This is an optimization exercise on Yosys and OpenROAD, whose aim is small area, a short achievable clock period and few clock cycles per item, not a production implementation.
Where RTL was checked, it was by simulation tests only, not by an equivalence proof against the original.
Some runs may be left out. An edit can pass the tests and still lose a function that they never use.
Function not checked in runs 2 to 5 and 12 to 14: the RTL went through the layout flow alone.

--- flow/config.mk ---
export PLATFORM = sky130hd
export DESIGN_NAME = bitcoin_miner
export DESIGN_NICKNAME = bitcoin_miner
export VERILOG_FILES = /design/flow/design.v
export SDC_FILE = /design/flow/constraint.sdc
export NUM_CORES = 8
export LEC_CHECK = 0
export CAP_MARGIN = 20
export CORE_MARGIN = 2
export CORE_UTILIZATION = 40
export SLEW_MARGIN = 20
--- flow/constraint.sdc ---
create_clock -name core_clock -period 8.5 [get_ports {clk}]
set_input_delay 1.7000 -clock core_clock [delete_from_list [all_inputs] [get_ports {clk}]]
set_output_delay 1.7000 -clock core_clock [all_outputs]
set_load 0.01 [all_outputs]
--- flow/design.v ---
module swap_endian #(
  parameter UNIT_WIDTH = 8,
  parameter UNIT_COUNT = 4
  ) (
    input wire [(UNIT_WIDTH*UNIT_COUNT)-1:0] src,
    output reg [(UNIT_WIDTH*UNIT_COUNT)-1:0] dst
  );
 integer i;
  always @* begin
    for (i = 0; i < UNIT_COUNT; i = i + 1) begin
      dst[(i * UNIT_WIDTH) +: UNIT_WIDTH] = src[((UNIT_COUNT - i) * UNIT_WIDTH - 1) -: UNIT_WIDTH];
    end
  end
endmodule
module sha256 (
  input wire clk,
  input wire rst,
  input wire [BLOCKSIZE-1:0] block,
  input wire block_valid,
  input wire [HASHSIZE-1:0] prev_hash,
  output wire [HASHSIZE-1:0] hash,
  output wire hash_valid,
  output wire ready
  );
  localparam  WORDSIZE = 32;
  localparam  BLOCKSIZE = 512;
  localparam  HASHSIZE = 256;
  reg running;
  reg [6:0] round;
  reg valid;
  reg [WORDSIZE-1:0] h_0, h_1, h_2, h_3, h_4, h_5, h_6, h_7;
  reg [WORDSIZE-1:0] reg_a, reg_b, reg_c, reg_d, reg_e, reg_f, reg_g, reg_h;
  wire [WORDSIZE-1:0] kt;
  wire [WORDSIZE-1:0] wt;
  wire req_update = ~running & block_valid;
  wire finished = (round == 64);
  assign hash = {h_0, h_1, h_2, h_3, h_4, h_5, h_6, h_7};
  assign hash_valid = valid;
  assign ready = ~running;
  always @ (posedge clk) begin
    if (rst) begin
      running <= 0;
    end else if (running) begin
      if (finished) begin
        running <= 0;
      end
    end else begin
      if (req_update) begin
        running <= 1;
      end
    end
  end
  always @ (posedge clk) begin
    if (rst) begin
      round <= 0;
    end else if (running) begin
      round <= round + 1;
    end else if (req_update) begin
      round <= 0;
    end
  end
  always @ (posedge clk) begin
    if (rst) begin
      valid <= 0;
    end else if (req_update) begin
      valid <= 0;
    end else if (finished) begin
      valid <= 1;
    end
  end
  wire [WORDSIZE-1:0] iv_0 = prev_hash[WORDSIZE*7 +: WORDSIZE];
  wire [WORDSIZE-1:0] iv_1 = prev_hash[WORDSIZE*6 +: WORDSIZE];
  wire [WORDSIZE-1:0] iv_2 = prev_hash[WORDSIZE*5 +: WORDSIZE];
  wire [WORDSIZE-1:0] iv_3 = prev_hash[WORDSIZE*4 +: WORDSIZE];
  wire [WORDSIZE-1:0] iv_4 = prev_hash[WORDSIZE*3 +: WORDSIZE];
  wire [WORDSIZE-1:0] iv_5 = prev_hash[WORDSIZE*2 +: WORDSIZE];
  wire [WORDSIZE-1:0] iv_6 = prev_hash[WORDSIZE*1 +: WORDSIZE];
  wire [WORDSIZE-1:0] iv_7 = prev_hash[WORDSIZE*0 +: WORDSIZE];
  always @ (posedge clk) begin
      if (req_update) begin
        h_0 <= iv_0;
        h_1 <= iv_1;
        h_2 <= iv_2;
        h_3 <= iv_3;
        h_4 <= iv_4;
        h_5 <= iv_5;
        h_6 <= iv_6;
        h_7 <= iv_7;
      end else if (running & finished) begin
        h_0 <= h_0 + reg_a;
        h_1 <= h_1 + reg_b;
        h_2 <= h_2 + reg_c;
        h_3 <= h_3 + reg_d;
        h_4 <= h_4 + reg_e;
        h_5 <= h_5 + reg_f;
        h_6 <= h_6 + reg_g;
        h_7 <= h_7 + reg_h;
      end
  end
  wire [WORDSIZE-1:0] t1 = reg_h + calc_sum_1(reg_e) + calc_ch(reg_e, reg_f, reg_g) + kt + wt;
  wire [WORDSIZE-1:0] t2 = calc_sum_0(reg_a) + calc_maj(reg_a, reg_b, reg_c);
  always @ (posedge clk) begin
    if (req_update) begin
      reg_a <= iv_0;
      reg_b <= iv_1;
      reg_c <= iv_2;
      reg_d <= iv_3;
      reg_e <= iv_4;
      reg_f <= iv_5;
      reg_g <= iv_6;
      reg_h <= iv_7;
    end else begin
      reg_a <= t1 + t2;
      reg_b <= reg_a;
      reg_c <= reg_b;
      reg_d <= reg_c;
      reg_e <= reg_d + t1;
      reg_f <= reg_e;
      reg_g <= reg_f;
      reg_h <= reg_g;
    end
  end
  reg [WORDSIZE*16-1:0] message;
  wire [WORDSIZE-1:0] wt_2 = message[WORDSIZE*1 +: WORDSIZE];
  wire [WORDSIZE-1:0] wt_7 = message[WORDSIZE*6 +: WORDSIZE];
  wire [WORDSIZE-1:0] wt_15 = message[WORDSIZE*14 +: WORDSIZE];
  wire [WORDSIZE-1:0] wt_16 = message[WORDSIZE*15 +: WORDSIZE];
  wire [WORDSIZE-1:0] wt_next = calc_s_sum_1(wt_2) + wt_7 + calc_s_sum_0(wt_15) + wt_16;
  assign wt = message[WORDSIZE*15 +: WORDSIZE];
  always @(posedge clk) begin
    if (req_update) begin
      message <= block;
    end else begin
      message <= {message[0 +: WORDSIZE*15], wt_next};
    end
  end
  function [WORDSIZE-1:0] calc_ch;
    input [WORDSIZE-1:0] x;
    input [WORDSIZE-1:0] y;
    input [WORDSIZE-1:0] z;
    begin
      calc_ch = (x & y) ^ (~x & z);
    end
  endfunction
  function [WORDSIZE-1:0] calc_maj;
    input [WORDSIZE-1:0] x;
    input [WORDSIZE-1:0] y;
    input [WORDSIZE-1:0] z;
    begin
      calc_maj = (x & y) ^ (x & z) ^ (y & z);
    end
  endfunction
  function [WORDSIZE-1:0] calc_sum_0;
    input [WORDSIZE-1:0] x;
    begin
      calc_sum_0 = {x[1:0], x[31:2]} ^ {x[12:0], x[31:13]} ^ {x[21:0], x[31:22]};
    end
  endfunction
  function [WORDSIZE-1:0] calc_sum_1;
    input [WORDSIZE-1:0] x;
    begin
      calc_sum_1 = {x[5:0], x[31:6]} ^ {x[10:0], x[31:11]} ^ {x[24:0], x[31:25]};
    end
  endfunction
  function [WORDSIZE-1:0] calc_s_sum_0;
    input [WORDSIZE-1:0] x;
    begin
      calc_s_sum_0 = {x[6:0], x[31:7]} ^ {x[17:0], x[31:18]} ^ (x >> 3);
    end
  endfunction
  function [WORDSIZE-1:0] calc_s_sum_1;
    input [WORDSIZE-1:0] x;
    begin
      calc_s_sum_1 = {x[16:0], x[31:17]} ^ {x[18:0], x[31:19]} ^ (x >> 10);
    end
  endfunction
  assign kt = k_table(round[5:0]);
  function [WORDSIZE-1:0] k_table;
    input [5:0] addr;
    begin
      case(addr)
        00: k_table = 32'h428a2f98;
        01: k_table = 32'h71374491;
        02: k_table = 32'hb5c0fbcf;
        03: k_table = 32'he9b5dba5;
        04: k_table = 32'h3956c25b;
        05: k_table = 32'h59f111f1;
        06: k_table = 32'h923f82a4;
        07: k_table = 32'hab1c5ed5;
        08: k_table = 32'hd807aa98;
        09: k_table = 32'h12835b01;
        10: k_table = 32'h243185be;
        11: k_table = 32'h550c7dc3;
        12: k_table = 32'h72be5d74;
        13: k_table = 32'h80deb1fe;
        14: k_table = 32'h9bdc06a7;
        15: k_table = 32'hc19bf174;
        16: k_table = 32'he49b69c1;
        17: k_table = 32'hefbe4786;
        18: k_table = 32'h0fc19dc6;
        19: k_table = 32'h240ca1cc;
        20: k_table = 32'h2de92c6f;
        21: k_table = 32'h4a7484aa;
        22: k_table = 32'h5cb0a9dc;
        23: k_table = 32'h76f988da;
        24: k_table = 32'h983e5152;
        25: k_table = 32'ha831c66d;
        26: k_table = 32'hb00327c8;
        27: k_table = 32'hbf597fc7;
        28: k_table = 32'hc6e00bf3;
        29: k_table = 32'hd5a79147;
        30: k_table = 32'h06ca6351;
        31: k_table = 32'h14292967;
        32: k_table = 32'h27b70a85;
        33: k_table = 32'h2e1b2138;
        34: k_table = 32'h4d2c6dfc;
        35: k_table = 32'h53380d13;
        36: k_table = 32'h650a7354;
        37: k_table = 32'h766a0abb;
        38: k_table = 32'h81c2c92e;
        39: k_table = 32'h92722c85;
        40: k_table = 32'ha2bfe8a1;
        41: k_table = 32'ha81a664b;
        42: k_table = 32'hc24b8b70;
        43: k_table = 32'hc76c51a3;
        44: k_table = 32'hd192e819;
        45: k_table = 32'hd6990624;
        46: k_table = 32'hf40e3585;
        47: k_table = 32'h106aa070;
        48: k_table = 32'h19a4c116;
        49: k_table = 32'h1e376c08;
        50: k_table = 32'h2748774c;
        51: k_table = 32'h34b0bcb5;
        52: k_table = 32'h391c0cb3;
        53: k_table = 32'h4ed8aa4a;
        54: k_table = 32'h5b9cca4f;
        55: k_table = 32'h682e6ff3;
        56: k_table = 32'h748f82ee;
        57: k_table = 32'h78a5636f;
        58: k_table = 32'h84c87814;
        59: k_table = 32'h8cc70208;
        60: k_table = 32'h90befffa;
        61: k_table = 32'ha4506ceb;
        62: k_table = 32'hbef9a3f7;
        63: k_table = 32'hc67178f2;
      endcase
    end
  endfunction
endmodule
module bitcoin_miner (
  input wire clk,
  input wire rst,
  input wire start,
  input wire [255:0] first_block_hash,
  input wire [127:0] second_block,
  input wire [255:0] target,
  input wire [31:0]  max_nonce,
  output reg running,
  output reg found,
  output reg [31:0] nonce
  );
  localparam  BLOCKSIZE = 512;
  localparam  HASHSIZE = 256;
  localparam  ST_IDLE  = 2'd0;
  localparam  ST_ISSUE = 2'd1;
  localparam  ST_HASH0 = 2'd2;
  localparam  ST_HASH1 = 2'd3;
  reg [1:0] state;
  reg [31:0] current_nonce_be;
  wire [31:0] current_nonce_le;
  swap_endian swap_nonce_b2l(.src(current_nonce_be),.dst(current_nonce_le));
  wire [31:0] start_nonce_le = second_block[31:0];
  wire [31:0] start_nonce_be;
  swap_endian swap_nonce_l2b(.src(start_nonce_le), .dst(start_nonce_be));
  wire [HASHSIZE-1:0] hash_0, hash_1;
  wire hash_valid_0, hash_valid_1;
  wire ready_0, ready_1;
  wire [BLOCKSIZE-1:0] block_0 = {
    second_block[127:32], current_nonce_le,
    32'h80000000, 32'h00000000, 32'h00000000, 32'h00000000,
    32'h00000000, 32'h00000000, 32'h00000000, 32'h00000000,
    32'h00000000, 32'h00000000, 32'h00000000, 32'h00000280};
  wire [BLOCKSIZE-1:0] block_1 = {
    hash_0,
    32'h80000000, 32'h00000000, 32'h00000000, 32'h00000000,
    32'h00000000, 32'h00000000, 32'h00000000, 32'h00000100};
  wire [HASHSIZE-1:0] prev_hash_0 = first_block_hash;
  wire [HASHSIZE-1:0] prev_hash_1 = {
    32'h6a09e667, 32'hbb67ae85, 32'h3c6ef372, 32'ha54ff53a,
    32'h510e527f, 32'h9b05688c, 32'h1f83d9ab, 32'h5be0cd19};
  wire block_valid_0 = (state == ST_ISSUE);
  wire block_valid_1 = (state == ST_HASH0) & hash_valid_0;
  sha256 sha256_0 (
    .clk(clk),
    .rst(rst),
    .block_valid(block_valid_0),
    .block(block_0),
    .prev_hash(prev_hash_0),
    .hash(hash_0),
    .hash_valid(hash_valid_0),
    .ready(ready_0));
  sha256 sha256_1 (
    .clk(clk),
    .rst(rst),
    .block_valid(block_valid_1),
    .block(block_1),
    .prev_hash(prev_hash_1),
    .hash(hash_1),
    .hash_valid(hash_valid_1),
    .ready(ready_1));
  wire [HASHSIZE-1:0] hash_sw;
  swap_endian #(.UNIT_WIDTH(8),
                .UNIT_COUNT(HASHSIZE/8)) swap_hash(.src(hash_1),
                                                   .dst(hash_sw));
  wire nonce_end_flag = (current_nonce_be == max_nonce);
  wire found_flag = (hash_sw <= target);
  always @ (posedge clk) begin
    if (rst) begin
      running <= 0;
      found <= 0;
      state <= ST_IDLE;
    end else begin
      case (state)
        ST_IDLE: begin
          if (start) begin
            running <= 1;
            found <= 0;
            current_nonce_be <= start_nonce_be;
            nonce <= start_nonce_be;
            state <= ST_ISSUE;
          end
        end
        ST_ISSUE: begin
          if (ready_0) begin
            state <= ST_HASH0;
          end
        end
        ST_HASH0: begin
          if (hash_valid_0 & ready_1) begin
            state <= ST_HASH1;
          end
        end
        ST_HASH1: begin
          if (hash_valid_1) begin
            nonce <= current_nonce_be;
            found <= found_flag;
            if (nonce_end_flag || found_flag) begin
              running <= 0;
              state <= ST_IDLE;
            end else begin
              current_nonce_be <= current_nonce_be + 1;
              state <= ST_ISSUE;
            end
          end
        end
      endcase
    end
  end
endmodule
--- flow/run.sh ---
#!/bin/bash
# synth_recipe.tcl (not shown) runs the flow's synth.tcl, then flattens the netlist and writes it again
# the make line also repeats each setting of config.mk as NAME=value (left out here)
make -C /OpenROAD-flow-scripts/flow DESIGN_CONFIG=/design/flow/config.mk WORK_HOME=/design/flow/orfs CLKGATE_MAP_FILE= SYNTH_SCRIPT=/design/flow/synth_recipe.tcl finish
==> run_1/sizes.png <==
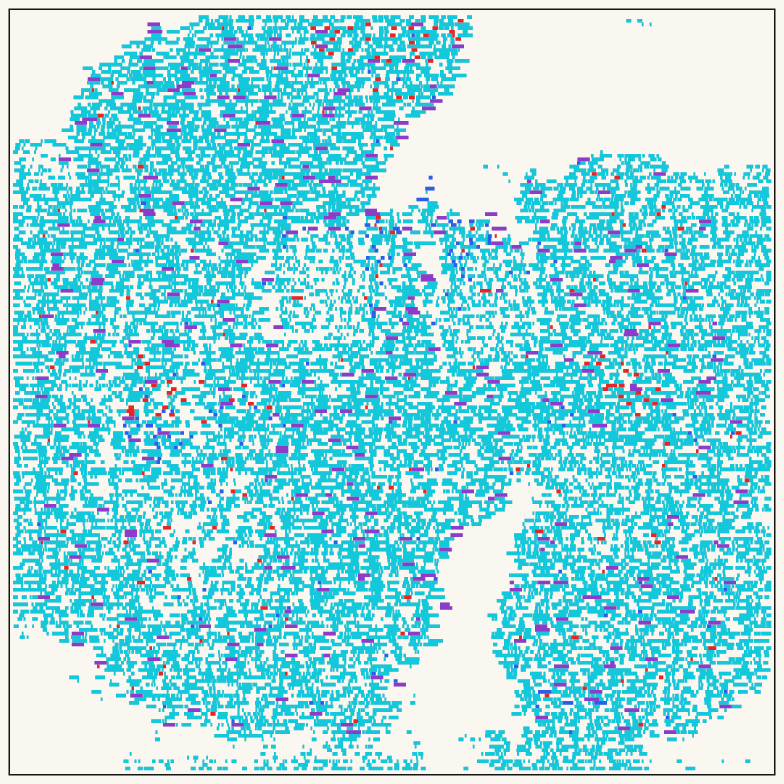
Key: red = _2 cells [cells 192]; cyan = _0 and _1 cells [cells 14,449]; purple = _6 and larger [cells 333]; blue = _3 and _4 cells [cells 159]
post-route cell area: 0.147 mm²
number of non-clock buffers: 830
synthesis-to-finish area growth: 15.2%
post-route setup slack: 0.446 ns

==> run_1/clk_routes.png <==
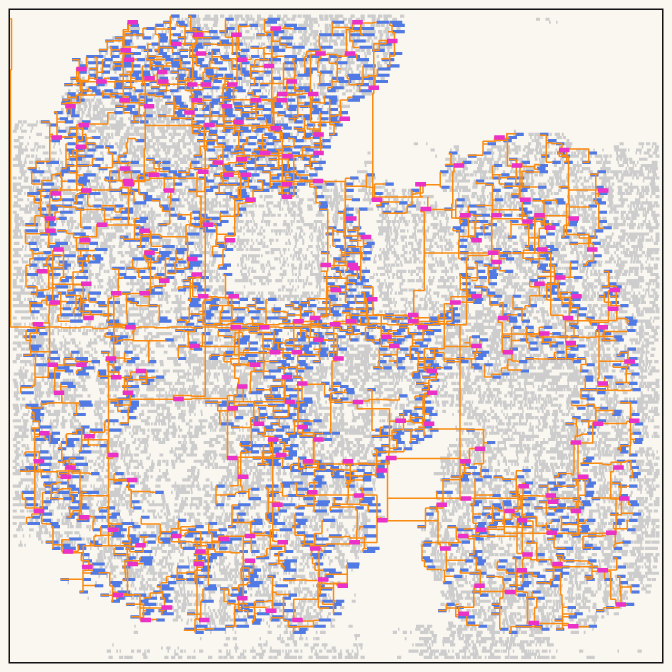
Key: blue = flip-flops [count 2,198]; orange = clock wires [length 29.3 mm]; magenta = clock drivers [count 239]
There are 240 routed clock nets. Position of the flops: spread over the die.
later-pin clock latency in the skew report: 0.95 ns

==> run_1/layer_met2.png <==
Scale bar: 200 µm.
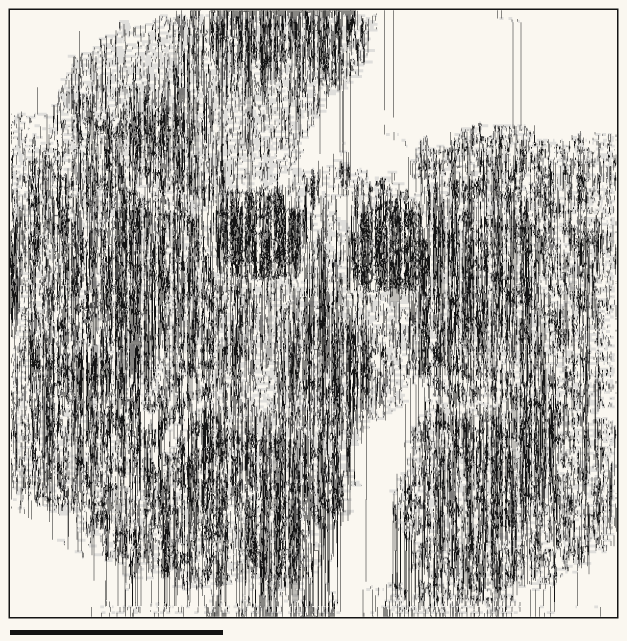
The layer carries 208 mm of wire. The layer holds 44% of the routed length. The longest straight run is 170 µm.
met2 usage: 44.2%
DRT Wirelength: 469,000 µm

==> summary.txt, run 1 <==
Outcome: no timing/DRC/antenna violations
Post-Synthesis Cells: 14.5k
CP max-delay cell: dfxtp_1
Crit. Startpoint: sha256_0.reg_e[11]
Worst-path fanout max: 6
Via density: 5.49
Max Cap Violations: 0
WL met2: 208,000 µm
Input/output buffers: 708
CP peak stage delay: 0.55 ns
Share of the synthesized area in the top cell type: 29.4%
DR vias: 106k
Cell taking the most area after synthesis: dfxtp_1
Regs by FF count: sha256_0.message x512, sha256_1.message x512
Crit-path leading delay family: adder cells
N_taps: 4,180
WP data required: 9.30 ns
Multi-input logic area: 0.0754 mm²
DP Area: 0.139 mm²
R2r endpoint: sha256_0.reg_a[31]
Final period utilization: 94.8%
Initial antenna violation count: 33
Core region area: 0.318 mm²
WL/cell: 24.3 µm
First-pass GRT wire length: 670,000 µm
Most numerous cell on the critical path: fa_1
CLK BUF: 317
Post-Synth Simple-Gate Area: 17.4%
Top cells by area, synth: dfxtp_1 29%, ha_1 10%, edfxtp_1 7.5%
Hold_buf cts: 0
Top post-synthesis cells by count: 2,354 x nand2_1, 1,878 x dfxtp_1, 1,042 x ha_1
Top cell category: multi-input combinational cells
EDFF count, synth: 320
Testbench counts for the RTL of run 1, summed over its fixed seeds: cycles 251,011, nonces 1,887.
## Run 2: files that changed since run 1, shown whole
==> flow/design.v <==
module swap_endian #(
  parameter UNIT_WIDTH = 8,
  parameter UNIT_COUNT = 4
  ) (
    input wire [(UNIT_WIDTH*UNIT_COUNT)-1:0] src,
    output reg [(UNIT_WIDTH*UNIT_COUNT)-1:0] dst
  );
 integer i;
  always @* begin
    for (i = 0; i < UNIT_COUNT; i = i + 1) begin
      dst[(i * UNIT_WIDTH) +: UNIT_WIDTH] = src[((UNIT_COUNT - i) * UNIT_WIDTH - 1) -: UNIT_WIDTH];
    end
  end
endmodule
module sha256_k (
  input  wire [5:0]  idx,
  output reg  [31:0] k
  );
  always @* begin
    case (idx)
      6'd0: k = 32'h428a2f98;
      6'd1: k = 32'h71374491;
      6'd2: k = 32'hb5c0fbcf;
      6'd3: k = 32'he9b5dba5;
      6'd4: k = 32'h3956c25b;
      6'd5: k = 32'h59f111f1;
      6'd6: k = 32'h923f82a4;
      6'd7: k = 32'hab1c5ed5;
      6'd8: k = 32'hd807aa98;
      6'd9: k = 32'h12835b01;
      6'd10: k = 32'h243185be;
      6'd11: k = 32'h550c7dc3;
      6'd12: k = 32'h72be5d74;
      6'd13: k = 32'h80deb1fe;
      6'd14: k = 32'h9bdc06a7;
      6'd15: k = 32'hc19bf174;
      6'd16: k = 32'he49b69c1;
      6'd17: k = 32'hefbe4786;
      6'd18: k = 32'h0fc19dc6;
      6'd19: k = 32'h240ca1cc;
      6'd20: k = 32'h2de92c6f;
      6'd21: k = 32'h4a7484aa;
      6'd22: k = 32'h5cb0a9dc;
      6'd23: k = 32'h76f988da;
      6'd24: k = 32'h983e5152;
      6'd25: k = 32'ha831c66d;
      6'd26: k = 32'hb00327c8;
      6'd27: k = 32'hbf597fc7;
      6'd28: k = 32'hc6e00bf3;
      6'd29: k = 32'hd5a79147;
      6'd30: k = 32'h06ca6351;
      6'd31: k = 32'h14292967;
      6'd32: k = 32'h27b70a85;
      6'd33: k = 32'h2e1b2138;
      6'd34: k = 32'h4d2c6dfc;
      6'd35: k = 32'h53380d13;
      6'd36: k = 32'h650a7354;
      6'd37: k = 32'h766a0abb;
      6'd38: k = 32'h81c2c92e;
      6'd39: k = 32'h92722c85;
      6'd40: k = 32'ha2bfe8a1;
      6'd41: k = 32'ha81a664b;
      6'd42: k = 32'hc24b8b70;
      6'd43: k = 32'hc76c51a3;
      6'd44: k = 32'hd192e819;
      6'd45: k = 32'hd6990624;
      6'd46: k = 32'hf40e3585;
      6'd47: k = 32'h106aa070;
      6'd48: k = 32'h19a4c116;
      6'd49: k = 32'h1e376c08;
      6'd50: k = 32'h2748774c;
      6'd51: k = 32'h34b0bcb5;
      6'd52: k = 32'h391c0cb3;
      6'd53: k = 32'h4ed8aa4a;
      6'd54: k = 32'h5b9cca4f;
      6'd55: k = 32'h682e6ff3;
      6'd56: k = 32'h748f82ee;
      6'd57: k = 32'h78a5636f;
      6'd58: k = 32'h84c87814;
      6'd59: k = 32'h8cc70208;
      6'd60: k = 32'h90befffa;
      6'd61: k = 32'ha4506ceb;
      6'd62: k = 32'hbef9a3f7;
      default: k = 32'hc67178f2;
    endcase
  end
endmodule
module csa32 (
  input  wire [31:0] x,
  input  wire [31:0] y,
  input  wire [31:0] z,
  output wire [31:0] s,
  output wire [31:0] c
  );
  wire [31:0] m = (x & y) | (x & z) | (y & z);
  assign s = x ^ y ^ z;
  assign c = {m[30:0], 1'b0};
endmodule
module add32 (
  input  wire [31:0] x,
  input  wire [31:0] y,
  output reg  [31:0] s
  );
  reg [31:0] p, G, P;
  integer i, d;
  always @* begin
    p = x ^ y;
    G = x & y;
    P = p;
    for (d = 1; d < 32; d = d * 2)
      for (i = 2 * d - 1; i < 32; i = i + 2 * d) begin
        G[i] = G[i] | (P[i] & G[i - d]);
        P[i] = P[i] & P[i - d];
      end
    for (d = 8; d >= 1; d = d / 2)
      for (i = 3 * d - 1; i < 32; i = i + 2 * d) begin
        G[i] = G[i] | (P[i] & G[i - d]);
        P[i] = P[i] & P[i - d];
      end
    s[0] = p[0];
    for (i = 1; i < 32; i = i + 1)
      s[i] = p[i] ^ G[i - 1];
  end
endmodule
module bitcoin_miner (
  input wire clk,
  input wire rst,
  input wire start,
  input wire [255:0] first_block_hash,
  input wire [127:0] second_block,
  input wire [255:0] target,
  input wire [31:0]  max_nonce,
  output reg running,
  output reg found,
  output reg [31:0] nonce
  );
  localparam [255:0] IV = {
    32'h6a09e667, 32'hbb67ae85, 32'h3c6ef372, 32'ha54ff53a,
    32'h510e527f, 32'h9b05688c, 32'h1f83d9ab, 32'h5be0cd19};
  localparam [1:0] PH_IDLE = 2'd0;
  localparam [1:0] PH_RF   = 2'd1;
  localparam [1:0] PH_H1   = 2'd2;
  localparam [1:0] PH_H2   = 2'd3;
  reg [1:0] phase;
  reg [6:0] rnd;
  reg [31:0] kreg;
  reg hi_eq, hi_lt, lo_eq, lo_lt, reject;
  reg [3:0] sel_m, sel_v, sel_t;
  reg [31:0] a, b, c, d, e, f, g, h;
  reg [511:0] w;
  function [31:0] bswap;
    input [31:0] x;
    bswap = {x[7:0], x[15:8], x[23:16], x[31:24]};
  endfunction
  function [31:0] word;
    input [255:0] v;
    input integer i;
    word = v[255 - 32 * i -: 32];
  endfunction
  wire [31:0] sig1 = {e[5:0], e[31:6]} ^ {e[10:0], e[31:11]} ^ {e[24:0], e[31:25]};
  wire [31:0] sig0 = {a[1:0], a[31:2]} ^ {a[12:0], a[31:13]} ^ {a[21:0], a[31:22]};
  wire [31:0] ch   = (e & f) ^ (~e & g);
  wire [31:0] maj  = (a & b) | (a & c) | (b & c);
  wire [31:0] w0   = w[32*0 +: 32];
  wire [31:0] s_hkw, c_hkw, s_t, c_t, s_a1, c_a1, s_a2, c_a2, s_e1, c_e1, s_e2, c_e2;
  csa32 u_hkw (.x(h), .y(kreg), .z(w0), .s(s_hkw), .c(c_hkw));
  csa32 u_t   (.x(sig1), .y(sig0), .z(maj), .s(s_t), .c(c_t));
  csa32 u_a1  (.x(s_hkw), .y(c_hkw), .z(ch), .s(s_a1), .c(c_a1));
  csa32 u_a2  (.x(s_t), .y(c_t), .z(s_a1), .s(s_a2), .c(c_a2));
  wire [31:0] s_a3, c_a3;
  csa32 u_a3  (.x(s_a2), .y(c_a2), .z(c_a1), .s(s_a3), .c(c_a3));
  wire [31:0] a_new;
  add32 u_aadd (.x(s_a3), .y(c_a3), .s(a_new));
  csa32 u_e1  (.x(d), .y(sig1), .z(ch), .s(s_e1), .c(c_e1));
  csa32 u_e2  (.x(s_hkw), .y(c_hkw), .z(s_e1), .s(s_e2), .c(c_e2));
  wire [31:0] s_e3, c_e3;
  csa32 u_e3  (.x(s_e2), .y(c_e2), .z(c_e1), .s(s_e3), .c(c_e3));
  wire [31:0] e_new;
  add32 u_eadd (.x(s_e3), .y(c_e3), .s(e_new));
  wire [31:0] w1  = w[32*1  +: 32];
  wire [31:0] w9  = w[32*9  +: 32];
  wire [31:0] w14 = w[32*14 +: 32];
  wire [31:0] ss0 = {w1[6:0], w1[31:7]} ^ {w1[17:0], w1[31:18]} ^ {3'b000, w1[31:3]};
  wire [31:0] ss1 = {w14[16:0], w14[31:17]} ^ {w14[18:0], w14[31:19]} ^ {10'b0, w14[31:10]};
  wire [31:0] s_x1, c_x1, s_x2, c_x2, w_next;
  csa32 u_x1 (.x(w0), .y(w9), .z(ss1), .s(s_x1), .c(c_x1));
  csa32 u_x2 (.x(s_x1), .y(c_x1), .z(ss0), .s(s_x2), .c(c_x2));
  add32 u_xadd (.x(s_x2), .y(c_x2), .s(w_next));
  reg [31:0] op_a, op_e, t_hi, t_lo;
  integer k;
  always @* begin
    op_a = 32'h0; op_e = 32'h0; t_hi = 32'h0; t_lo = 32'h0;
    for (k = 0; k < 4; k = k + 1) begin
      op_a = op_a | ({32{sel_m[k]}} & word(first_block_hash, 3 - k))
                  | ({32{sel_v[k]}} & word(IV, 3 - k));
      op_e = op_e | ({32{sel_m[k]}} & word(first_block_hash, 7 - k))
                  | ({32{sel_v[k]}} & word(IV, 7 - k));
      t_hi = t_hi | ({32{sel_t[k]}} & word(target, k));
      t_lo = t_lo | ({32{sel_t[k]}} & word(target, 4 + k));
    end
  end
  wire [31:0] ff_a, ff_e;
  add32 u_ffa (.x(op_a), .y(a), .s(ff_a));
  add32 u_ffe (.x(op_e), .y(e), .s(ff_e));
  wire [31:0] v_hi = bswap(ff_e);
  wire [31:0] v_lo = bswap(ff_a);
  wire hi_w_lt = v_hi < t_hi;
  wire hi_w_eq = v_hi == t_hi;
  wire lo_w_lt = v_lo < t_lo;
  wire lo_w_eq = v_lo == t_lo;
  wire first_w = sel_t[0];
  wire hi_lt_n = first_w ? hi_w_lt : (hi_lt | (hi_eq & hi_w_lt));
  wire hi_eq_n = first_w ? hi_w_eq : (hi_eq & hi_w_eq);
  wire lo_lt_n = first_w ? lo_w_lt : (lo_lt | (lo_eq & lo_w_lt));
  wire lo_eq_n = first_w ? lo_w_eq : (lo_eq & lo_w_eq);
  always @(posedge clk) begin
    hi_lt <= hi_lt_n; hi_eq <= hi_eq_n;
    lo_lt <= lo_lt_n; lo_eq <= lo_eq_n;
    if (first_w) reject <= ~(hi_w_lt | hi_w_eq);
  end
  wire hit = hi_lt | (hi_eq & (lo_lt | lo_eq));
  wire in_h1 = (phase == PH_H1);
  wire in_h2 = (phase == PH_H2);
  wire in_rf = (phase == PH_RF);
  wire r62 = (rnd == 7'd62);
  wire r64 = (rnd == 7'd64);
  wire r65 = (rnd == 7'd65);
  wire last_nonce = (nonce == max_nonce);
  wire [31:0] nonce_inc = nonce + {31'd0, in_h2};
  wire early_end = in_h2 & r62 & reject;            
  wire full_end  = in_h2 & r65;                     
  wire load_h1   = (early_end & ~last_nonce) | (in_rf & r62);
  wire to_rf     = full_end & ~hit & ~last_nonce;
  wire stop      = (early_end & last_nonce) | (full_end & (hit | last_nonce));
  wire load_iv   = in_h1 & r64;
  wire start_ok  = (phase == PH_IDLE) & start;
  wire [6:0] rnd_inc = rnd + 7'd1;
  reg [6:0] rnd_nxt;
  always @* begin
    if (load_h1 | load_iv) rnd_nxt = 7'd0;
    else if (to_rf | start_ok) rnd_nxt = 7'd48;
    else rnd_nxt = rnd_inc;
  end
  wire [31:0] k_inc;
  sha256_k u_k (.idx(rnd_inc[5:0]), .k(k_inc));
  wire [1:0] phase_nxt_h = load_h1 ? PH_H1 : load_iv ? PH_H2 : phase;
  wire ff_nxt = (rnd_nxt >= 7'd61) & (rnd_nxt <= 7'd64);
  always @(posedge clk) begin
    rnd <= rnd_nxt;
    kreg <= (load_h1 | load_iv) ? 32'h428a2f98 : k_inc;
    for (k = 0; k < 4; k = k + 1) begin
      sel_t[k] <= ff_nxt & (rnd_nxt[1:0] == ((k + 1) & 3));
      sel_m[k] <= ff_nxt & (rnd_nxt[1:0] == ((k + 1) & 3)) & (phase_nxt_h == PH_H1);
      sel_v[k] <= ff_nxt & (rnd_nxt[1:0] == ((k + 1) & 3)) & (phase_nxt_h == PH_H2);
    end
  end
  always @(posedge clk) begin
    if (rst) begin
      phase <= PH_IDLE;
      running <= 1'b0;
      found <= 1'b0;
    end else begin
      if (start_ok) begin
        phase <= PH_RF;
        running <= 1'b1;
        found <= 1'b0;
      end
      if (load_h1) phase <= PH_H1;
      if (load_iv) phase <= PH_H2;
      if (to_rf) phase <= PH_RF;
      if (stop) begin
        phase <= PH_IDLE;
        running <= 1'b0;
        found <= full_end & hit;
      end
    end
  end
  always @(posedge clk) begin
    if (start_ok) nonce <= bswap(second_block[31:0]);
    else if ((early_end & ~last_nonce) | to_rf) nonce <= nonce_inc;
  end
  always @(posedge clk) begin
    if (load_h1) begin
      {a, b, c, d, e, f, g, h} <= first_block_hash;
    end else if (load_iv) begin
      {a, b, c, d, e, f, g, h} <= IV;
    end else begin
      a <= a_new; b <= a; c <= b; d <= c;
      e <= e_new; f <= e; g <= f; h <= g;
    end
  end
  reg [31:0] tail;
  always @* begin
    tail = w_next;
    if (in_h1 & (rnd >= 7'd57)) begin
      tail = (rnd == 7'd57) ? 32'h80000000 : r64 ? 32'h00000100 : 32'h0;
    end else if ((in_h2 | in_rf) & (rnd >= 7'd48)) begin
      case (rnd[5:0])
        6'd48:   tail = second_block[95:64];
        6'd49:   tail = second_block[63:32];
        6'd50:   tail = bswap(nonce_inc);
        6'd51:   tail = 32'h80000000;
        6'd62:   tail = 32'h00000280;
        default: tail = 32'h0;
      endcase
    end
  end
  wire h1_ff = in_h1 & (rnd >= 7'd61);
  reg [511:0] w_nxt;
  always @* begin
    w_nxt = {tail, w[511:32]};
    if (h1_ff) begin
      if (sel_t[0]) begin w_nxt[32*6 +: 32] = ff_a; w_nxt[32*10 +: 32] = ff_e; end
      if (sel_t[1]) begin w_nxt[32*4 +: 32] = ff_a; w_nxt[32*8  +: 32] = ff_e; end
      if (sel_t[2]) begin w_nxt[32*2 +: 32] = ff_a; w_nxt[32*6  +: 32] = ff_e; end
      if (sel_t[3]) begin w_nxt[32*0 +: 32] = ff_a; w_nxt[32*4  +: 32] = ff_e; end
    end
    if (load_h1) w_nxt[32*0 +: 32] = second_block[127:96];
  end
  always @(posedge clk) w <= w_nxt;
endmodule
==> run_2/clk_routes.png <==
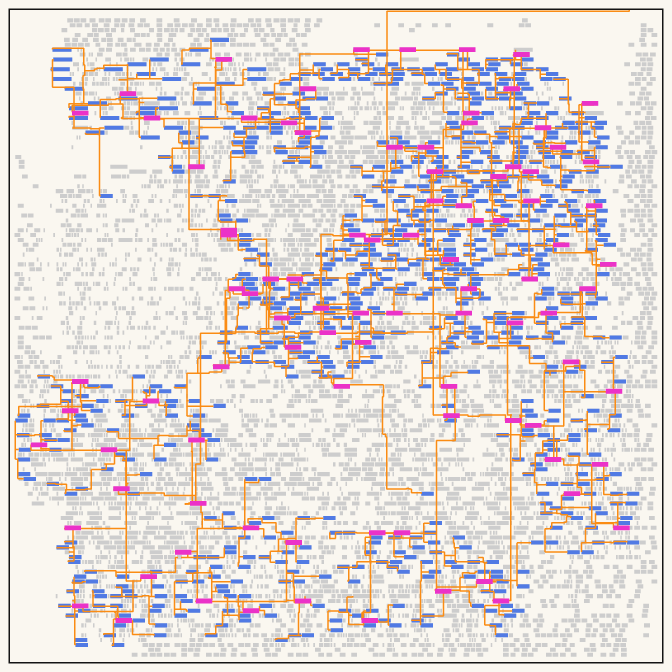
Key: magenta = clock drivers [count 93]; blue = flip-flops [count 860]; orange = clock wires [length 11,300 µm]
Position of the flops: spread over the die. There are 94 routed clock nets.
later-pin clock latency in the skew report: 0.73 ns

==> run_2/sizes.png <==
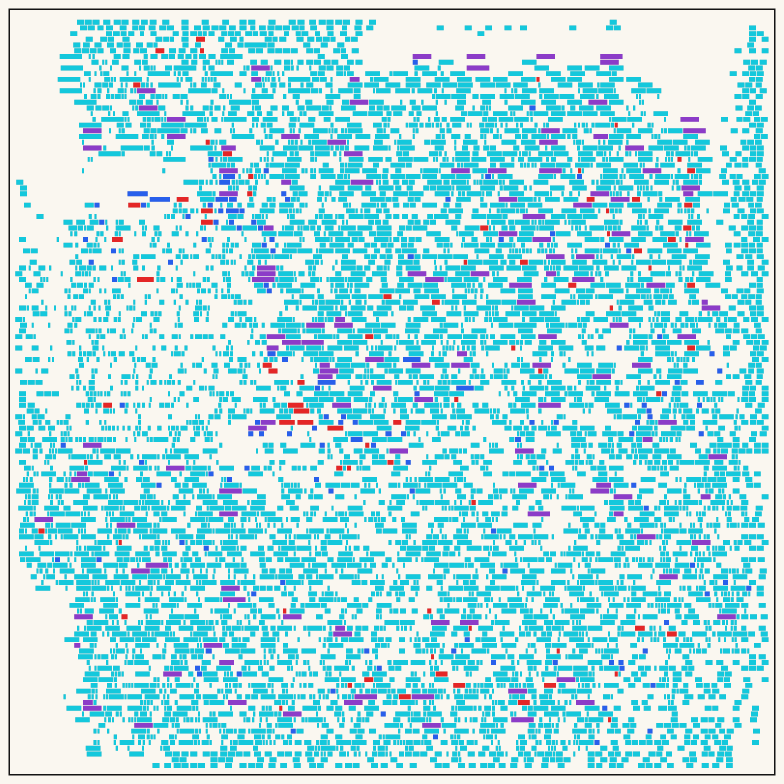
number of non-clock buffers: 824
post-route cell area: 0.0640 mm²

==> run_2/placement.png <==
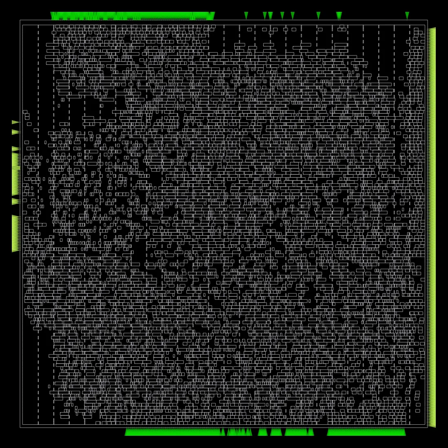
Rows: 131
core region area: 0.128 mm²
Core Util, Final: 50.0%
n_taps: 1,662
Seq/total area: 27.5%

==> run_2/layer_met2.png <==
Scale bar: 100 µm.
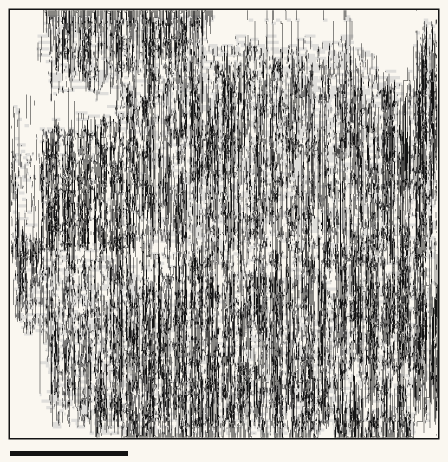
The wires run mostly vertical. 6,435 nets have wire on it. The longest straight run is 165 µm. The layer carries 107 mm of wire. The layer holds 43% of the routed length.
met2 usage: 55.4%
DR vias: 47.3k
DRT Wirelength: 251,000 µm

==> run 2 against run 1 <==
  * Synthesized cell count decreased by 60%
  * Die area down 59%
  * Design area is 57% lower
  * Core utilization is 3.7 points higher
  * Hold slack got worse by 0.096 ns
  * Setup slack better by 0.81 ns
  * Via count shrank 55%
  * Sequential cell count fell by 1338
  * Non-clock buffer count down 6
  * Critical path type is now primary input to register
  * Largest cell class unchanged
==> summary.txt, run 2 <==
Outcome: no timing/DRC/antenna violations
HPWL Detailed: 200,000 µm
Post-Synthesis Cells: 5,863 (-60%)
Cell taking the most area after synthesis: dfxtp_1
Final Slew Violations: 0
WP data required: 9.09 ns (-0.21 ns)
Crit-path cells: clkdlybuf4s50_1, a22oi_1, nand3_1, ha_1, fa_1, a211oi_1, o21ai_1, o211ai_1, o211ai_1, o211a_1, a31o_2, o41a_1, a31o_2, fa_1, xor2_1, xnor2_1, inv_1, ha_1, o21ai_0, a21oi_1, o21ai_0, a21o_1, a32o_1
Min Tclk post-route: 7.24 ns
DP Area: 0.0605 mm² (-57%)
WL/cell: 30.7 µm (+27%)
Reg2reg setup slack: 1.43 ns
Routability congestion estimate: 1.03
Final period utilization: 85.2% (-9.6 points)
First-pass GRT wire length: 344,000 µm (-49%)
CLK BUF: 120 (-62%)
Post-route setup slack: 1.26 ns (+0.815 ns)
Input/output buffers: 708 (unchanged)
Die ar.: 0.132 mm²
Max Cap Violations: 0 (unchanged)
CP peak stage delay: 0.45 ns (-0.10 ns)
Crit-path leading delay family: compound AO/OA/AOI/OAI gates
Worst-path fanout max: 5 (-1)
Multi-input logic area: 0.0303 mm² (-60%)
EDFF count, synth: 33 (-90%)
Crit. Startpoint: first_block_hash[160]
Largest net degree at the start of global routing: 178
Antenna diode count: 12
R2r endpoint: a[31]
Initial antenna violation count: 41 (+24%)
CP max-delay cell: fa_1
ClkCell Share: 5.37%
Synthesis-to-finish area growth: 23.7%
Nets: 7,692
Hold_buf cts: 0 (unchanged)
Top post-synthesis cells by count: 836 x nand2_1, 827 x dfxtp_1, 661 x inv_1
Top cell category: multi-input combinational cells
Antenna Violating Nets Remaining: 0
Share of the synthesized area in the top cell type: 32.0% (+2.7 points)
Post-Synth Simple-Gate Area: 12.8% (-4.6 points)
==> inputs of run 3 (changes only) <==
--- a/flow/config.mk
+++ b/flow/config.mk
@@ -7,2 +7,3 @@
 export LEC_CHECK = 0
+export ABC_CLOCK_PERIOD_IN_PS = 4000
 export CAP_MARGIN = 20
==> run_3/metal_density.png <==
Scale bar: 100 µm. The die is cut into 36 by 36 equal tiles; dark blue is low, red is high, scaled to the fullest tile. Values are wire area over tile area, all layers added.
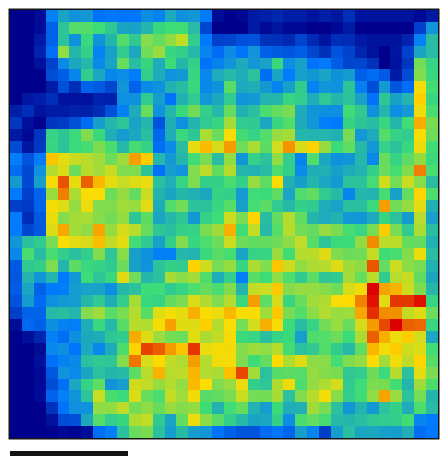
4.8% of the tiles are nearly empty. 41% of the tiles are over half the peak. The fullest tile reaches 0.74.
GRT Overall Usage: 37.0%
WL/cell: 30.7 µm

==> run 3 against run 2 <==
  * Die area stayed put
  * Register-to-register slack hardly changed
  * Global-route usage stayed put
  * Synthesized cell count stayed put
  * Still clean on timing, DRC and antenna
  * Via count stayed put
  * Critical path depth stayed put
  * Sequential share of layout area stayed put
  * Core utilization stayed put
  * Clock skew stayed put
==> summary.txt, run 3 <==
DRT Wirelength: 251,000 µm (unchanged)
Nets: 7,692 (unchanged)
CP peak stage delay: 0.45 ns (about the same)
Outcome: no timing/DRC/antenna violations
Post-route cell area: 0.0640 mm² (unchanged)
Final Slew Violations: 0 (unchanged)
Rows: 131 (unchanged)
Crit. Startpoint: first_block_hash[160]
Post-Synthesis Cells: 5,863 (unchanged)
Cell taking the most area after synthesis: dfxtp_1
First-pass GRT wire length: 344,000 µm (unchanged)
N_taps: 1,662 (unchanged)
Max Cap Violations: 0 (unchanged)
Crit-path cells: clkdlybuf4s50_1, a22oi_1, nand3_1, ha_1, fa_1, a211oi_1, o21ai_1, o211ai_1, o211ai_1, o211a_1, a31o_2, o41a_1, a31o_2, fa_1, xor2_1, xnor2_1, inv_1, ha_1, o21ai_0, a21oi_1, o21ai_0, a21o_1, a32o_1
ClkCell Share: 5.37% (unchanged)
Routability congestion estimate: 1.03 (unchanged)
Share of the synthesized area in the top cell type: 32.0% (unchanged)
Seq/total area: 27.5% (unchanged)
Crit-path leading delay family: compound AO/OA/AOI/OAI gates
Core Util, Final: 50.0% (unchanged)
Post-route setup slack: 1.26 ns (unchanged)
Hold_buf cts: 0 (unchanged)
Final period utilization: 85.2% (unchanged)
HPWL Detailed: 200,000 µm (unchanged)
EDFF count, synth: 33 (unchanged)
Met2 usage: 55.4% (unchanged)
Synthesis-to-finish area growth: 23.7% (unchanged)
Multi-input logic area: 0.0303 mm² (unchanged)
Top post-synthesis cells by count: 836 x nand2_1, 827 x dfxtp_1, 661 x inv_1
Worst-path fanout max: 5 (unchanged)
Min Tclk post-route: 7.24 ns (unchanged)
R2r endpoint: a[31]
==> inputs of run 4 (changes only) <==
--- a/flow/config.mk
+++ b/flow/config.mk
@@ -7,3 +7,2 @@
 export LEC_CHECK = 0
-export ABC_CLOCK_PERIOD_IN_PS = 4000
 export CAP_MARGIN = 20
@@ -11,2 +10,3 @@
 export CORE_UTILIZATION = 40
+export SETUP_SLACK_MARGIN = 2.0
 export SLEW_MARGIN = 20
==> run_4/metal_density.png <==
Scale bar: 100 µm. The die is cut into 36 by 36 equal tiles; dark blue is low, red is high, scaled to the fullest tile. Values are wire area over tile area, all layers added.
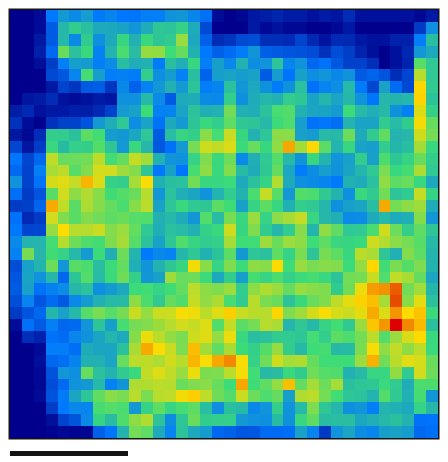
DR vias: 47.4k
WL/cell: 30.7 µm
GRT Overall Usage: 37.0%
DRT Wirelength: 251,000 µm

==> run_4/layer_met2.png <==
Scale bar: 100 µm.
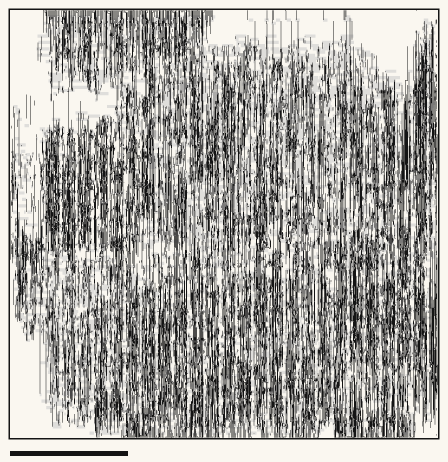
met2 usage: 55.8%

==> run_4/clk_routes.png <==
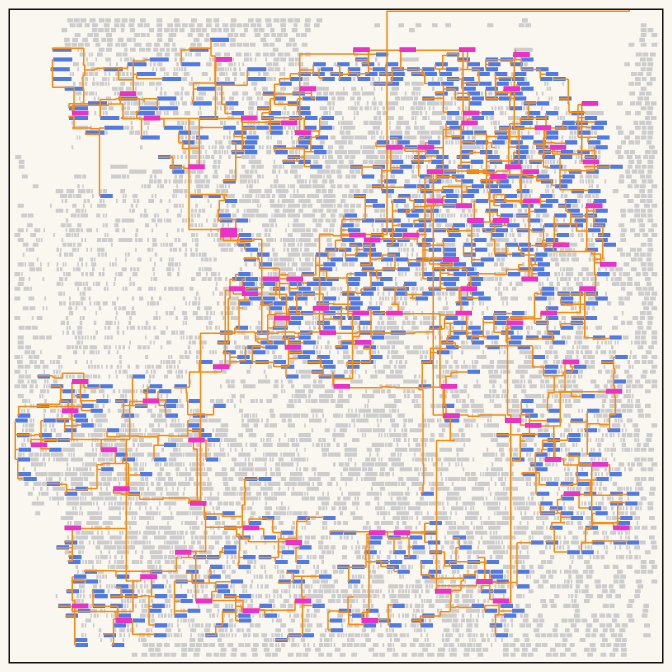
Key: blue = flip-flops [count 860]; orange = clock wires [length 11,300 µm]; magenta = clock drivers [count 93]
There are 94 routed clock nets. Position of the flops: spread over the die.
later-pin clock latency in the skew report: 0.72 ns
Setup Skew: 0.0666 ns

==> run_4/sizes.png <==
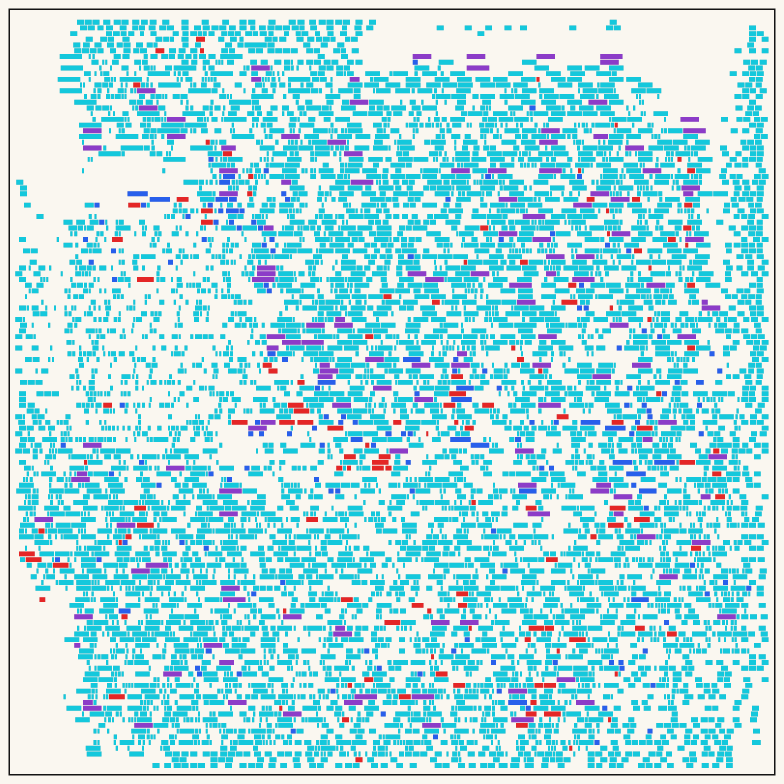
post-route setup slack: 2.08 ns
synthesis-to-finish area growth: 24.8%

==> run 4 against run 3 <==
  * Still clean
  * Cell count up 0.20%
  * Setup slack improved by 0.82 ns
  * Maximum frequency grew 13%
  * Global-route usage about the same
  * Sequential share of layout area shrank 0.18 points
  * First-iteration DRC count up 0.11%
  * Synthesized cell count did not move
  * Critical path type unchanged
  * Critical endpoint is now hi_lt
==> summary.txt, run 4 <==
HPWL Detailed: 200,000 µm (unchanged)
Crit-path leading delay family: compound AO/OA/AOI/OAI gates
Outcome: no timing/DRC/antenna violations
First-pass GRT wire length: 344,000 µm (about the same)
Cell taking the most area after synthesis: dfxtp_1
Multi-input logic area: 0.0307 mm² (+1.2%)
Hold_buf cts: 0 (unchanged)
Max Cap Violations: 0 (unchanged)
Final period utilization: 75.5% (-9.6 points)
Nets: 7,707 (+0.20%)
Rows: 131 (unchanged)
Final Slew Violations: 0 (unchanged)
Busiest layer in global routing: met2
Min Tclk post-route: 6.42 ns (-0.818 ns)
Routability congestion estimate: 1.03 (unchanged)
Antenna Violating Nets Remaining: 0
Post-route cell area: 0.0645 mm² (+0.82%)
N_taps: 1,662 (unchanged)
CP peak stage delay: 0.51 ns (+0.06 ns)
Worst-path fanout max: 3 (-2)
Layout cells sized above 1: 6.67%
R2r endpoint: a[31]
Top post-synthesis cells by count: 836 x nand2_1, 827 x dfxtp_1, 661 x inv_1
Post-Synthesis Cells: 5,863 (unchanged)
ClkCell Share: 5.33% (-0.044 points)
Number of global-route vias before repair: 45.5k
Crit. Startpoint: first_block_hash[41]
Core Util, Final: 50.4% (+0.41 points)
EDFF count, synth: 33 (unchanged)
Largest net degree at the start of global routing: 178
Seq/total area: 27.3% (-0.18 points)
WP data required: 9.08 ns
Crit-path cells: clkdlybuf4s50_1, a222oi_1, nand2_1, ha_1, a21oi_1, o21ai_0, a221oi_4, a311oi_4, nor4_2, nor2_1, nor4_1, nor3_1, fa_1, xnor2_2, inv_1, ha_1, o21ai_0, a21oi_1, nor3_2, o32a_1, a32o_1
Critical path depth: 21
Share of the synthesized area in the top cell type: 32.0% (unchanged)
==> inputs of run 5 (changes only) <==
--- a/flow/config.mk
+++ b/flow/config.mk
@@ -7,2 +7,3 @@
 export LEC_CHECK = 0
+export ABC_AREA = 1
 export CAP_MARGIN = 20
==> run_5/placement.png <==
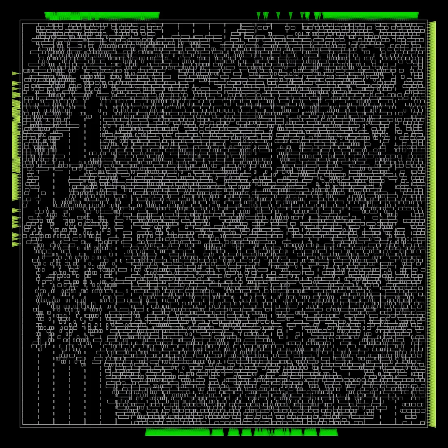
non-filler cells, final: 8,462
layout sequential cell count: 860
fill cell total of the finished layout: 12.3k
core region area: 0.127 mm²

==> run_5/clk_routes.png <==
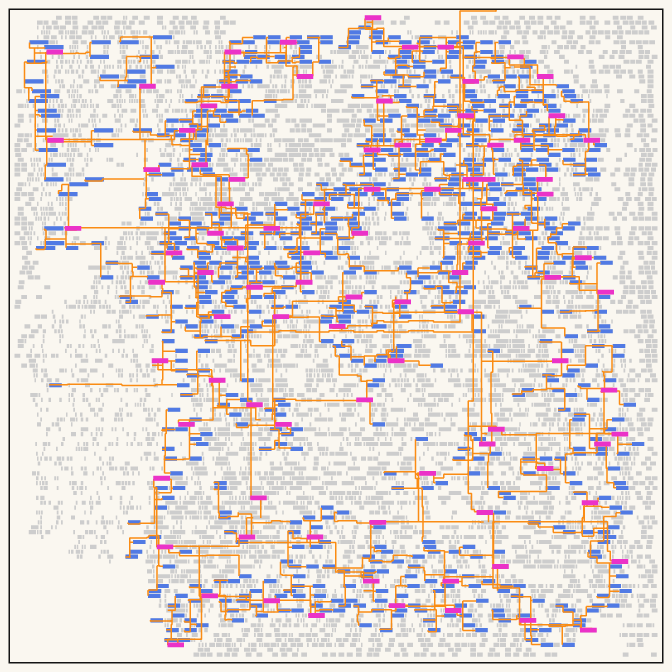
Setup Skew: 0.0576 ns

==> run_5/metal_density.png <==
Scale bar: 100 µm. The die is cut into 36 by 36 equal tiles; dark blue is low, red is high, scaled to the fullest tile. Values are wire area over tile area, all layers added.
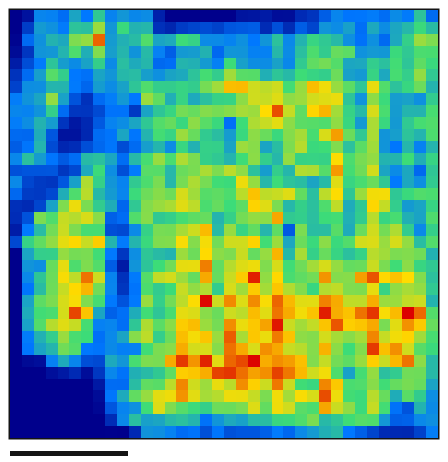
The densest ninth of the die: south. The mean over all tiles is 0.32. The emptiest ninth of the die: south-west. 4.8% of the tiles are nearly empty.
WL/cell: 29.2 µm
GRT Overall Usage: 36.8%
DR vias: 47.0k
DRT Wirelength: 247,000 µm

==> run_5/layer_met2.png <==
Scale bar: 100 µm.
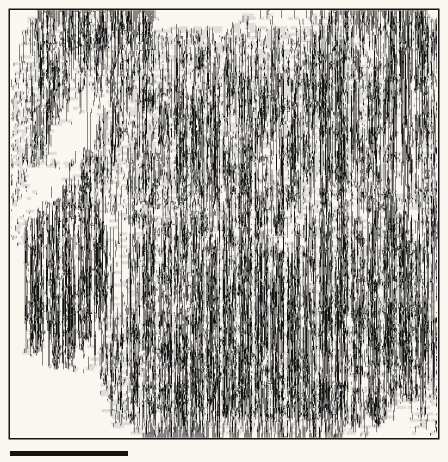
The layer holds 43% of the routed length. The wires run mostly vertical. The longest straight run is 170 µm. 6,677 nets have wire on it.
met2 usage: 56.3%

==> run 5 against run 4 <==
  * Hold slack improved by 0.011 ns
  * Highest routed layer unchanged
  * Still clean
  * Sequential cell count unchanged
  * Cell count increased by 3.6%
==> summary.txt, run 5 <==
Outcome: no timing/DRC/antenna violations
Number of global-route vias before repair: 45.8k (+0.53%)
Crit. Startpoint: w[2]
Crit-path leading delay family: adder cells
Min Tclk post-route: 6.24 ns (-0.183 ns)
Max Cap Violations: 0 (unchanged)
Hold_buf cts: 0 (unchanged)
Multi-input logic area: 0.0286 mm² (-6.9%)
Final Slew Violations: 0 (unchanged)
N_taps: 1,662 (unchanged)
ClkCell Share: 5.23% (-0.098 points)
Busiest layer in global routing: met2
First-pass GRT wire length: 341,000 µm (-0.93%)
Core Util, Final: 49.9% (-0.58 points)
Routability congestion estimate: 1.07 (+4.4%)
Share of the synthesized area in the top cell type: 32.3% (+0.27 points)
HPWL Detailed: 199,000 µm (-0.12%)
Largest net degree at the start of global routing: 132 (-26%)
Top post-synthesis cells by count: 1,036 x inv_1, 963 x nand2_1, 827 x dfxtp_1
CP peak stage delay: 0.54 ns (+0.03 ns)
Synthesis-to-finish area growth: 23.9%
Post-Synthesis Cells: 6,093 (+3.9%)
Seq/total area: 27.7% (+0.39 points)
Worst-path fanout max: 3 (unchanged)
Post-route setup slack: 2.26 ns (+0.183 ns)
Later-pin clock latency in the skew report: 0.72 ns (about the same)
WP data required: 9.01 ns (-0.07 ns)
Layout cells sized above 1: 5.63% (-1.0 points)
Rows: 131 (unchanged)
==> inputs of run 6 (changes only) <==
--- a/flow/design.v
+++ b/flow/design.v
@@ -172,3 +172,3 @@
   wire [31:0] a_new;
-  add32 u_aadd (.x(s_a3), .y(c_a3), .s(a_new));
+  assign a_new = s_a3 + c_a3;
   csa32 u_e1  (.x(d), .y(sig1), .z(ch), .s(s_e1), .c(c_e1));
@@ -178,3 +178,3 @@
   wire [31:0] e_new;
-  add32 u_eadd (.x(s_e3), .y(c_e3), .s(e_new));
+  assign e_new = s_e3 + c_e3;
   wire [31:0] w1  = w[32*1  +: 32];
@@ -187,3 +187,3 @@
   csa32 u_x2 (.x(s_x1), .y(c_x1), .z(ss0), .s(s_x2), .c(c_x2));
-  add32 u_xadd (.x(s_x2), .y(c_x2), .s(w_next));
+  assign w_next = s_x2 + c_x2;
   reg [31:0] op_a, op_e, t_hi, t_lo;
@@ -202,4 +202,4 @@
   wire [31:0] ff_a, ff_e;
-  add32 u_ffa (.x(op_a), .y(a), .s(ff_a));
-  add32 u_ffe (.x(op_e), .y(e), .s(ff_e));
+  assign ff_a = op_a + a;
+  assign ff_e = op_e + e;
   wire [31:0] v_hi = bswap(ff_e);
--- a/flow/config.mk
+++ b/flow/config.mk
@@ -11,3 +11,3 @@
 export CORE_UTILIZATION = 40
-export SETUP_SLACK_MARGIN = 2.0
+export SETUP_SLACK_MARGIN = 3.0
 export SLEW_MARGIN = 20
==> run_6/metal_density.png <==
Scale bar: 100 µm. The die is cut into 37 by 37 equal tiles; dark blue is low, red is high, scaled to the fullest tile. Values are wire area over tile area, all layers added.
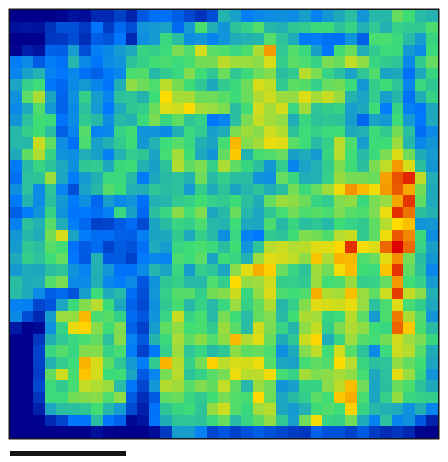
36% of the tiles are over half the peak. The mean over all tiles is 0.34. The fullest tile reaches 0.78.
GRT Overall Usage: 38.7%
WL/cell: 29.6 µm
DRT Wirelength: 272,000 µm
DR vias: 51.7k

==> run_6/sizes.png <==
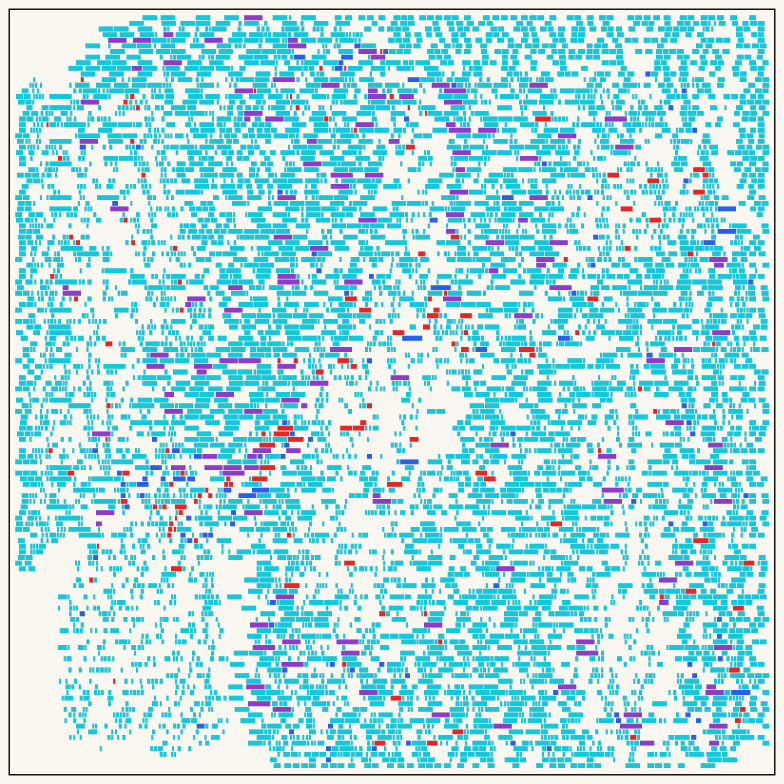
Key: purple = _6 and larger [cells 142]; blue = _3 and _4 cells [cells 111]; red = _2 cells [cells 134]; cyan = _0 and _1 cells [cells 7,016]
post-route setup slack: 2.91 ns
post-route cell area: 0.0660 mm²
synthesis-to-finish area growth: 23.4%
number of non-clock buffers: 787

==> run_6/clk_routes.png <==
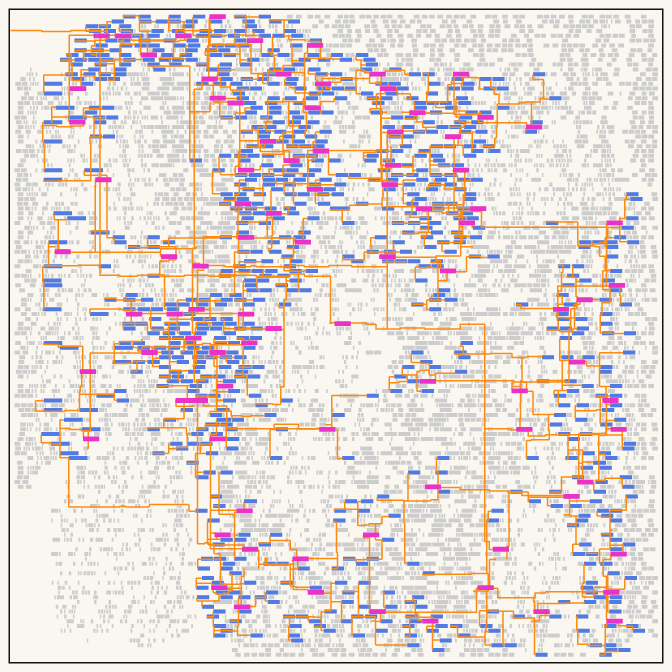
Key: blue = flip-flops [count 860]; magenta = clock drivers [count 90]; orange = clock wires [length 11,900 µm]
Position of the flops: spread over the die.
later-pin clock latency in the skew report: 0.76 ns
Setup Skew: 0.0811 ns

==> run_6/placement.png <==
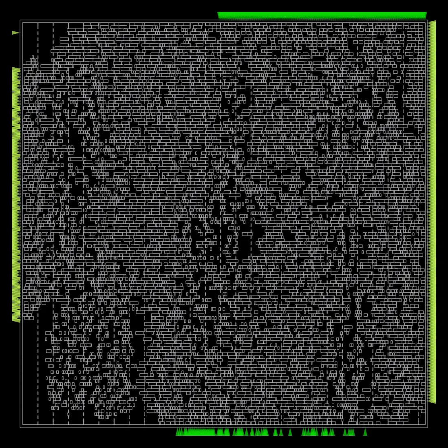
non-filler cells, final: 9,180
core region area: 0.133 mm²
fill cell total of the finished layout: 13.0k

==> run 6 against run 5 <==
  * Still clean on timing, DRC and antenna
  * Non-clock buffer count decreased by 30
  * Critical path depth decreased by 11
  * Clock skew increased by 0.023 ns
  * Design area increased by 3.9%
  * Sequential cell count unchanged
  * First-iteration DRC count increased by 22%
  * Synthesized cell count increased by 10%
==> summary.txt, run 6 <==
Min Tclk post-route: 5.59 ns (-0.652 ns)
N_taps: 1,768 (+6.4%)
Rows: 134 (+2.3%)
Share of the synthesized area in the top cell type: 31.0% (-1.3 points)
Max Cap Violations: 0 (unchanged)
Hold_buf cts: 0 (unchanged)
CP peak stage delay: 0.51 ns (-0.03 ns)
Top post-synthesis cells by count: 1,269 x nand2_1, 1,032 x inv_1, 827 x dfxtp_1
Synth Area in XOR/XNOR: 6.03%
Multi-input logic area: 0.0312 mm² (+9.2%)
Crit. Startpoint: first_block_hash[16]
Top FF cell, synth: dfxtp_1
Worst R2R Path Depth: 20
Number of global-route vias before repair: 49.7k (+8.6%)
Wire length on met3: 26,600 µm
Starting Density: 40.2%
Post-Synth Simple-Gate Area: 16.9%
HPWL Detailed: 221,000 µm (+11%)
CTS max path bufs: 3
Cell taking the most area after synthesis: dfxtp_1
Largest family of logic cells by synthesized area: adder cells
Worst-path fanout max: 5 (+2)
Crit Path Category: primary input to register
Hold crit path type: register to register
Antenna diode count: 9
Initial antenna violation count: 18
CP max-delay cell: nand4_1
Fin Setup TNS: 0 ns
Final Slew Violations: 0 (unchanged)
First-pass GRT wire length: 375,000 µm (+9.9%)
Post-Synthesis Cells: 6,732 (+10%)
CTS tree: built
Largest net degree at the start of global routing: 140 (+6.1%)
EDFF count, synth: 33
Routability congestion estimate: 1.05 (-2.2%)
WP data required: 8.98 ns (-0.03 ns)
Busiest layer in global routing: met2
Core Util, Final: 49.6% (-0.28 points)
# setup viols final: 0
Layout sequential cell count: 860 (unchanged)
Die Ht: 370 µm
Drt drc: 0
Netlist cell types: 70
Inverter count: 1,048
Outcome: no timing/DRC/antenna violations
Layout cells sized above 1: 5.23% (-0.40 points)
ClkCell Share: 4.99% (-0.25 points)
Via density: 5.63
Seq/total area: 26.6% (-1.1 points)
Worst-path clk slew: 0.06 ns
Crit-path leading delay family: simple AND/OR/NAND/NOR gates
Largest register FFs: 512
Met2 usage: 59.0% (+2.7 points)
Testbench counts for the RTL of run 6, summed over its fixed seeds: cycles 242,107, nonces 1,887.
==> inputs of run 7 (changes only) <==
--- a/flow/config.mk
+++ b/flow/config.mk
@@ -13 +13,2 @@
 export SLEW_MARGIN = 20
+export SYNTH_HIERARCHICAL = 1
==> run_7/sizes.png <==
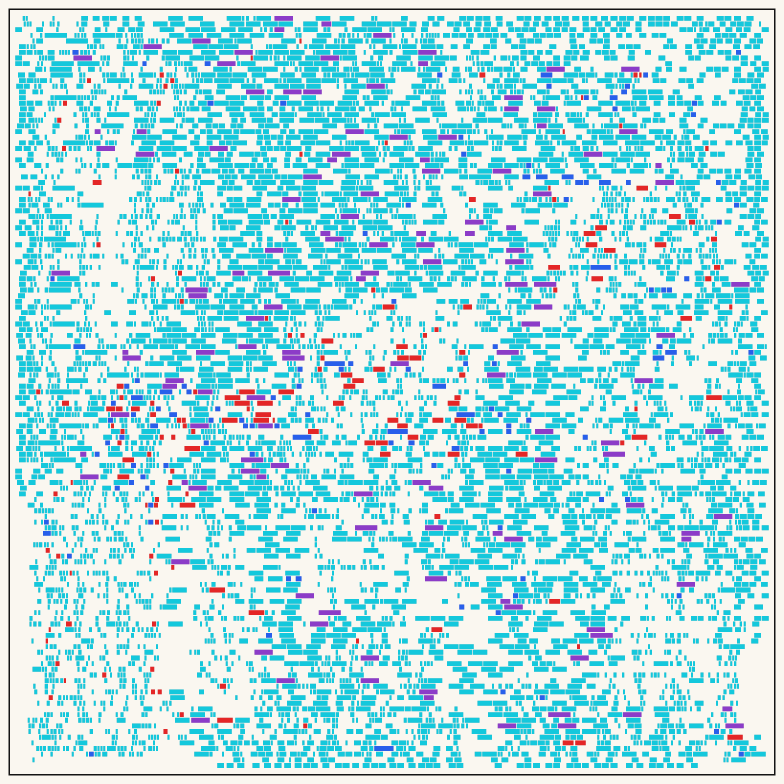
Key: cyan = _0 and _1 cells [cells 6,884]; red = _2 cells [cells 161]; blue = _3 and _4 cells [cells 124]; purple = _6 and larger [cells 136]
post-route cell area: 0.0654 mm²
number of non-clock buffers: 797
post-route setup slack: 3.06 ns
synthesis-to-finish area growth: 24.0%

==> run_7/metal_density.png <==
Scale bar: 100 µm. The die is cut into 37 by 37 equal tiles; dark blue is low, red is high, scaled to the fullest tile. Values are wire area over tile area, all layers added.
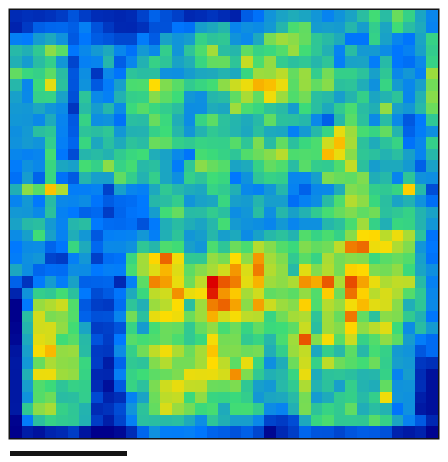
The mean over all tiles is 0.35. The fullest tile reaches 0.84. 31% of the tiles are over half the peak. 0.80% of the tiles are nearly empty.
DR vias: 51.9k
GRT Overall Usage: 39.9%

==> run_7/layer_met2.png <==
Scale bar: 100 µm.
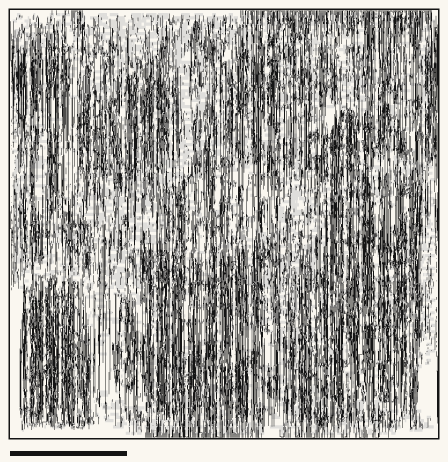
met2 usage: 60.1%
DRT Wirelength: 276,000 µm

==> run_7/placement.png <==
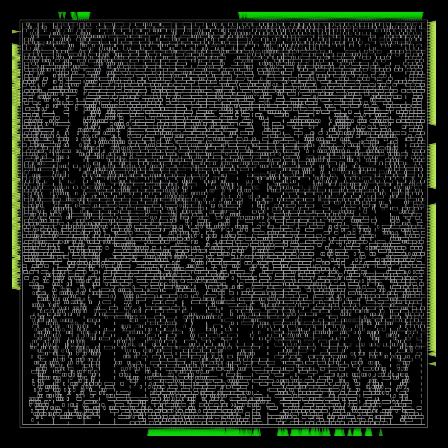
n_taps: 1,755
Core Util, Final: 49.9%
core region area: 0.131 mm²
Rows: 133

==> run 7 against run 6 <==
  * Global-route usage up 1.2 points
  * Maximum frequency is 2.7% higher
  * Sequential share of layout area up 0.23 points
  * Clock-buffer cell count up 4
  * Critical endpoint is now a[31]
==> summary.txt, run 7 <==
Antenna diode count: 9 (unchanged)
Starting Density: 40.2% (+0.063 points)
CTS tree: built
Multi-input logic area: 0.0322 mm² (+3.1%)
Layout cells sized above 1: 5.76% (+0.54 points)
HPWL Detailed: 225,000 µm (+1.9%)
WP data required: 9.14 ns (+0.16 ns)
Outcome: no timing/DRC/antenna violations
# setup viols final: 0 (unchanged)
WL/cell: 30.5 µm (+2.8%)
Top post-synthesis cells by count: 1,510 x nand2_1, 827 x dfxtp_1, 609 x inv_1
Crit Path Category: register to register
Largest net degree at the start of global routing: 98 (-30%)
Drt drc: 0 (unchanged)
Layout sequential cell count: 860 (unchanged)
Largest family of logic cells by synthesized area: simple AND/OR/NAND/NOR gates
Crit. Startpoint: e[2]
Min Tclk post-route: 5.44 ns (-0.147 ns)
Top FF cell, synth: dfxtp_1
Post-Synthesis Cells: 6,585 (-2.2%)
Worst-path clk slew: 0.06 ns (about the same)
Seq/total area: 26.9% (+0.23 points)
Routability congestion estimate: 1.05 (+0.42%)
==> inputs of run 8 (changes only) <==
==> flow/flow/run.sh (new file) <==
#!/bin/bash
# The standard layout, with the port buffers made of the smallest
# buffer cell instead of the flow's default delay buffer.
set -euo pipefail
bash standard.sh "BUFFER_PORTS_ARGS=-buffer_cell sky130_fd_sc_hd__buf_1" finish > standard.log 2>&1
==> flow/standard.sh (new file) <==
#!/bin/bash
# synth_recipe.tcl (not shown) runs the flow's synth.tcl, then flattens the netlist and writes it again
# the make line also repeats each setting of config.mk as NAME=value (left out here)
make -C /OpenROAD-flow-scripts/flow DESIGN_CONFIG=/design/flow/config.mk WORK_HOME=/design/flow/orfs CLKGATE_MAP_FILE= SYNTH_SCRIPT=/design/flow/synth_recipe.tcl "${@:-finish}"
removed: flow/run.sh
==> run_8/clk_routes.png <==
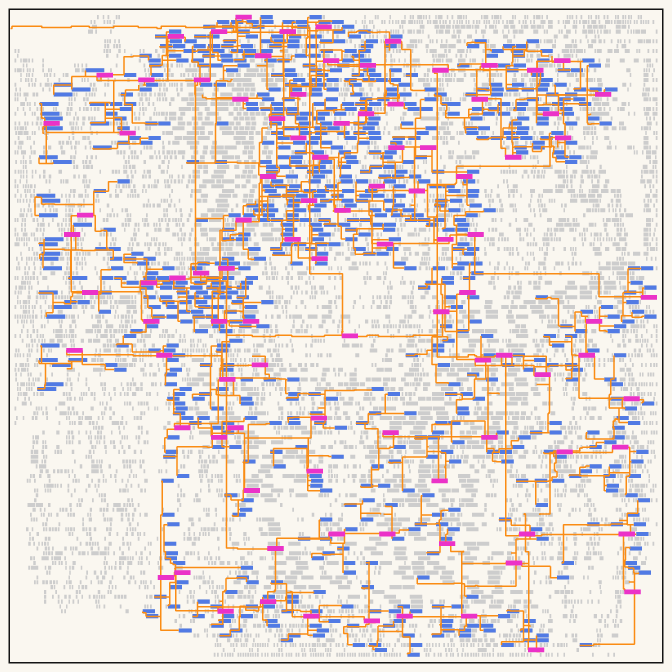
Key: blue = flip-flops [count 860]; orange = clock wires [length 12,200 µm]; magenta = clock drivers [count 97]
Position of the flops: spread over the die. There are 98 routed clock nets.
Setup Skew: 0.0681 ns

==> run_8/placement.png <==
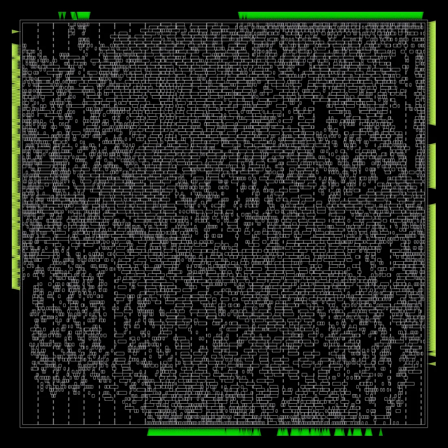
fill cell total of the finished layout: 13.4k
Core Util, Final: 46.3%
Seq/total area: 28.9%
non-filler cells, final: 9,062

==> run_8/sizes.png <==
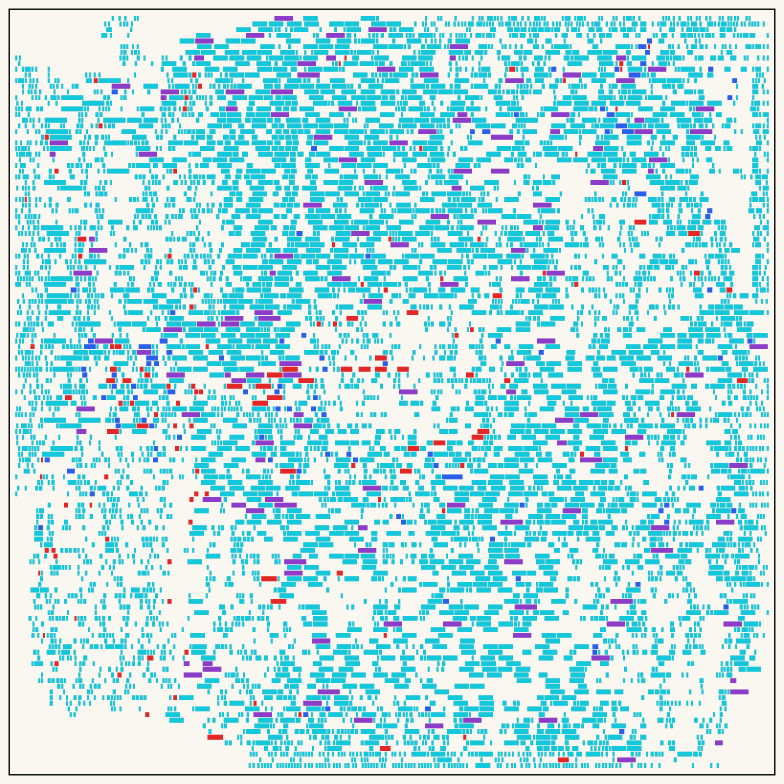
Key: blue = _3 and _4 cells [cells 101]; red = _2 cells [cells 132]; cyan = _0 and _1 cells [cells 6,923]; purple = _6 and larger [cells 143]
synthesis-to-finish area growth: 15.2%
post-route cell area: 0.0607 mm²
number of non-clock buffers: 781
post-route setup slack: 2.95 ns

==> run_8/metal_density.png <==
Scale bar: 100 µm. The die is cut into 37 by 37 equal tiles; dark blue is low, red is high, scaled to the fullest tile. Values are wire area over tile area, all layers added.
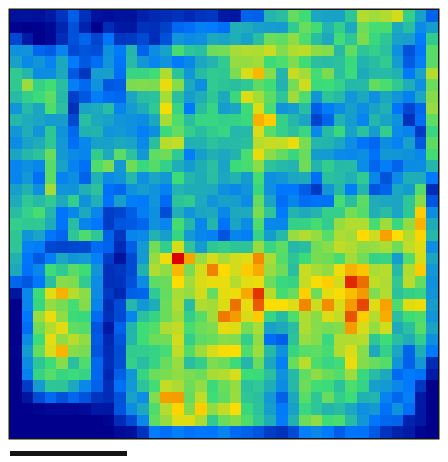
DRT Wirelength: 270,000 µm
GRT Overall Usage: 39.0%
DR vias: 52.0k

==> run 8 against run 7 <==
  * Clock skew up 0.0070 ns
  * Non-clock buffer count down 16
  * Sequential cell count unchanged
  * Synthesized cell count unchanged
  * Critical path type unchanged
==> summary.txt, run 8 <==
# setup viols final: 0 (unchanged)
Core region area: 0.131 mm² (unchanged)
N_taps: 1,755 (unchanged)
Min Tclk post-route: 5.55 ns (+0.111 ns)
Starting Density: 40.2% (unchanged)
Antenna Violating Nets Remaining: 0
Largest net degree at the start of global routing: 124 (+27%)
WP data required: 9.07 ns (-0.07 ns)
First-pass GRT wire length: 375,000 µm
Drt drc: 0 (unchanged)
Initial antenna violation count: 17
Worst-path clk slew: 0.06 ns (about the same)
Top FF cell, synth: dfxtp_1
WL/cell: 29.8 µm (-2.2%)
Crit Path Category: register to register
Layout cells sized above 1: 5.15% (-0.61 points)
Top post-synthesis cells by count: 1,510 x nand2_1, 827 x dfxtp_1, 609 x inv_1
Ports: 709
Largest family of logic cells by synthesized area: simple AND/OR/NAND/NOR gates
HPWL Detailed: 221,000 µm (-2.1%)
Routability congestion estimate: 1.06 (+1.0%)
Layout sequential cell count: 860 (unchanged)
Outcome: no timing/DRC/antenna violations
Crit. Startpoint: e[29]
Post-Synthesis Cells: 6,585 (unchanged)
Adder-cell area share of the yosys netlist: 18.4%
Rows: 133 (unchanged)
Met2 usage: 58.1% (-2.0 points)
==> inputs of run 9 (changes only) <==
--- a/flow/config.mk
+++ b/flow/config.mk
@@ -11,2 +11,3 @@
 export CORE_UTILIZATION = 40
+export CTS_BUF_LIST = sky130_fd_sc_hd__clkbuf_4 sky130_fd_sc_hd__clkbuf_8
 export SETUP_SLACK_MARGIN = 3.0
==> run_9/clk_routes.png <==
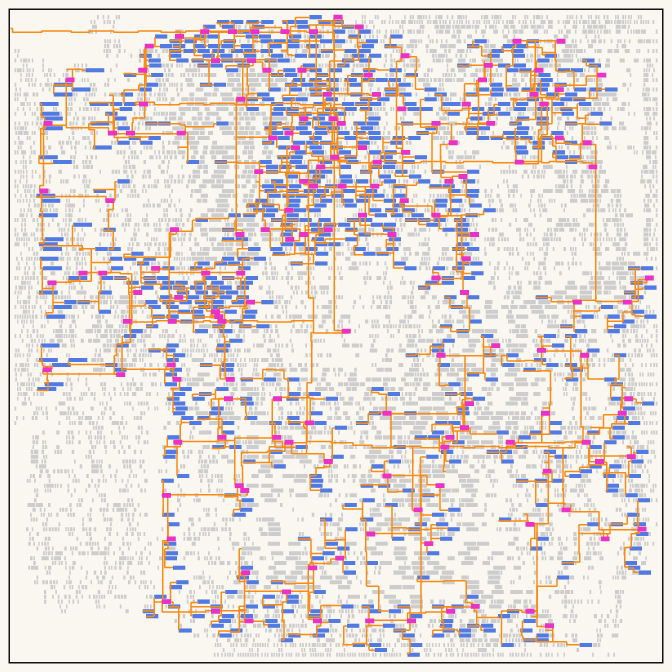
Key: blue = flip-flops [count 860]; orange = clock wires [length 12,600 µm]; magenta = clock drivers [count 153]
There are 154 routed clock nets. Position of the flops: spread over the die.
Setup Skew: 0.0575 ns

==> run_9/sizes.png <==
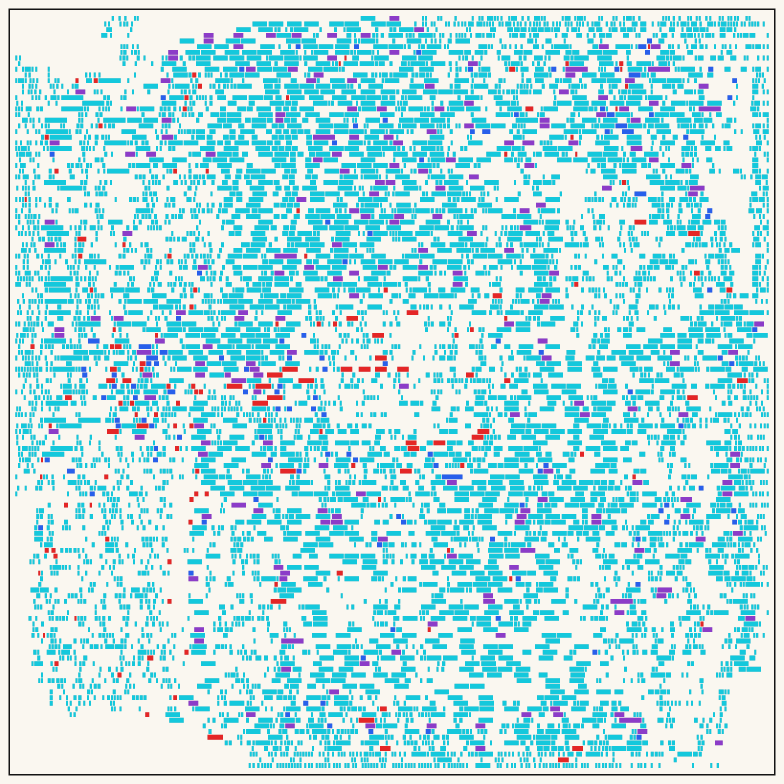
Key: cyan = _0 and _1 cells [cells 6,904]; red = _2 cells [cells 146]; blue = _3 and _4 cells [cells 126]; purple = _6 and larger [cells 217]
post-route cell area: 0.0608 mm²
post-route setup slack: 2.99 ns

==> run_9/placement.png <==
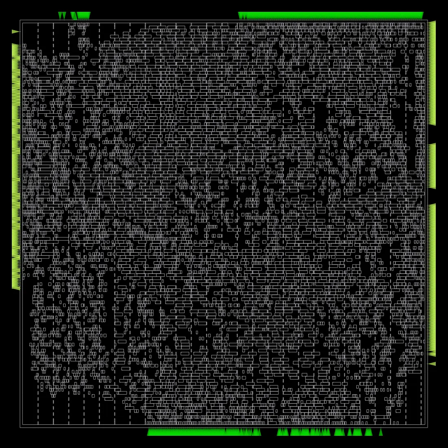
fill cell total of the finished layout: 13.4k
non-filler cells, final: 9,157
Seq/total area: 28.9%

==> run_9/layer_met2.png <==
Scale bar: 100 µm.
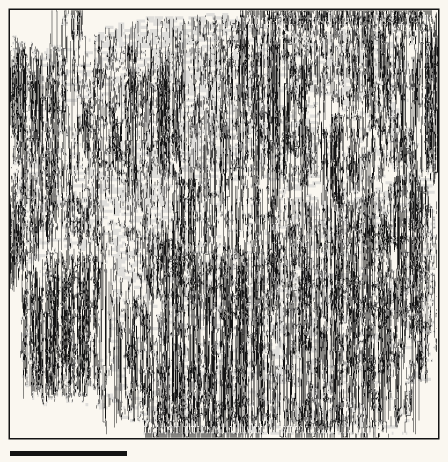
The longest straight run is 165 µm. The wires run mostly vertical. The layer carries 116 mm of wire. The layer holds 43% of the routed length. 7,051 nets have wire on it.
met2 usage: 58.7%
DRT Wirelength: 271,000 µm

==> run 9 against run 8 <==
  * Sequential cell count stayed put
  * Sequential share of layout area hardly changed
  * Clock-buffer cell count is 98 higher
  * Critical path depth is 8 higher
  * Via count up 0.94%
  * Setup slack better by 0.037 ns
  * Synthesized cell count unchanged
  * Register-to-register slack better by 0.04 ns
  * Clock skew shrank 0.011 ns
  * Maximum frequency grew 0.67%
  * First-iteration DRC count down 0.27%
  * Core utilization grew 0.061 points
  * Critical endpoint is now lo_lt
==> summary.txt, run 9 <==
Largest net degree at the start of global routing: 124 (unchanged)
HPWL Detailed: 221,000 µm (unchanged)
Layout cells sized above 1: 6.61% (+1.5 points)
Adder-cell area share of the yosys netlist: 18.4% (unchanged)
WL/cell: 29.6 µm (-0.63%)
Routability congestion estimate: 1.06 (unchanged)
Ports: 709 (unchanged)
Crit. Startpoint: sel_v[3]
Synthesis-to-finish area growth: 15.3%
Antenna Violating Nets Remaining: 0 (unchanged)
Outcome: no timing/DRC/antenna violations
Largest family of logic cells by synthesized area: simple AND/OR/NAND/NOR gates
Total CTS buffers: 153
Post-synthesis mux area share: 0.152%
Yosys warning total: 8
Crit-path leading delay family: simple AND/OR/NAND/NOR gates
H-tree levels: 4
First-pass GRT wire length: 376,000 µm (+0.28%)
Starting Density: 40.2% (unchanged)
Layout sequential cell count: 860 (unchanged)
# setup viols final: 0 (unchanged)
Rows: 133 (unchanged)
WP data required: 9.32 ns (+0.25 ns)
Drt drc: 0 (unchanged)
N_taps: 1,755 (unchanged)
Initial antenna violation count: 21 (+4)
Top post-synthesis cells by count: 1,510 x nand2_1, 827 x dfxtp_1, 609 x inv_1
Core region area: 0.131 mm² (unchanged)
Core Util, Final: 46.4% (+0.061 points)
GRT Overall Usage: 39.2% (+0.17 points)
Worst-path clk slew: 0.07 ns (about the same)
Post-Synthesis Cells: 6,585 (unchanged)
Min Tclk post-route: 5.51 ns (-0.0372 ns)
Number of non-clock buffers: 781 (unchanged)
==> inputs of run 10 (changes only) <==
--- a/flow/config.mk
+++ b/flow/config.mk
@@ -11,4 +11,3 @@
 export CORE_UTILIZATION = 40
-export CTS_BUF_LIST = sky130_fd_sc_hd__clkbuf_4 sky130_fd_sc_hd__clkbuf_8
-export SETUP_SLACK_MARGIN = 3.0
+export SETUP_SLACK_MARGIN = 5.0
 export SLEW_MARGIN = 20
==> run_10/placement.png <==
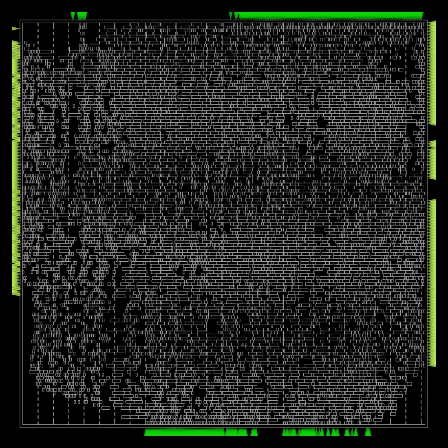
Core Util, Final: 57.3%
Seq/total area: 23.9%

==> run_10/sizes.png <==
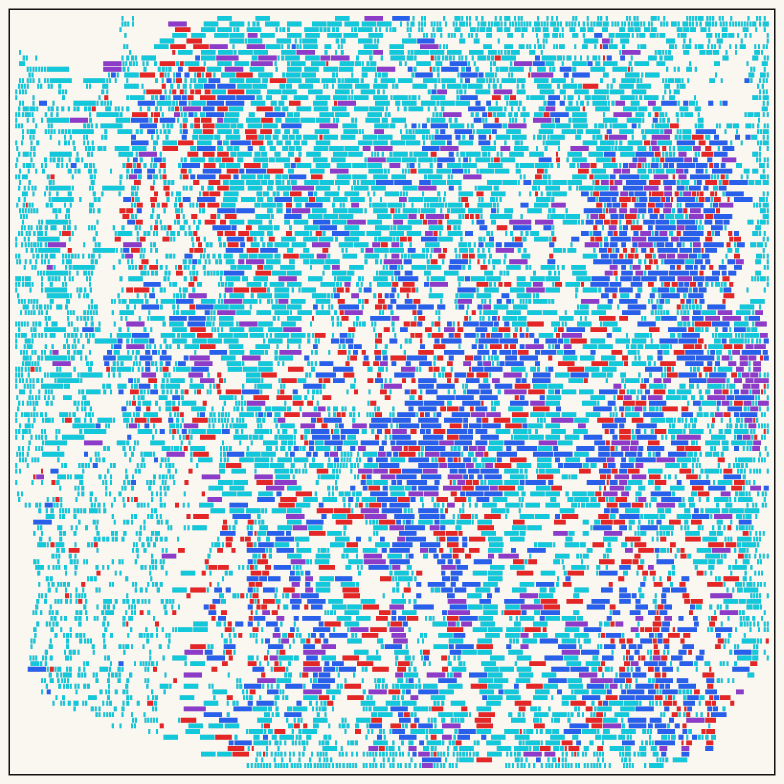
synthesis-to-finish area growth: 42.4%
post-route setup slack: 3.99 ns
number of non-clock buffers: 1,266
post-route cell area: 0.0751 mm²

==> run_10/layer_met2.png <==
Scale bar: 100 µm.
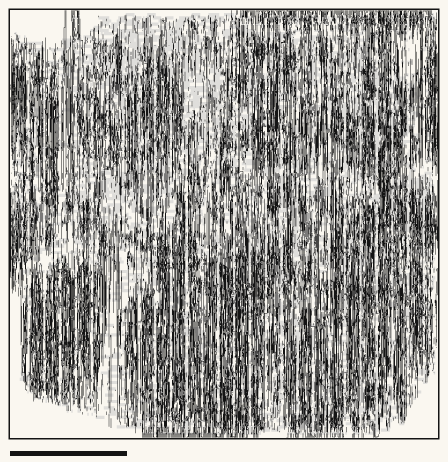
The layer holds 42% of the routed length. The layer carries 123 mm of wire. 7,671 nets have wire on it. The wires run mostly vertical.
DRT Wirelength: 292,000 µm
DR vias: 55.7k
met2 usage: 62.3%

==> run_10/metal_density.png <==
Scale bar: 100 µm. The die is cut into 37 by 37 equal tiles; dark blue is low, red is high, scaled to the fullest tile. Values are wire area over tile area, all layers added.
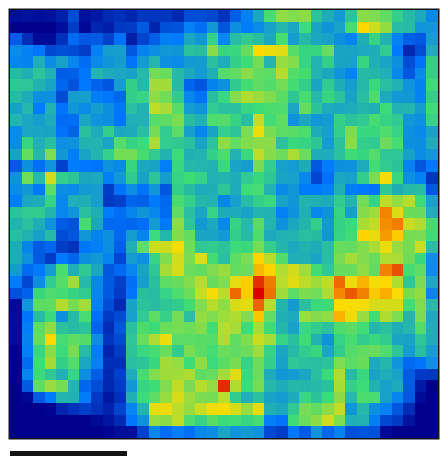
The mean over all tiles is 0.38. 30% of the tiles are over half the peak. 3.1% of the tiles are nearly empty. The fullest tile reaches 0.94.
GRT Overall Usage: 41.7%
WL/cell: 30.5 µm

==> run 10 against run 9 <==
  * Sequential cell count is the same
  * Register-to-register slack gained 1.0 ns
  * Clock-buffer cell count shrank 95
  * Critical path type unchanged
  * Routed wire length grew 7.6%
  * First-iteration DRC count grew 1.6%
  * Still clean
  * Area after synthesis is the same
  * Die area is the same
  * Synthesized cell count is the same
  * Maximum frequency grew 22%
  * Highest routed layer unchanged
  * Critical endpoint is now hi_lt
  * Via count grew 6.1%
  * Sequential share of layout area shrank 4.9 points
  * Largest cell class unchanged
==> summary.txt, run 10 <==
First-pass GRT wire length: 400,000 µm (+6.6%)
Antenna Violating Nets Remaining: 0 (unchanged)
Drt drc: 0 (unchanged)
Yosys warning total: 8 (unchanged)
Largest net degree at the start of global routing: 73 (-41%)
Non-filler cells, final: 9,549 (+4.3%)
Post-Synthesis Cells: 6,585 (unchanged)
Largest family of logic cells by synthesized area: simple AND/OR/NAND/NOR gates
Rows: 133 (unchanged)
Ports: 709 (unchanged)
Total CTS buffers: 97 (-37%)
Fill cell total of the finished layout: 11.7k (-13%)
H-tree levels: 3 (-1)
WP data required: 9.13 ns (-0.19 ns)
Top post-synthesis cells by count: 1,510 x nand2_1, 827 x dfxtp_1, 609 x inv_1
#FFs+latches synth: 860
Min Tclk post-route: 4.51 ns (-1.00 ns)
Setup Skew: 0.0695 ns (+0.0120 ns)
# setup viols final: 0 (unchanged)
Routability congestion estimate: 1.04 (-1.7%)
Layout cells sized above 1: 28.9% (+22 points)
Post-synthesis mux area share: 0.152% (unchanged)
Core region area: 0.131 mm² (unchanged)
Initial antenna violation count: 18 (-14%)
Worst-path clk slew: 0.06 ns (about the same)
Outcome: no timing/DRC/antenna violations
Crit. Startpoint: sel_m[0]
Layout sequential cell count: 860 (unchanged)
Crit-path leading delay family: compound AO/OA/AOI/OAI gates
N_taps: 1,755 (unchanged)
==> inputs of run 11 (changes only) <==
--- a/flow/config.mk
+++ b/flow/config.mk
@@ -11,3 +11,3 @@
 export CORE_UTILIZATION = 40
-export SETUP_SLACK_MARGIN = 5.0
+export SETUP_SLACK_MARGIN = 4.0
 export SLEW_MARGIN = 20
==> run_11/layer_met2.png <==
Scale bar: 100 µm.
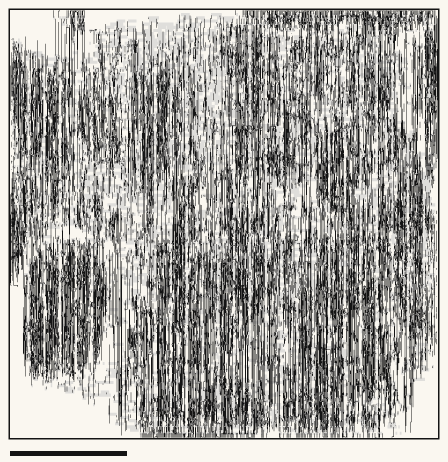
7,110 nets have wire on it. The longest straight run is 150 µm. The wires run mostly vertical.
met2 usage: 58.3%
DR vias: 52.7k
DRT Wirelength: 272,000 µm

==> run_11/metal_density.png <==
Scale bar: 100 µm. The die is cut into 37 by 37 equal tiles; dark blue is low, red is high, scaled to the fullest tile. Values are wire area over tile area, all layers added.
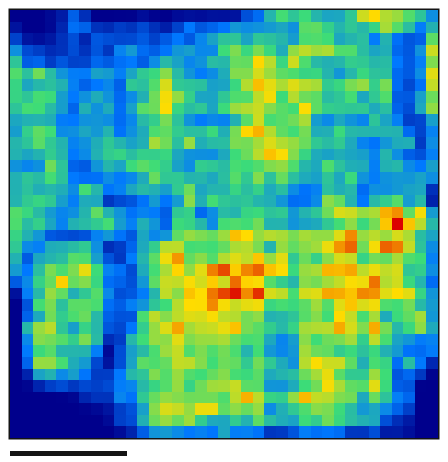
WL/cell: 29.6 µm
GRT Overall Usage: 39.1%

==> run_11/placement.png <==
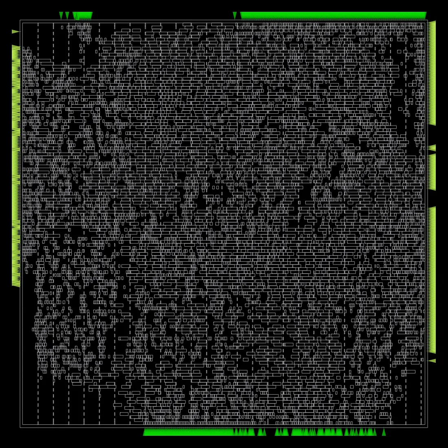
Seq/total area: 27.2%
non-filler cells, final: 9,197
Core Util, Final: 49.9%
fill cell total of the finished layout: 12.9k

==> run_11/clk_routes.png <==
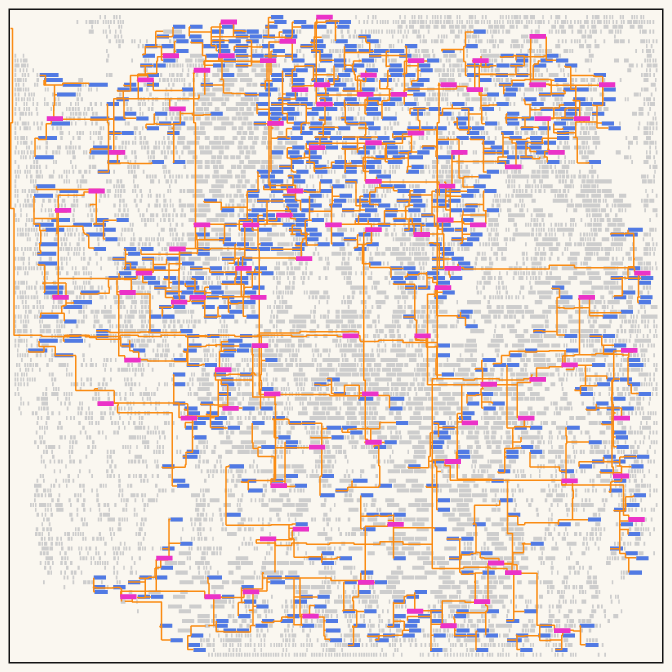
Key: orange = clock wires [length 12,500 µm]; magenta = clock drivers [count 98]; blue = flip-flops [count 860]
Position of the flops: spread over the die. There are 99 routed clock nets.
later-pin clock latency in the skew report: 0.78 ns
Setup Skew: 0.0661 ns

==> run 11 against run 10 <==
  * Clock skew fell by 0.0034 ns
  * Core utilization fell by 7.4 points
  * Maximum frequency fell by 1.9%
  * Clock-buffer cell count fell by 3
  * Cell count fell by 3.7%
  * Sequential share of layout area rose by 3.2 points
  * Critical path depth rose by 2
  * Die area did not move
  * Critical endpoint is now reject
  * Largest cell class unchanged
==> summary.txt, run 11 <==
Crit. Startpoint: first_block_hash[119]
Antenna Violating Nets Remaining: 0 (unchanged)
Inverter count: 627
Yosys warning total: 8 (unchanged)
Post-route setup slack: 3.90 ns (-0.0884 ns)
First-pass GRT wire length: 375,000 µm (-6.4%)
Worst Setup EP: reject
Most numerous cell on the critical path: nand2_2
Starting DRT DRC Count: 6,588
Slew headroom: 17.8%
WP data required: 9.04 ns (-0.09 ns)
Layout cells sized above 1: 14.1% (-15 points)
N_taps: 1,755 (unchanged)
Post-Synthesis Cells: 6,585 (unchanged)
Total CTS buffers: 98 (+1.0%)
Drt drc: 0 (unchanged)
Worst-path clk slew: 0.07 ns (about the same)
Synthesis-to-finish area growth: 24.0%
CLK BUF: 127
Number of non-clock buffers: 918 (-27%)
Rows: 133 (unchanged)
Post-synthesis mux area share: 0.152% (unchanged)
#FFs+latches synth: 860 (unchanged)
# setup viols final: 0 (unchanged)
Largest family of logic cells by synthesized area: simple AND/OR/NAND/NOR gates
Core region area: 0.131 mm² (unchanged)
Crit-path leading delay family: compound AO/OA/AOI/OAI gates
Top post-synthesis cells by count: 1,510 x nand2_1, 827 x dfxtp_1, 609 x inv_1
Die Ht: 367 µm
Number of global-route vias before repair: 49.9k
Antenna diode count: 4
Worst-path fanout max: 3
Min Tclk post-route: 4.60 ns (+0.0884 ns)
Outcome: no timing/DRC/antenna violations
Routability congestion estimate: 1.05 (+0.28%)
Layout sequential cell count: 860 (unchanged)
Largest net degree at the start of global routing: 170 (+130%)
DRT met1 WL: 109,000 µm
Initial antenna violation count: 13 (-5)
Ports: 709 (unchanged)
H-tree levels: 3 (unchanged)
==> inputs of run 12 (changes only) <==
--- a/flow/design.v
+++ b/flow/design.v
@@ -147,3 +147,5 @@
   reg hi_eq, hi_lt, lo_eq, lo_lt, reject;
-  reg [3:0] sel_m, sel_v, sel_t;
+  reg [3:0] sel_t;
+  reg [31:0] op_a, op_e;
+  reg last_nonce;
   reg [31:0] a, b, c, d, e, f, g, h;
@@ -188,11 +190,7 @@
   assign w_next = s_x2 + c_x2;
-  reg [31:0] op_a, op_e, t_hi, t_lo;
+  reg [31:0] t_hi, t_lo;
   integer k;
   always @* begin
-    op_a = 32'h0; op_e = 32'h0; t_hi = 32'h0; t_lo = 32'h0;
+    t_hi = 32'h0; t_lo = 32'h0;
     for (k = 0; k < 4; k = k + 1) begin
-      op_a = op_a | ({32{sel_m[k]}} & word(first_block_hash, 3 - k))
-                  | ({32{sel_v[k]}} & word(IV, 3 - k));
-      op_e = op_e | ({32{sel_m[k]}} & word(first_block_hash, 7 - k))
-                  | ({32{sel_v[k]}} & word(IV, 7 - k));
       t_hi = t_hi | ({32{sel_t[k]}} & word(target, k));
@@ -227,3 +225,2 @@
   wire r65 = (rnd == 7'd65);
-  wire last_nonce = (nonce == max_nonce);
   wire [31:0] nonce_inc = nonce + {31'd0, in_h2};
@@ -247,2 +244,17 @@
   wire ff_nxt = (rnd_nxt >= 7'd61) & (rnd_nxt <= 7'd64);
+  reg [3:0] sel_nxt;
+  reg [31:0] op_a_nxt, op_e_nxt;
+  always @* begin
+    op_a_nxt = 32'h0; op_e_nxt = 32'h0;
+    for (k = 0; k < 4; k = k + 1) begin
+      sel_nxt[k] = ff_nxt & (rnd_nxt[1:0] == ((k + 1) & 3));
+      if (phase_nxt_h == PH_H1) begin
+        op_a_nxt = op_a_nxt | ({32{sel_nxt[k]}} & word(first_block_hash, 3 - k));
+        op_e_nxt = op_e_nxt | ({32{sel_nxt[k]}} & word(first_block_hash, 7 - k));
+      end else begin
+        op_a_nxt = op_a_nxt | ({32{sel_nxt[k]}} & word(IV, 3 - k));
+        op_e_nxt = op_e_nxt | ({32{sel_nxt[k]}} & word(IV, 7 - k));
+      end
+    end
+  end
   always @(posedge clk) begin
@@ -250,7 +262,6 @@
     kreg <= (load_h1 | load_iv) ? 32'h428a2f98 : k_inc;
-    for (k = 0; k < 4; k = k + 1) begin
-      sel_t[k] <= ff_nxt & (rnd_nxt[1:0] == ((k + 1) & 3));
-      sel_m[k] <= ff_nxt & (rnd_nxt[1:0] == ((k + 1) & 3)) & (phase_nxt_h == PH_H1);
-      sel_v[k] <= ff_nxt & (rnd_nxt[1:0] == ((k + 1) & 3)) & (phase_nxt_h == PH_H2);
-    end
+    sel_t <= sel_nxt;
+    op_a <= op_a_nxt;
+    op_e <= op_e_nxt;
+    last_nonce <= (nonce == max_nonce);
   end
==> run_12/clk_routes.png <==
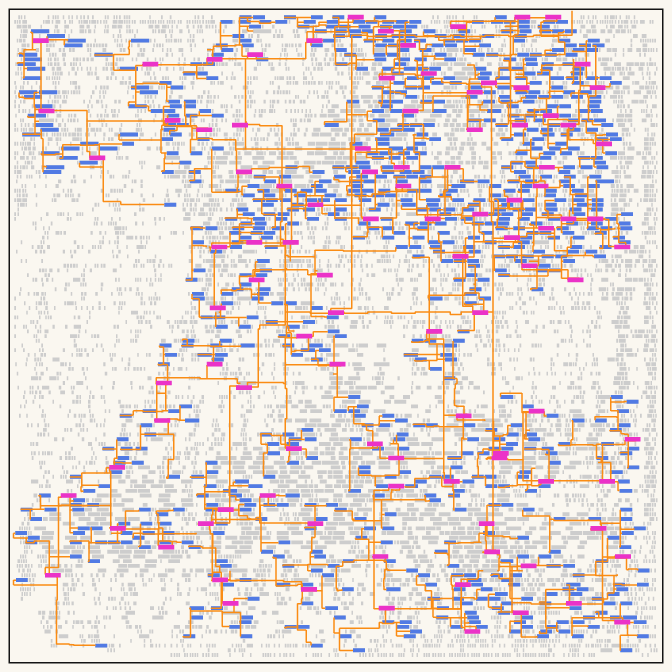
Setup Skew: 0.115 ns

==> run_12/layer_met2.png <==
Scale bar: 100 µm.
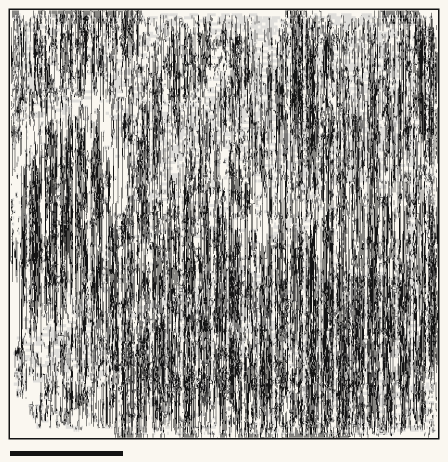
The layer carries 129 mm of wire. The wires run mostly vertical. 7,460 nets have wire on it. The longest straight run is 178 µm.
met2 usage: 61.5%
DR vias: 57.0k

==> run_12/placement.png <==
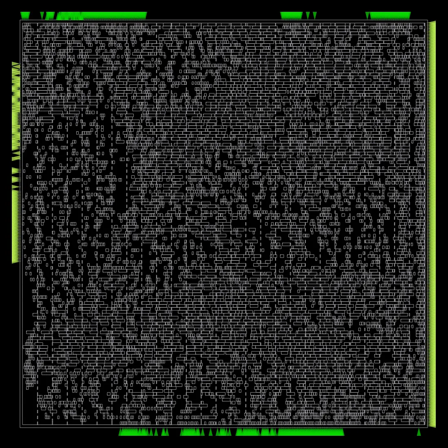
core region area: 0.139 mm²
Rows: 137
fill cell total of the finished layout: 14.1k
n_taps: 1,876
Core Util, Final: 47.7%

==> run_12/metal_density.png <==
Scale bar: 100 µm. The die is cut into 38 by 38 equal tiles; dark blue is low, red is high, scaled to the fullest tile. Values are wire area over tile area, all layers added.
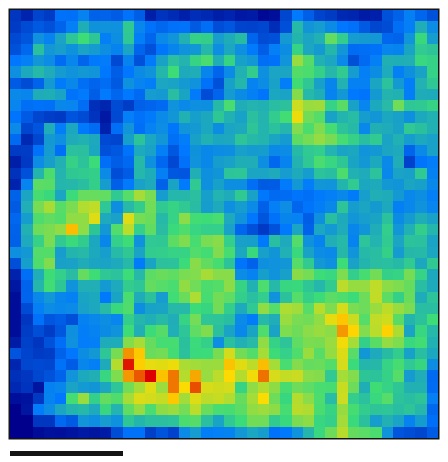
0.40% of the tiles are nearly empty. The mean over all tiles is 0.39. The emptiest ninth of the die: north-west. 23% of the tiles are over half the peak. The fullest tile reaches 1.0.
GRT Overall Usage: 42.8%
DRT Wirelength: 316,000 µm
WL/cell: 32.2 µm

==> run 12 against run 11 <==
  * Still clean
  * Hold slack got worse by 0.037 ns
  * Die area grew 6.1%
  * Sequential share of layout area is 1.3 points higher
  * Synthesized cell count grew 9.1%
  * Non-clock buffer count decreased by 63
  * Highest routed layer unchanged
==> summary.txt, run 12 <==
Antenna Violating Nets Remaining: 0 (unchanged)
Post-route cell area: 0.0663 mm²
Non-filler cells, final: 9,797 (+6.5%)
Critical path depth: 18
Inverter count: 696 (+11%)
Final Hold Vio Count: 0
Post-synthesis mux area share: 0.161% (+0.0090 points)
Worst-path fanout max: 6 (+3)
Post-Synth Simple-Gate Area: 22.9%
Later-pin clock latency in the skew report: 0.79 ns (about the same)
Worst-path clk slew: 0.07 ns (about the same)
Number of global-route vias before repair: 53.3k (+6.9%)
Ports: 709 (unchanged)
Global route overflow: 0
Slew headroom: 11.6% (-6.2 points)
Largest family of logic cells by synthesized area: simple AND/OR/NAND/NOR gates
Crit. Startpoint: a[18]
Drt drc: 0 (unchanged)
Critical path arrival: 5.23 ns
Most numerous cell on the critical path: fa_1
WP data required: 9.16 ns (+0.12 ns)
Startpoint types: register
Antenna diode count: 20 (+16)
Die Ht: 378 µm (+3.0%)
# setup viols final: 0 (unchanged)
Synthesis-to-finish area growth: 18.5%
Worst setup EP type: register
Largest net degree at the start of global routing: 120 (-29%)
Initial antenna violation count: 43 (+30)
Seq/total area: 28.5% (+1.3 points)
Yosys warning total: 8 (unchanged)
Layout cells sized above 1: 9.78% (-4.3 points)
CLK BUF: 133 (+4.7%)
Post-route setup slack: 3.93 ns (+0.0224 ns)
Starting DRT DRC Count: 6,998 (+6.2%)
Outcome: no timing/DRC/antenna violations
Min Tclk post-route: 4.57 ns (-0.0224 ns)
Crit-path leading delay family: adder cells
Worst Setup EP: a[22]
#FFs+latches synth: 917 (+6.6%)
DRT met1 WL: 126,000 µm (+15%)
HP Start: w[432]
Layout sequential cell count: 917 (+6.6%)
Final period utilization: 53.8%
Worst R2R Path Depth: 18
Routability congestion estimate: 1.09 (+4.3%)
First-pass GRT wire length: 423,000 µm (+13%)
Top cell category: multi-input combinational cells
Post-Synthesis Cells: 7,182 (+9.1%)
Number of non-clock buffers: 855 (-6.9%)
Top post-synthesis cells by count: 1,617 x nand2_1, 884 x dfxtp_1, 679 x inv_1
Total CTS buffers: 102 (+4.1%)
H-tree levels: 3 (unchanged)
==> inputs of run 13 (changes only) <==
--- a/flow/config.mk
+++ b/flow/config.mk
@@ -11,2 +11,4 @@
 export CORE_UTILIZATION = 40
+export CTS_CLUSTER_DIAMETER = 80
+export CTS_CLUSTER_SIZE = 24
 export SETUP_SLACK_MARGIN = 4.0
==> run_13/clk_routes.png <==
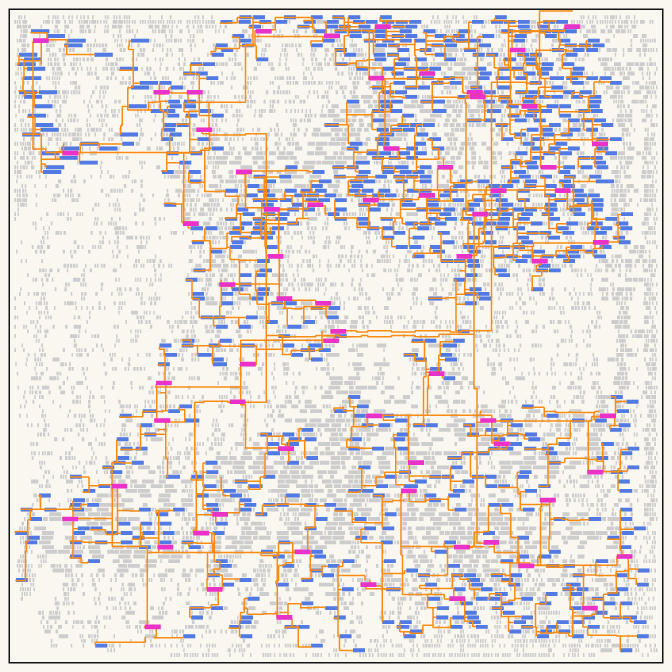
Key: orange = clock wires [length 11,700 µm]; blue = flip-flops [count 917]; magenta = clock drivers [count 67]
There are 68 routed clock nets.
later-pin clock latency in the skew report: 0.72 ns
Setup Skew: 0.0644 ns

==> run_13/placement.png <==
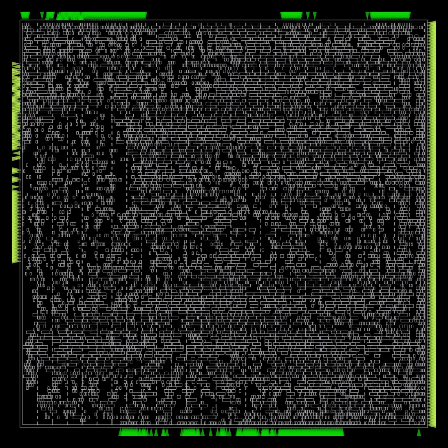
layout sequential cell count: 917
Core Util, Final: 46.6%

==> run_13/sizes.png <==
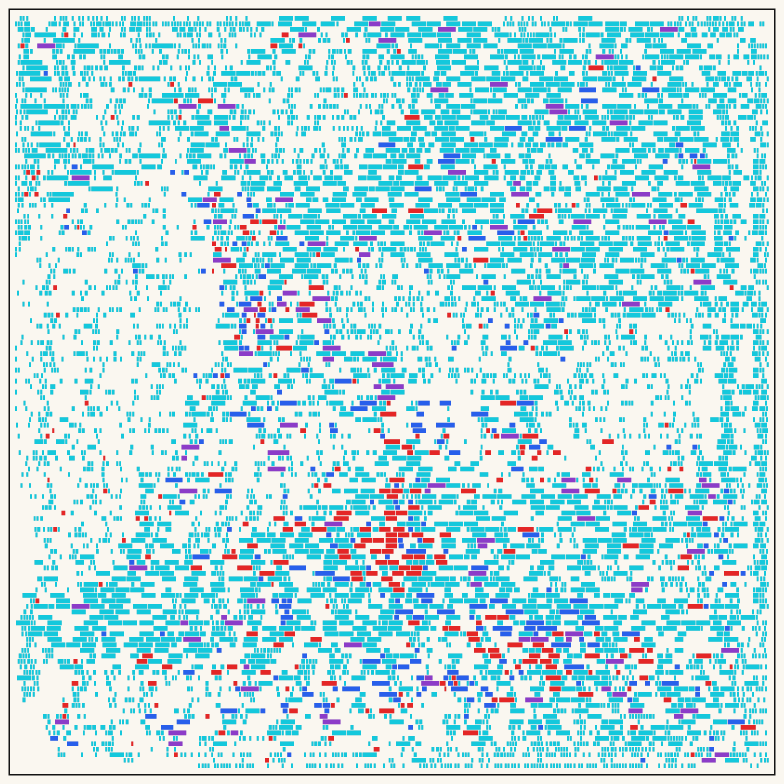
synthesis-to-finish area growth: 15.8%
post-route setup slack: 3.88 ns

==> run_13/layer_met2.png <==
Scale bar: 100 µm.
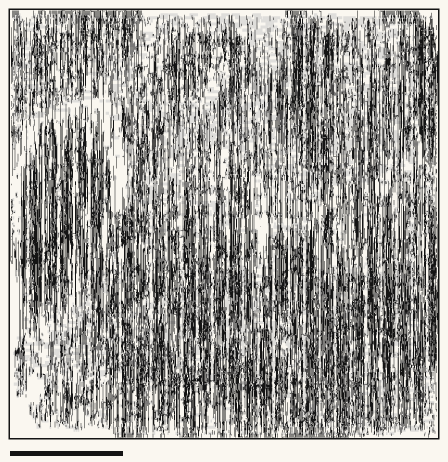
The wires run mostly vertical. The longest straight run is 175 µm. The layer holds 41% of the routed length.
DR vias: 57.1k
met2 usage: 61.3%
DRT Wirelength: 316,000 µm

==> run 13 against run 12 <==
  * Hold slack better by 0.043 ns
  * Synthesized cell count unchanged
  * Area after synthesis is the same
  * Still clean on timing, DRC and antenna
  * First-iteration DRC count decreased by 2.9%
  * Critical path depth decreased by 1
  * Highest routed layer unchanged
  * Die area stayed put
==> summary.txt, run 13 <==
Outcome: no timing/DRC/antenna violations
Worst-path fanout max: 6 (unchanged)
Routability congestion estimate: 1.09 (unchanged)
Total CTS buffers: 67 (-34%)
HP Start: w[347]
Top post-synthesis cells by count: 1,617 x nand2_1, 884 x dfxtp_1, 679 x inv_1
Number of global-route vias before repair: 52.8k (-1.0%)
Crit-path leading delay family: adder cells
Post-synthesis mux area share: 0.161% (unchanged)
Post-Synth Simple-Gate Area: 22.9% (unchanged)
First-pass GRT wire length: 421,000 µm (-0.36%)
Number of non-clock buffers: 854 (-0.12%)
Min Tclk post-route: 4.62 ns (+0.0426 ns)
Global route overflow: 0 (unchanged)
CLK BUF: 74 (-44%)
Layout cells sized above 1: 8.72% (-1.1 points)
Seq/total area: 29.1% (+0.65 points)
Final period utilization: 54.3% (+0.50 points)
N_taps: 1,876 (unchanged)
Ports: 709 (unchanged)
Critical path arrival: 5.20 ns (-0.03 ns)
Final Hold Vio Count: 0 (unchanged)
# setup viols final: 0 (unchanged)
Drt drc: 0 (unchanged)
WP data required: 9.09 ns (-0.07 ns)
==> inputs of run 14 (changes only) <==
--- a/flow/design.v
+++ b/flow/design.v
@@ -189,3 +189,5 @@
   csa32 u_x2 (.x(s_x1), .y(c_x1), .z(ss0), .s(s_x2), .c(c_x2));
-  assign w_next = s_x2 + c_x2;
+  wire ff_time = |sel_t;
+  wire [31:0] xsum = (ff_time ? op_a : s_x2) + (ff_time ? a : c_x2);
+  assign w_next = xsum;
   reg [31:0] t_hi, t_lo;
@@ -200,3 +202,3 @@
   wire [31:0] ff_a, ff_e;
-  assign ff_a = op_a + a;
+  assign ff_a = xsum;
   assign ff_e = op_e + e;
--- a/flow/config.mk
+++ b/flow/config.mk
@@ -11,4 +11,2 @@
 export CORE_UTILIZATION = 40
-export CTS_CLUSTER_DIAMETER = 80
-export CTS_CLUSTER_SIZE = 24
 export SETUP_SLACK_MARGIN = 4.0
==> run_14/layer_met2.png <==
Scale bar: 100 µm.
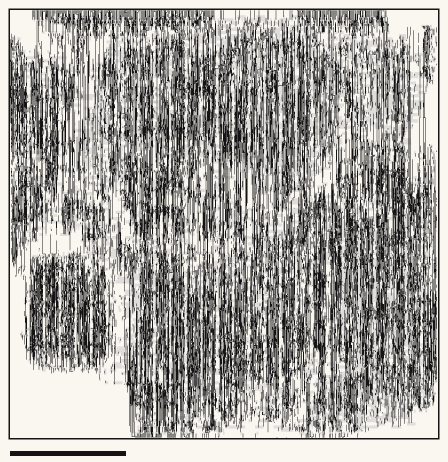
met2 usage: 58.2%
DR vias: 53.5k

==> run_14/clk_routes.png <==
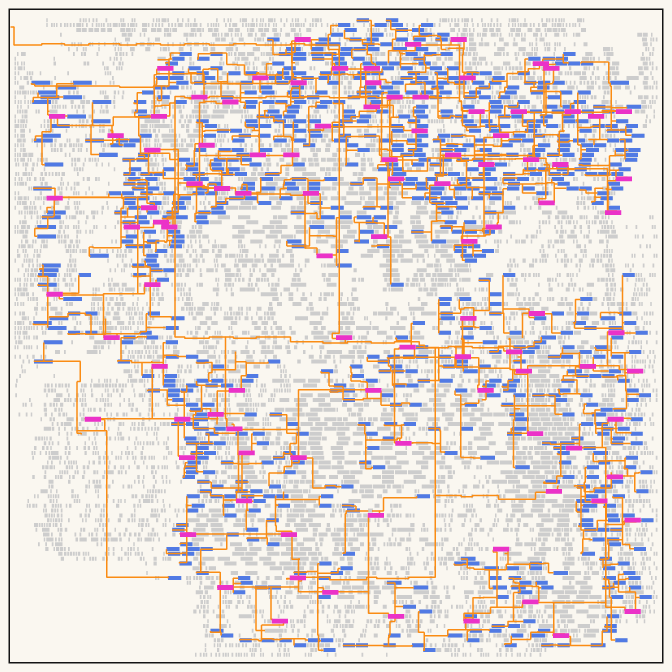
Setup Skew: 0.0640 ns
later-pin clock latency in the skew report: 0.79 ns

==> run_14/sizes.png <==
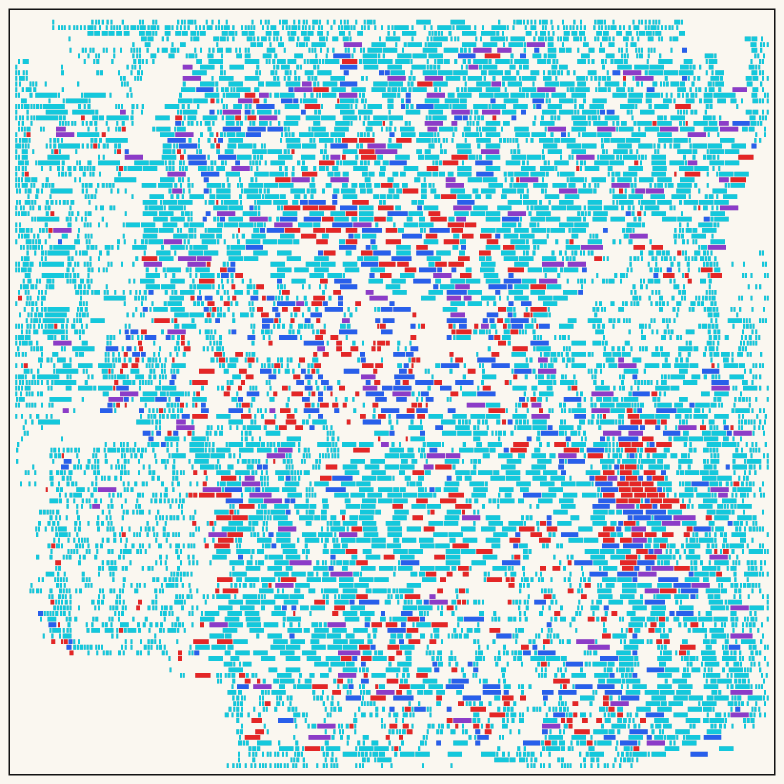
Key: blue = _3 and _4 cells [cells 421]; cyan = _0 and _1 cells [cells 6,200]; purple = _6 and larger [cells 168]; red = _2 cells [cells 535]
synthesis-to-finish area growth: 23.1%
number of non-clock buffers: 897
post-route setup slack: 3.77 ns
post-route cell area: 0.0656 mm²

==> run_14/placement.png <==
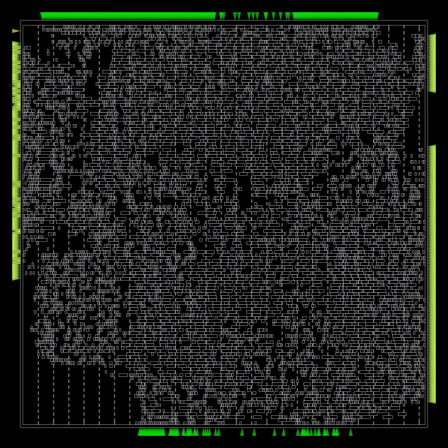
fill cell total of the finished layout: 12.9k
core region area: 0.132 mm²

==> run 14 against run 13 <==
  * Highest routed layer unchanged
  * Still clean
  * First-iteration DRC count increased by 12%
  * Critical path depth increased by 10
  * Critical endpoint is now lo_lt
  * Design area grew 1.1%
  * Cell count shrank 6.5%
==> summary.txt, run 14 <==
Number of global-route vias before repair: 49.7k (-5.8%)
Final period utilization: 55.7% (+1.4 points)
Multi-input logic area: 0.0344 mm²
Drt drc: 0 (unchanged)
Crit-path leading delay family: adder cells
Crit Path Category: register to register
Final Hold Vio Count: 0 (unchanged)
Ports: 709 (unchanged)
Worst setup EP type: register
Routability congestion estimate: 1.10 (+1.0%)
WP data required: 9.18 ns (+0.09 ns)
Critical path depth: 27
EDFF count, synth: 33
Min Tclk post-route: 4.73 ns (+0.118 ns)
Total CTS buffers: 101 (+51%)
Seq/total area: 29.0% (-0.094 points)
Avg Cell Area, Syn: 8.16 µm²
N_taps: 1,755 (-6.4%)
Synthesized area: 0.0533 mm²
CLK BUF: 131 (+77%)
DRT Wirelength: 283,000 µm (-10%)
Largest register FFs: 512
Post-synthesis mux area share: 0.937% (+0.78 points)
Top cells by area, synth: dfxtp_1 33%, fa_1 12%, nand2_1 10%
Top FF cell, synth: dfxtp_1
Outcome: no timing/DRC/antenna violations
Global route overflow: 0 (unchanged)
Core Util, Final: 49.8% (+3.2 points)
Yosys warning total: 8
Layout cells sized above 1: 15.3% (+6.6 points)
First-pass GRT wire length: 384,000 µm (-8.9%)
Critical path arrival: 5.41 ns (+0.21 ns)
Layout sequential cell count: 917 (unchanged)
Top post-synthesis cells by count: 1,438 x nand2_1, 884 x dfxtp_1, 534 x inv_1
HP Start: w[81]
# setup viols final: 0 (unchanged)
Top cell category: multi-input combinational cells
Post-Synth Simple-Gate Area: 20.1% (-2.7 points)
Worst-path fanout max: 5 (-1)
Initial antenna violation count: 34
WL/cell: 31.2 µm

==> notes/layouts.md <==
Pictures saved along the way, in no particular order.

Signal metal coverage by tile.
image #1
Scale bar: 100 µm. The die is cut into 38 by 38 equal tiles; dark blue is low, red is high, scaled to the fullest tile. Values are wire area over tile area, all layers added.
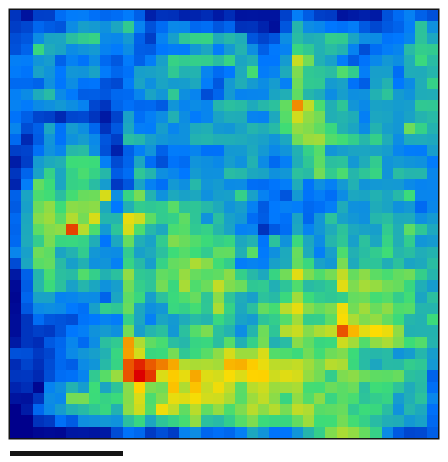
image #2
Scale bar: 200 µm. The die is cut into 28 by 28 equal tiles; dark blue is low, red is high, scaled to the fullest tile. Values are wire area over tile area, all layers added.
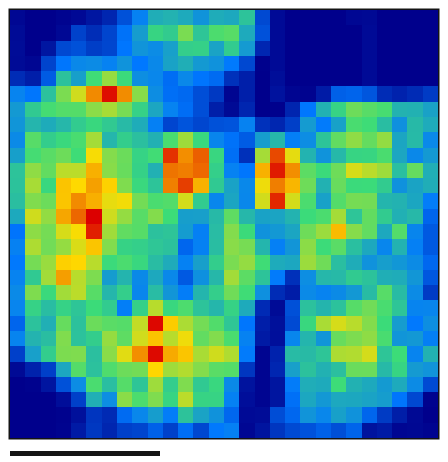
image #3
Scale bar: 100 µm. The die is cut into 37 by 37 equal tiles; dark blue is low, red is high, scaled to the fullest tile. Values are wire area over tile area, all layers added.
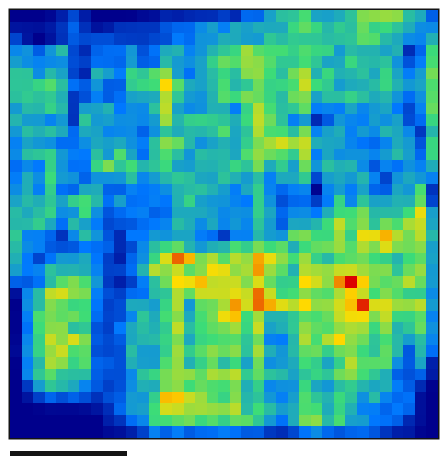
The one with the largest die is image #2.
image #3: run 9
image #2: run 1
image #1: run 13


==> layout pictures side by side <==
Drive-strength map.
picture 1
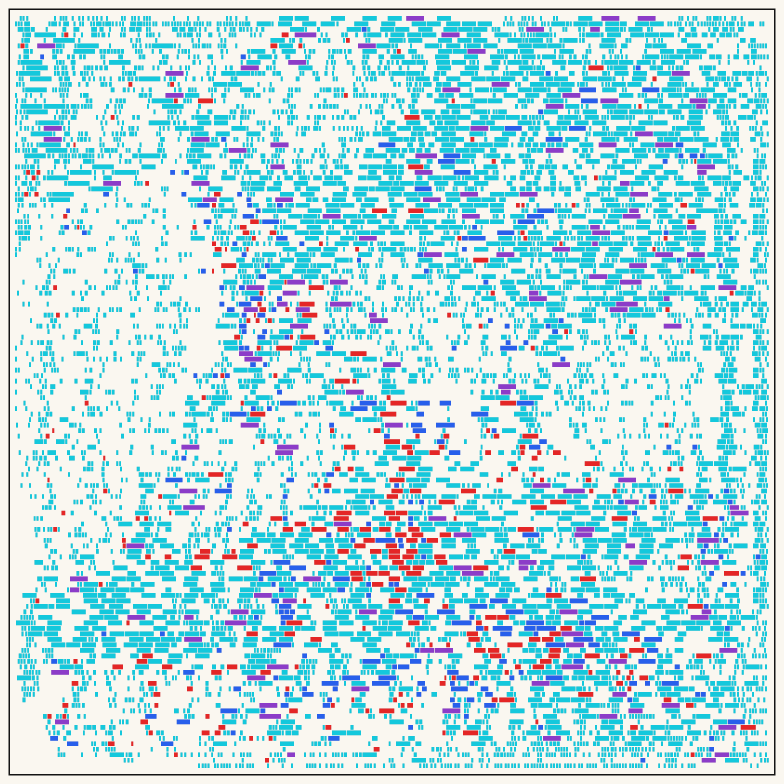
picture 2
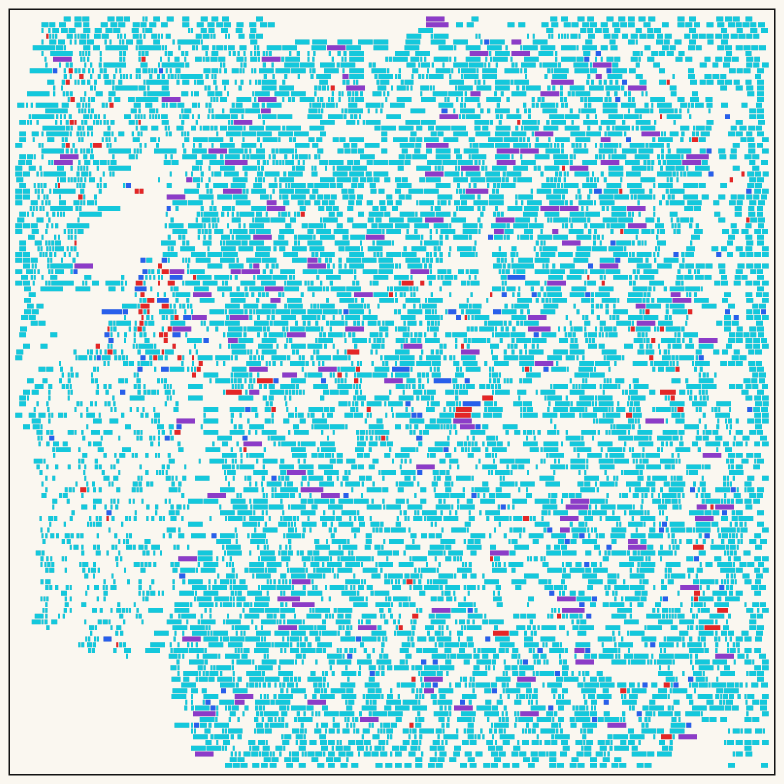
picture 3
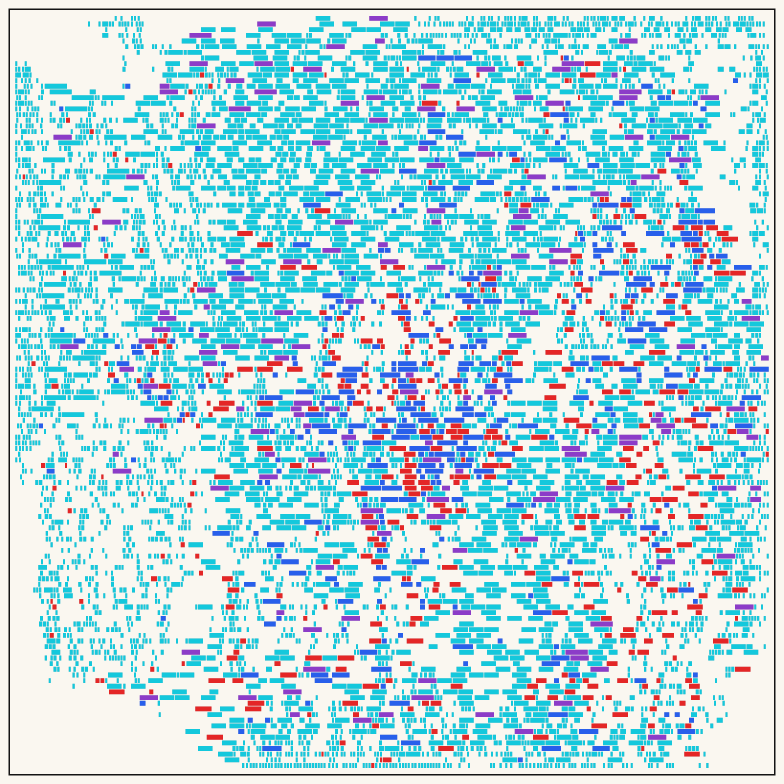
picture 1: run 12
picture 2: run 5
picture 3: run 11

==> static timing again, ports no longer ideal <==
Ports are ideal in the flow. The routed layouts listed here were re-timed in OpenROAD. Step 1 (the two cells are an assumption about what drives the block):
set clk [get_ports {clk}]
set_driving_cell -lib_cell sky130_fd_sc_hd__clkbuf_16 $clk
set_driving_cell -lib_cell sky130_fd_sc_hd__buf_2 [delete_from_list [all_inputs] $clk]
Step 2 also shifts input and output timing later by t, the mid clock arrival at the registers, as if the neighbouring blocks saw the same clock. Slacks: ideal ports / drivers / drivers and shift; pairs: ideal ports / drivers.
run	t (ns)	setup WS [ns]	hold slack, ns
run 1	1.014	0.446 / 0.446 / 0.446	0.389 / 0.389 / 0.389
run 2	0.772	1.261 / 1.307 / 0.535	0.293 / 0.293 / 0.293
run 3	0.772	1.261 / 1.307 / 0.535	0.293 / 0.293 / 0.293
run 4	0.766	2.079 / 2.123 / 1.358	0.288 / 0.288 / 0.288
run 5	0.757	2.262 / 2.262 / 1.625	0.299 / 0.299 / 0.299
run 6	0.805	2.914 / 2.959 / 2.165	0.307 / 0.307 / 0.307
run 7	0.795	3.061 / 3.061 / 2.355	0.297 / 0.297 / 0.297
run 8	0.808	2.950 / 2.950 / 2.422	0.289 / 0.289 / 0.289
run 9	0.966	2.988 / 2.988 / 2.431	0.306 / 0.306 / 0.306
run 10	0.816	3.992 / 3.992 / 3.271	0.304 / 0.304 / 0.304
run 11	0.838	3.904 / 3.932 / 3.119	0.296 / 0.296 / 0.296
run 12	0.807	3.926 / 3.926 / 3.427	0.259 / 0.259 / 0.259
run 13	0.765	3.883 / 3.883 / 3.287	0.302 / 0.302 / 0.302
run 14	0.847	3.766 / 3.766 / 3.735	0.315 / 0.315 / 0.315
After both steps every run listed still meets setup and hold. For run 11, which loses most, drivers alone change the setup slack by +0.028 ns; drivers and shift together by -0.785 ns.
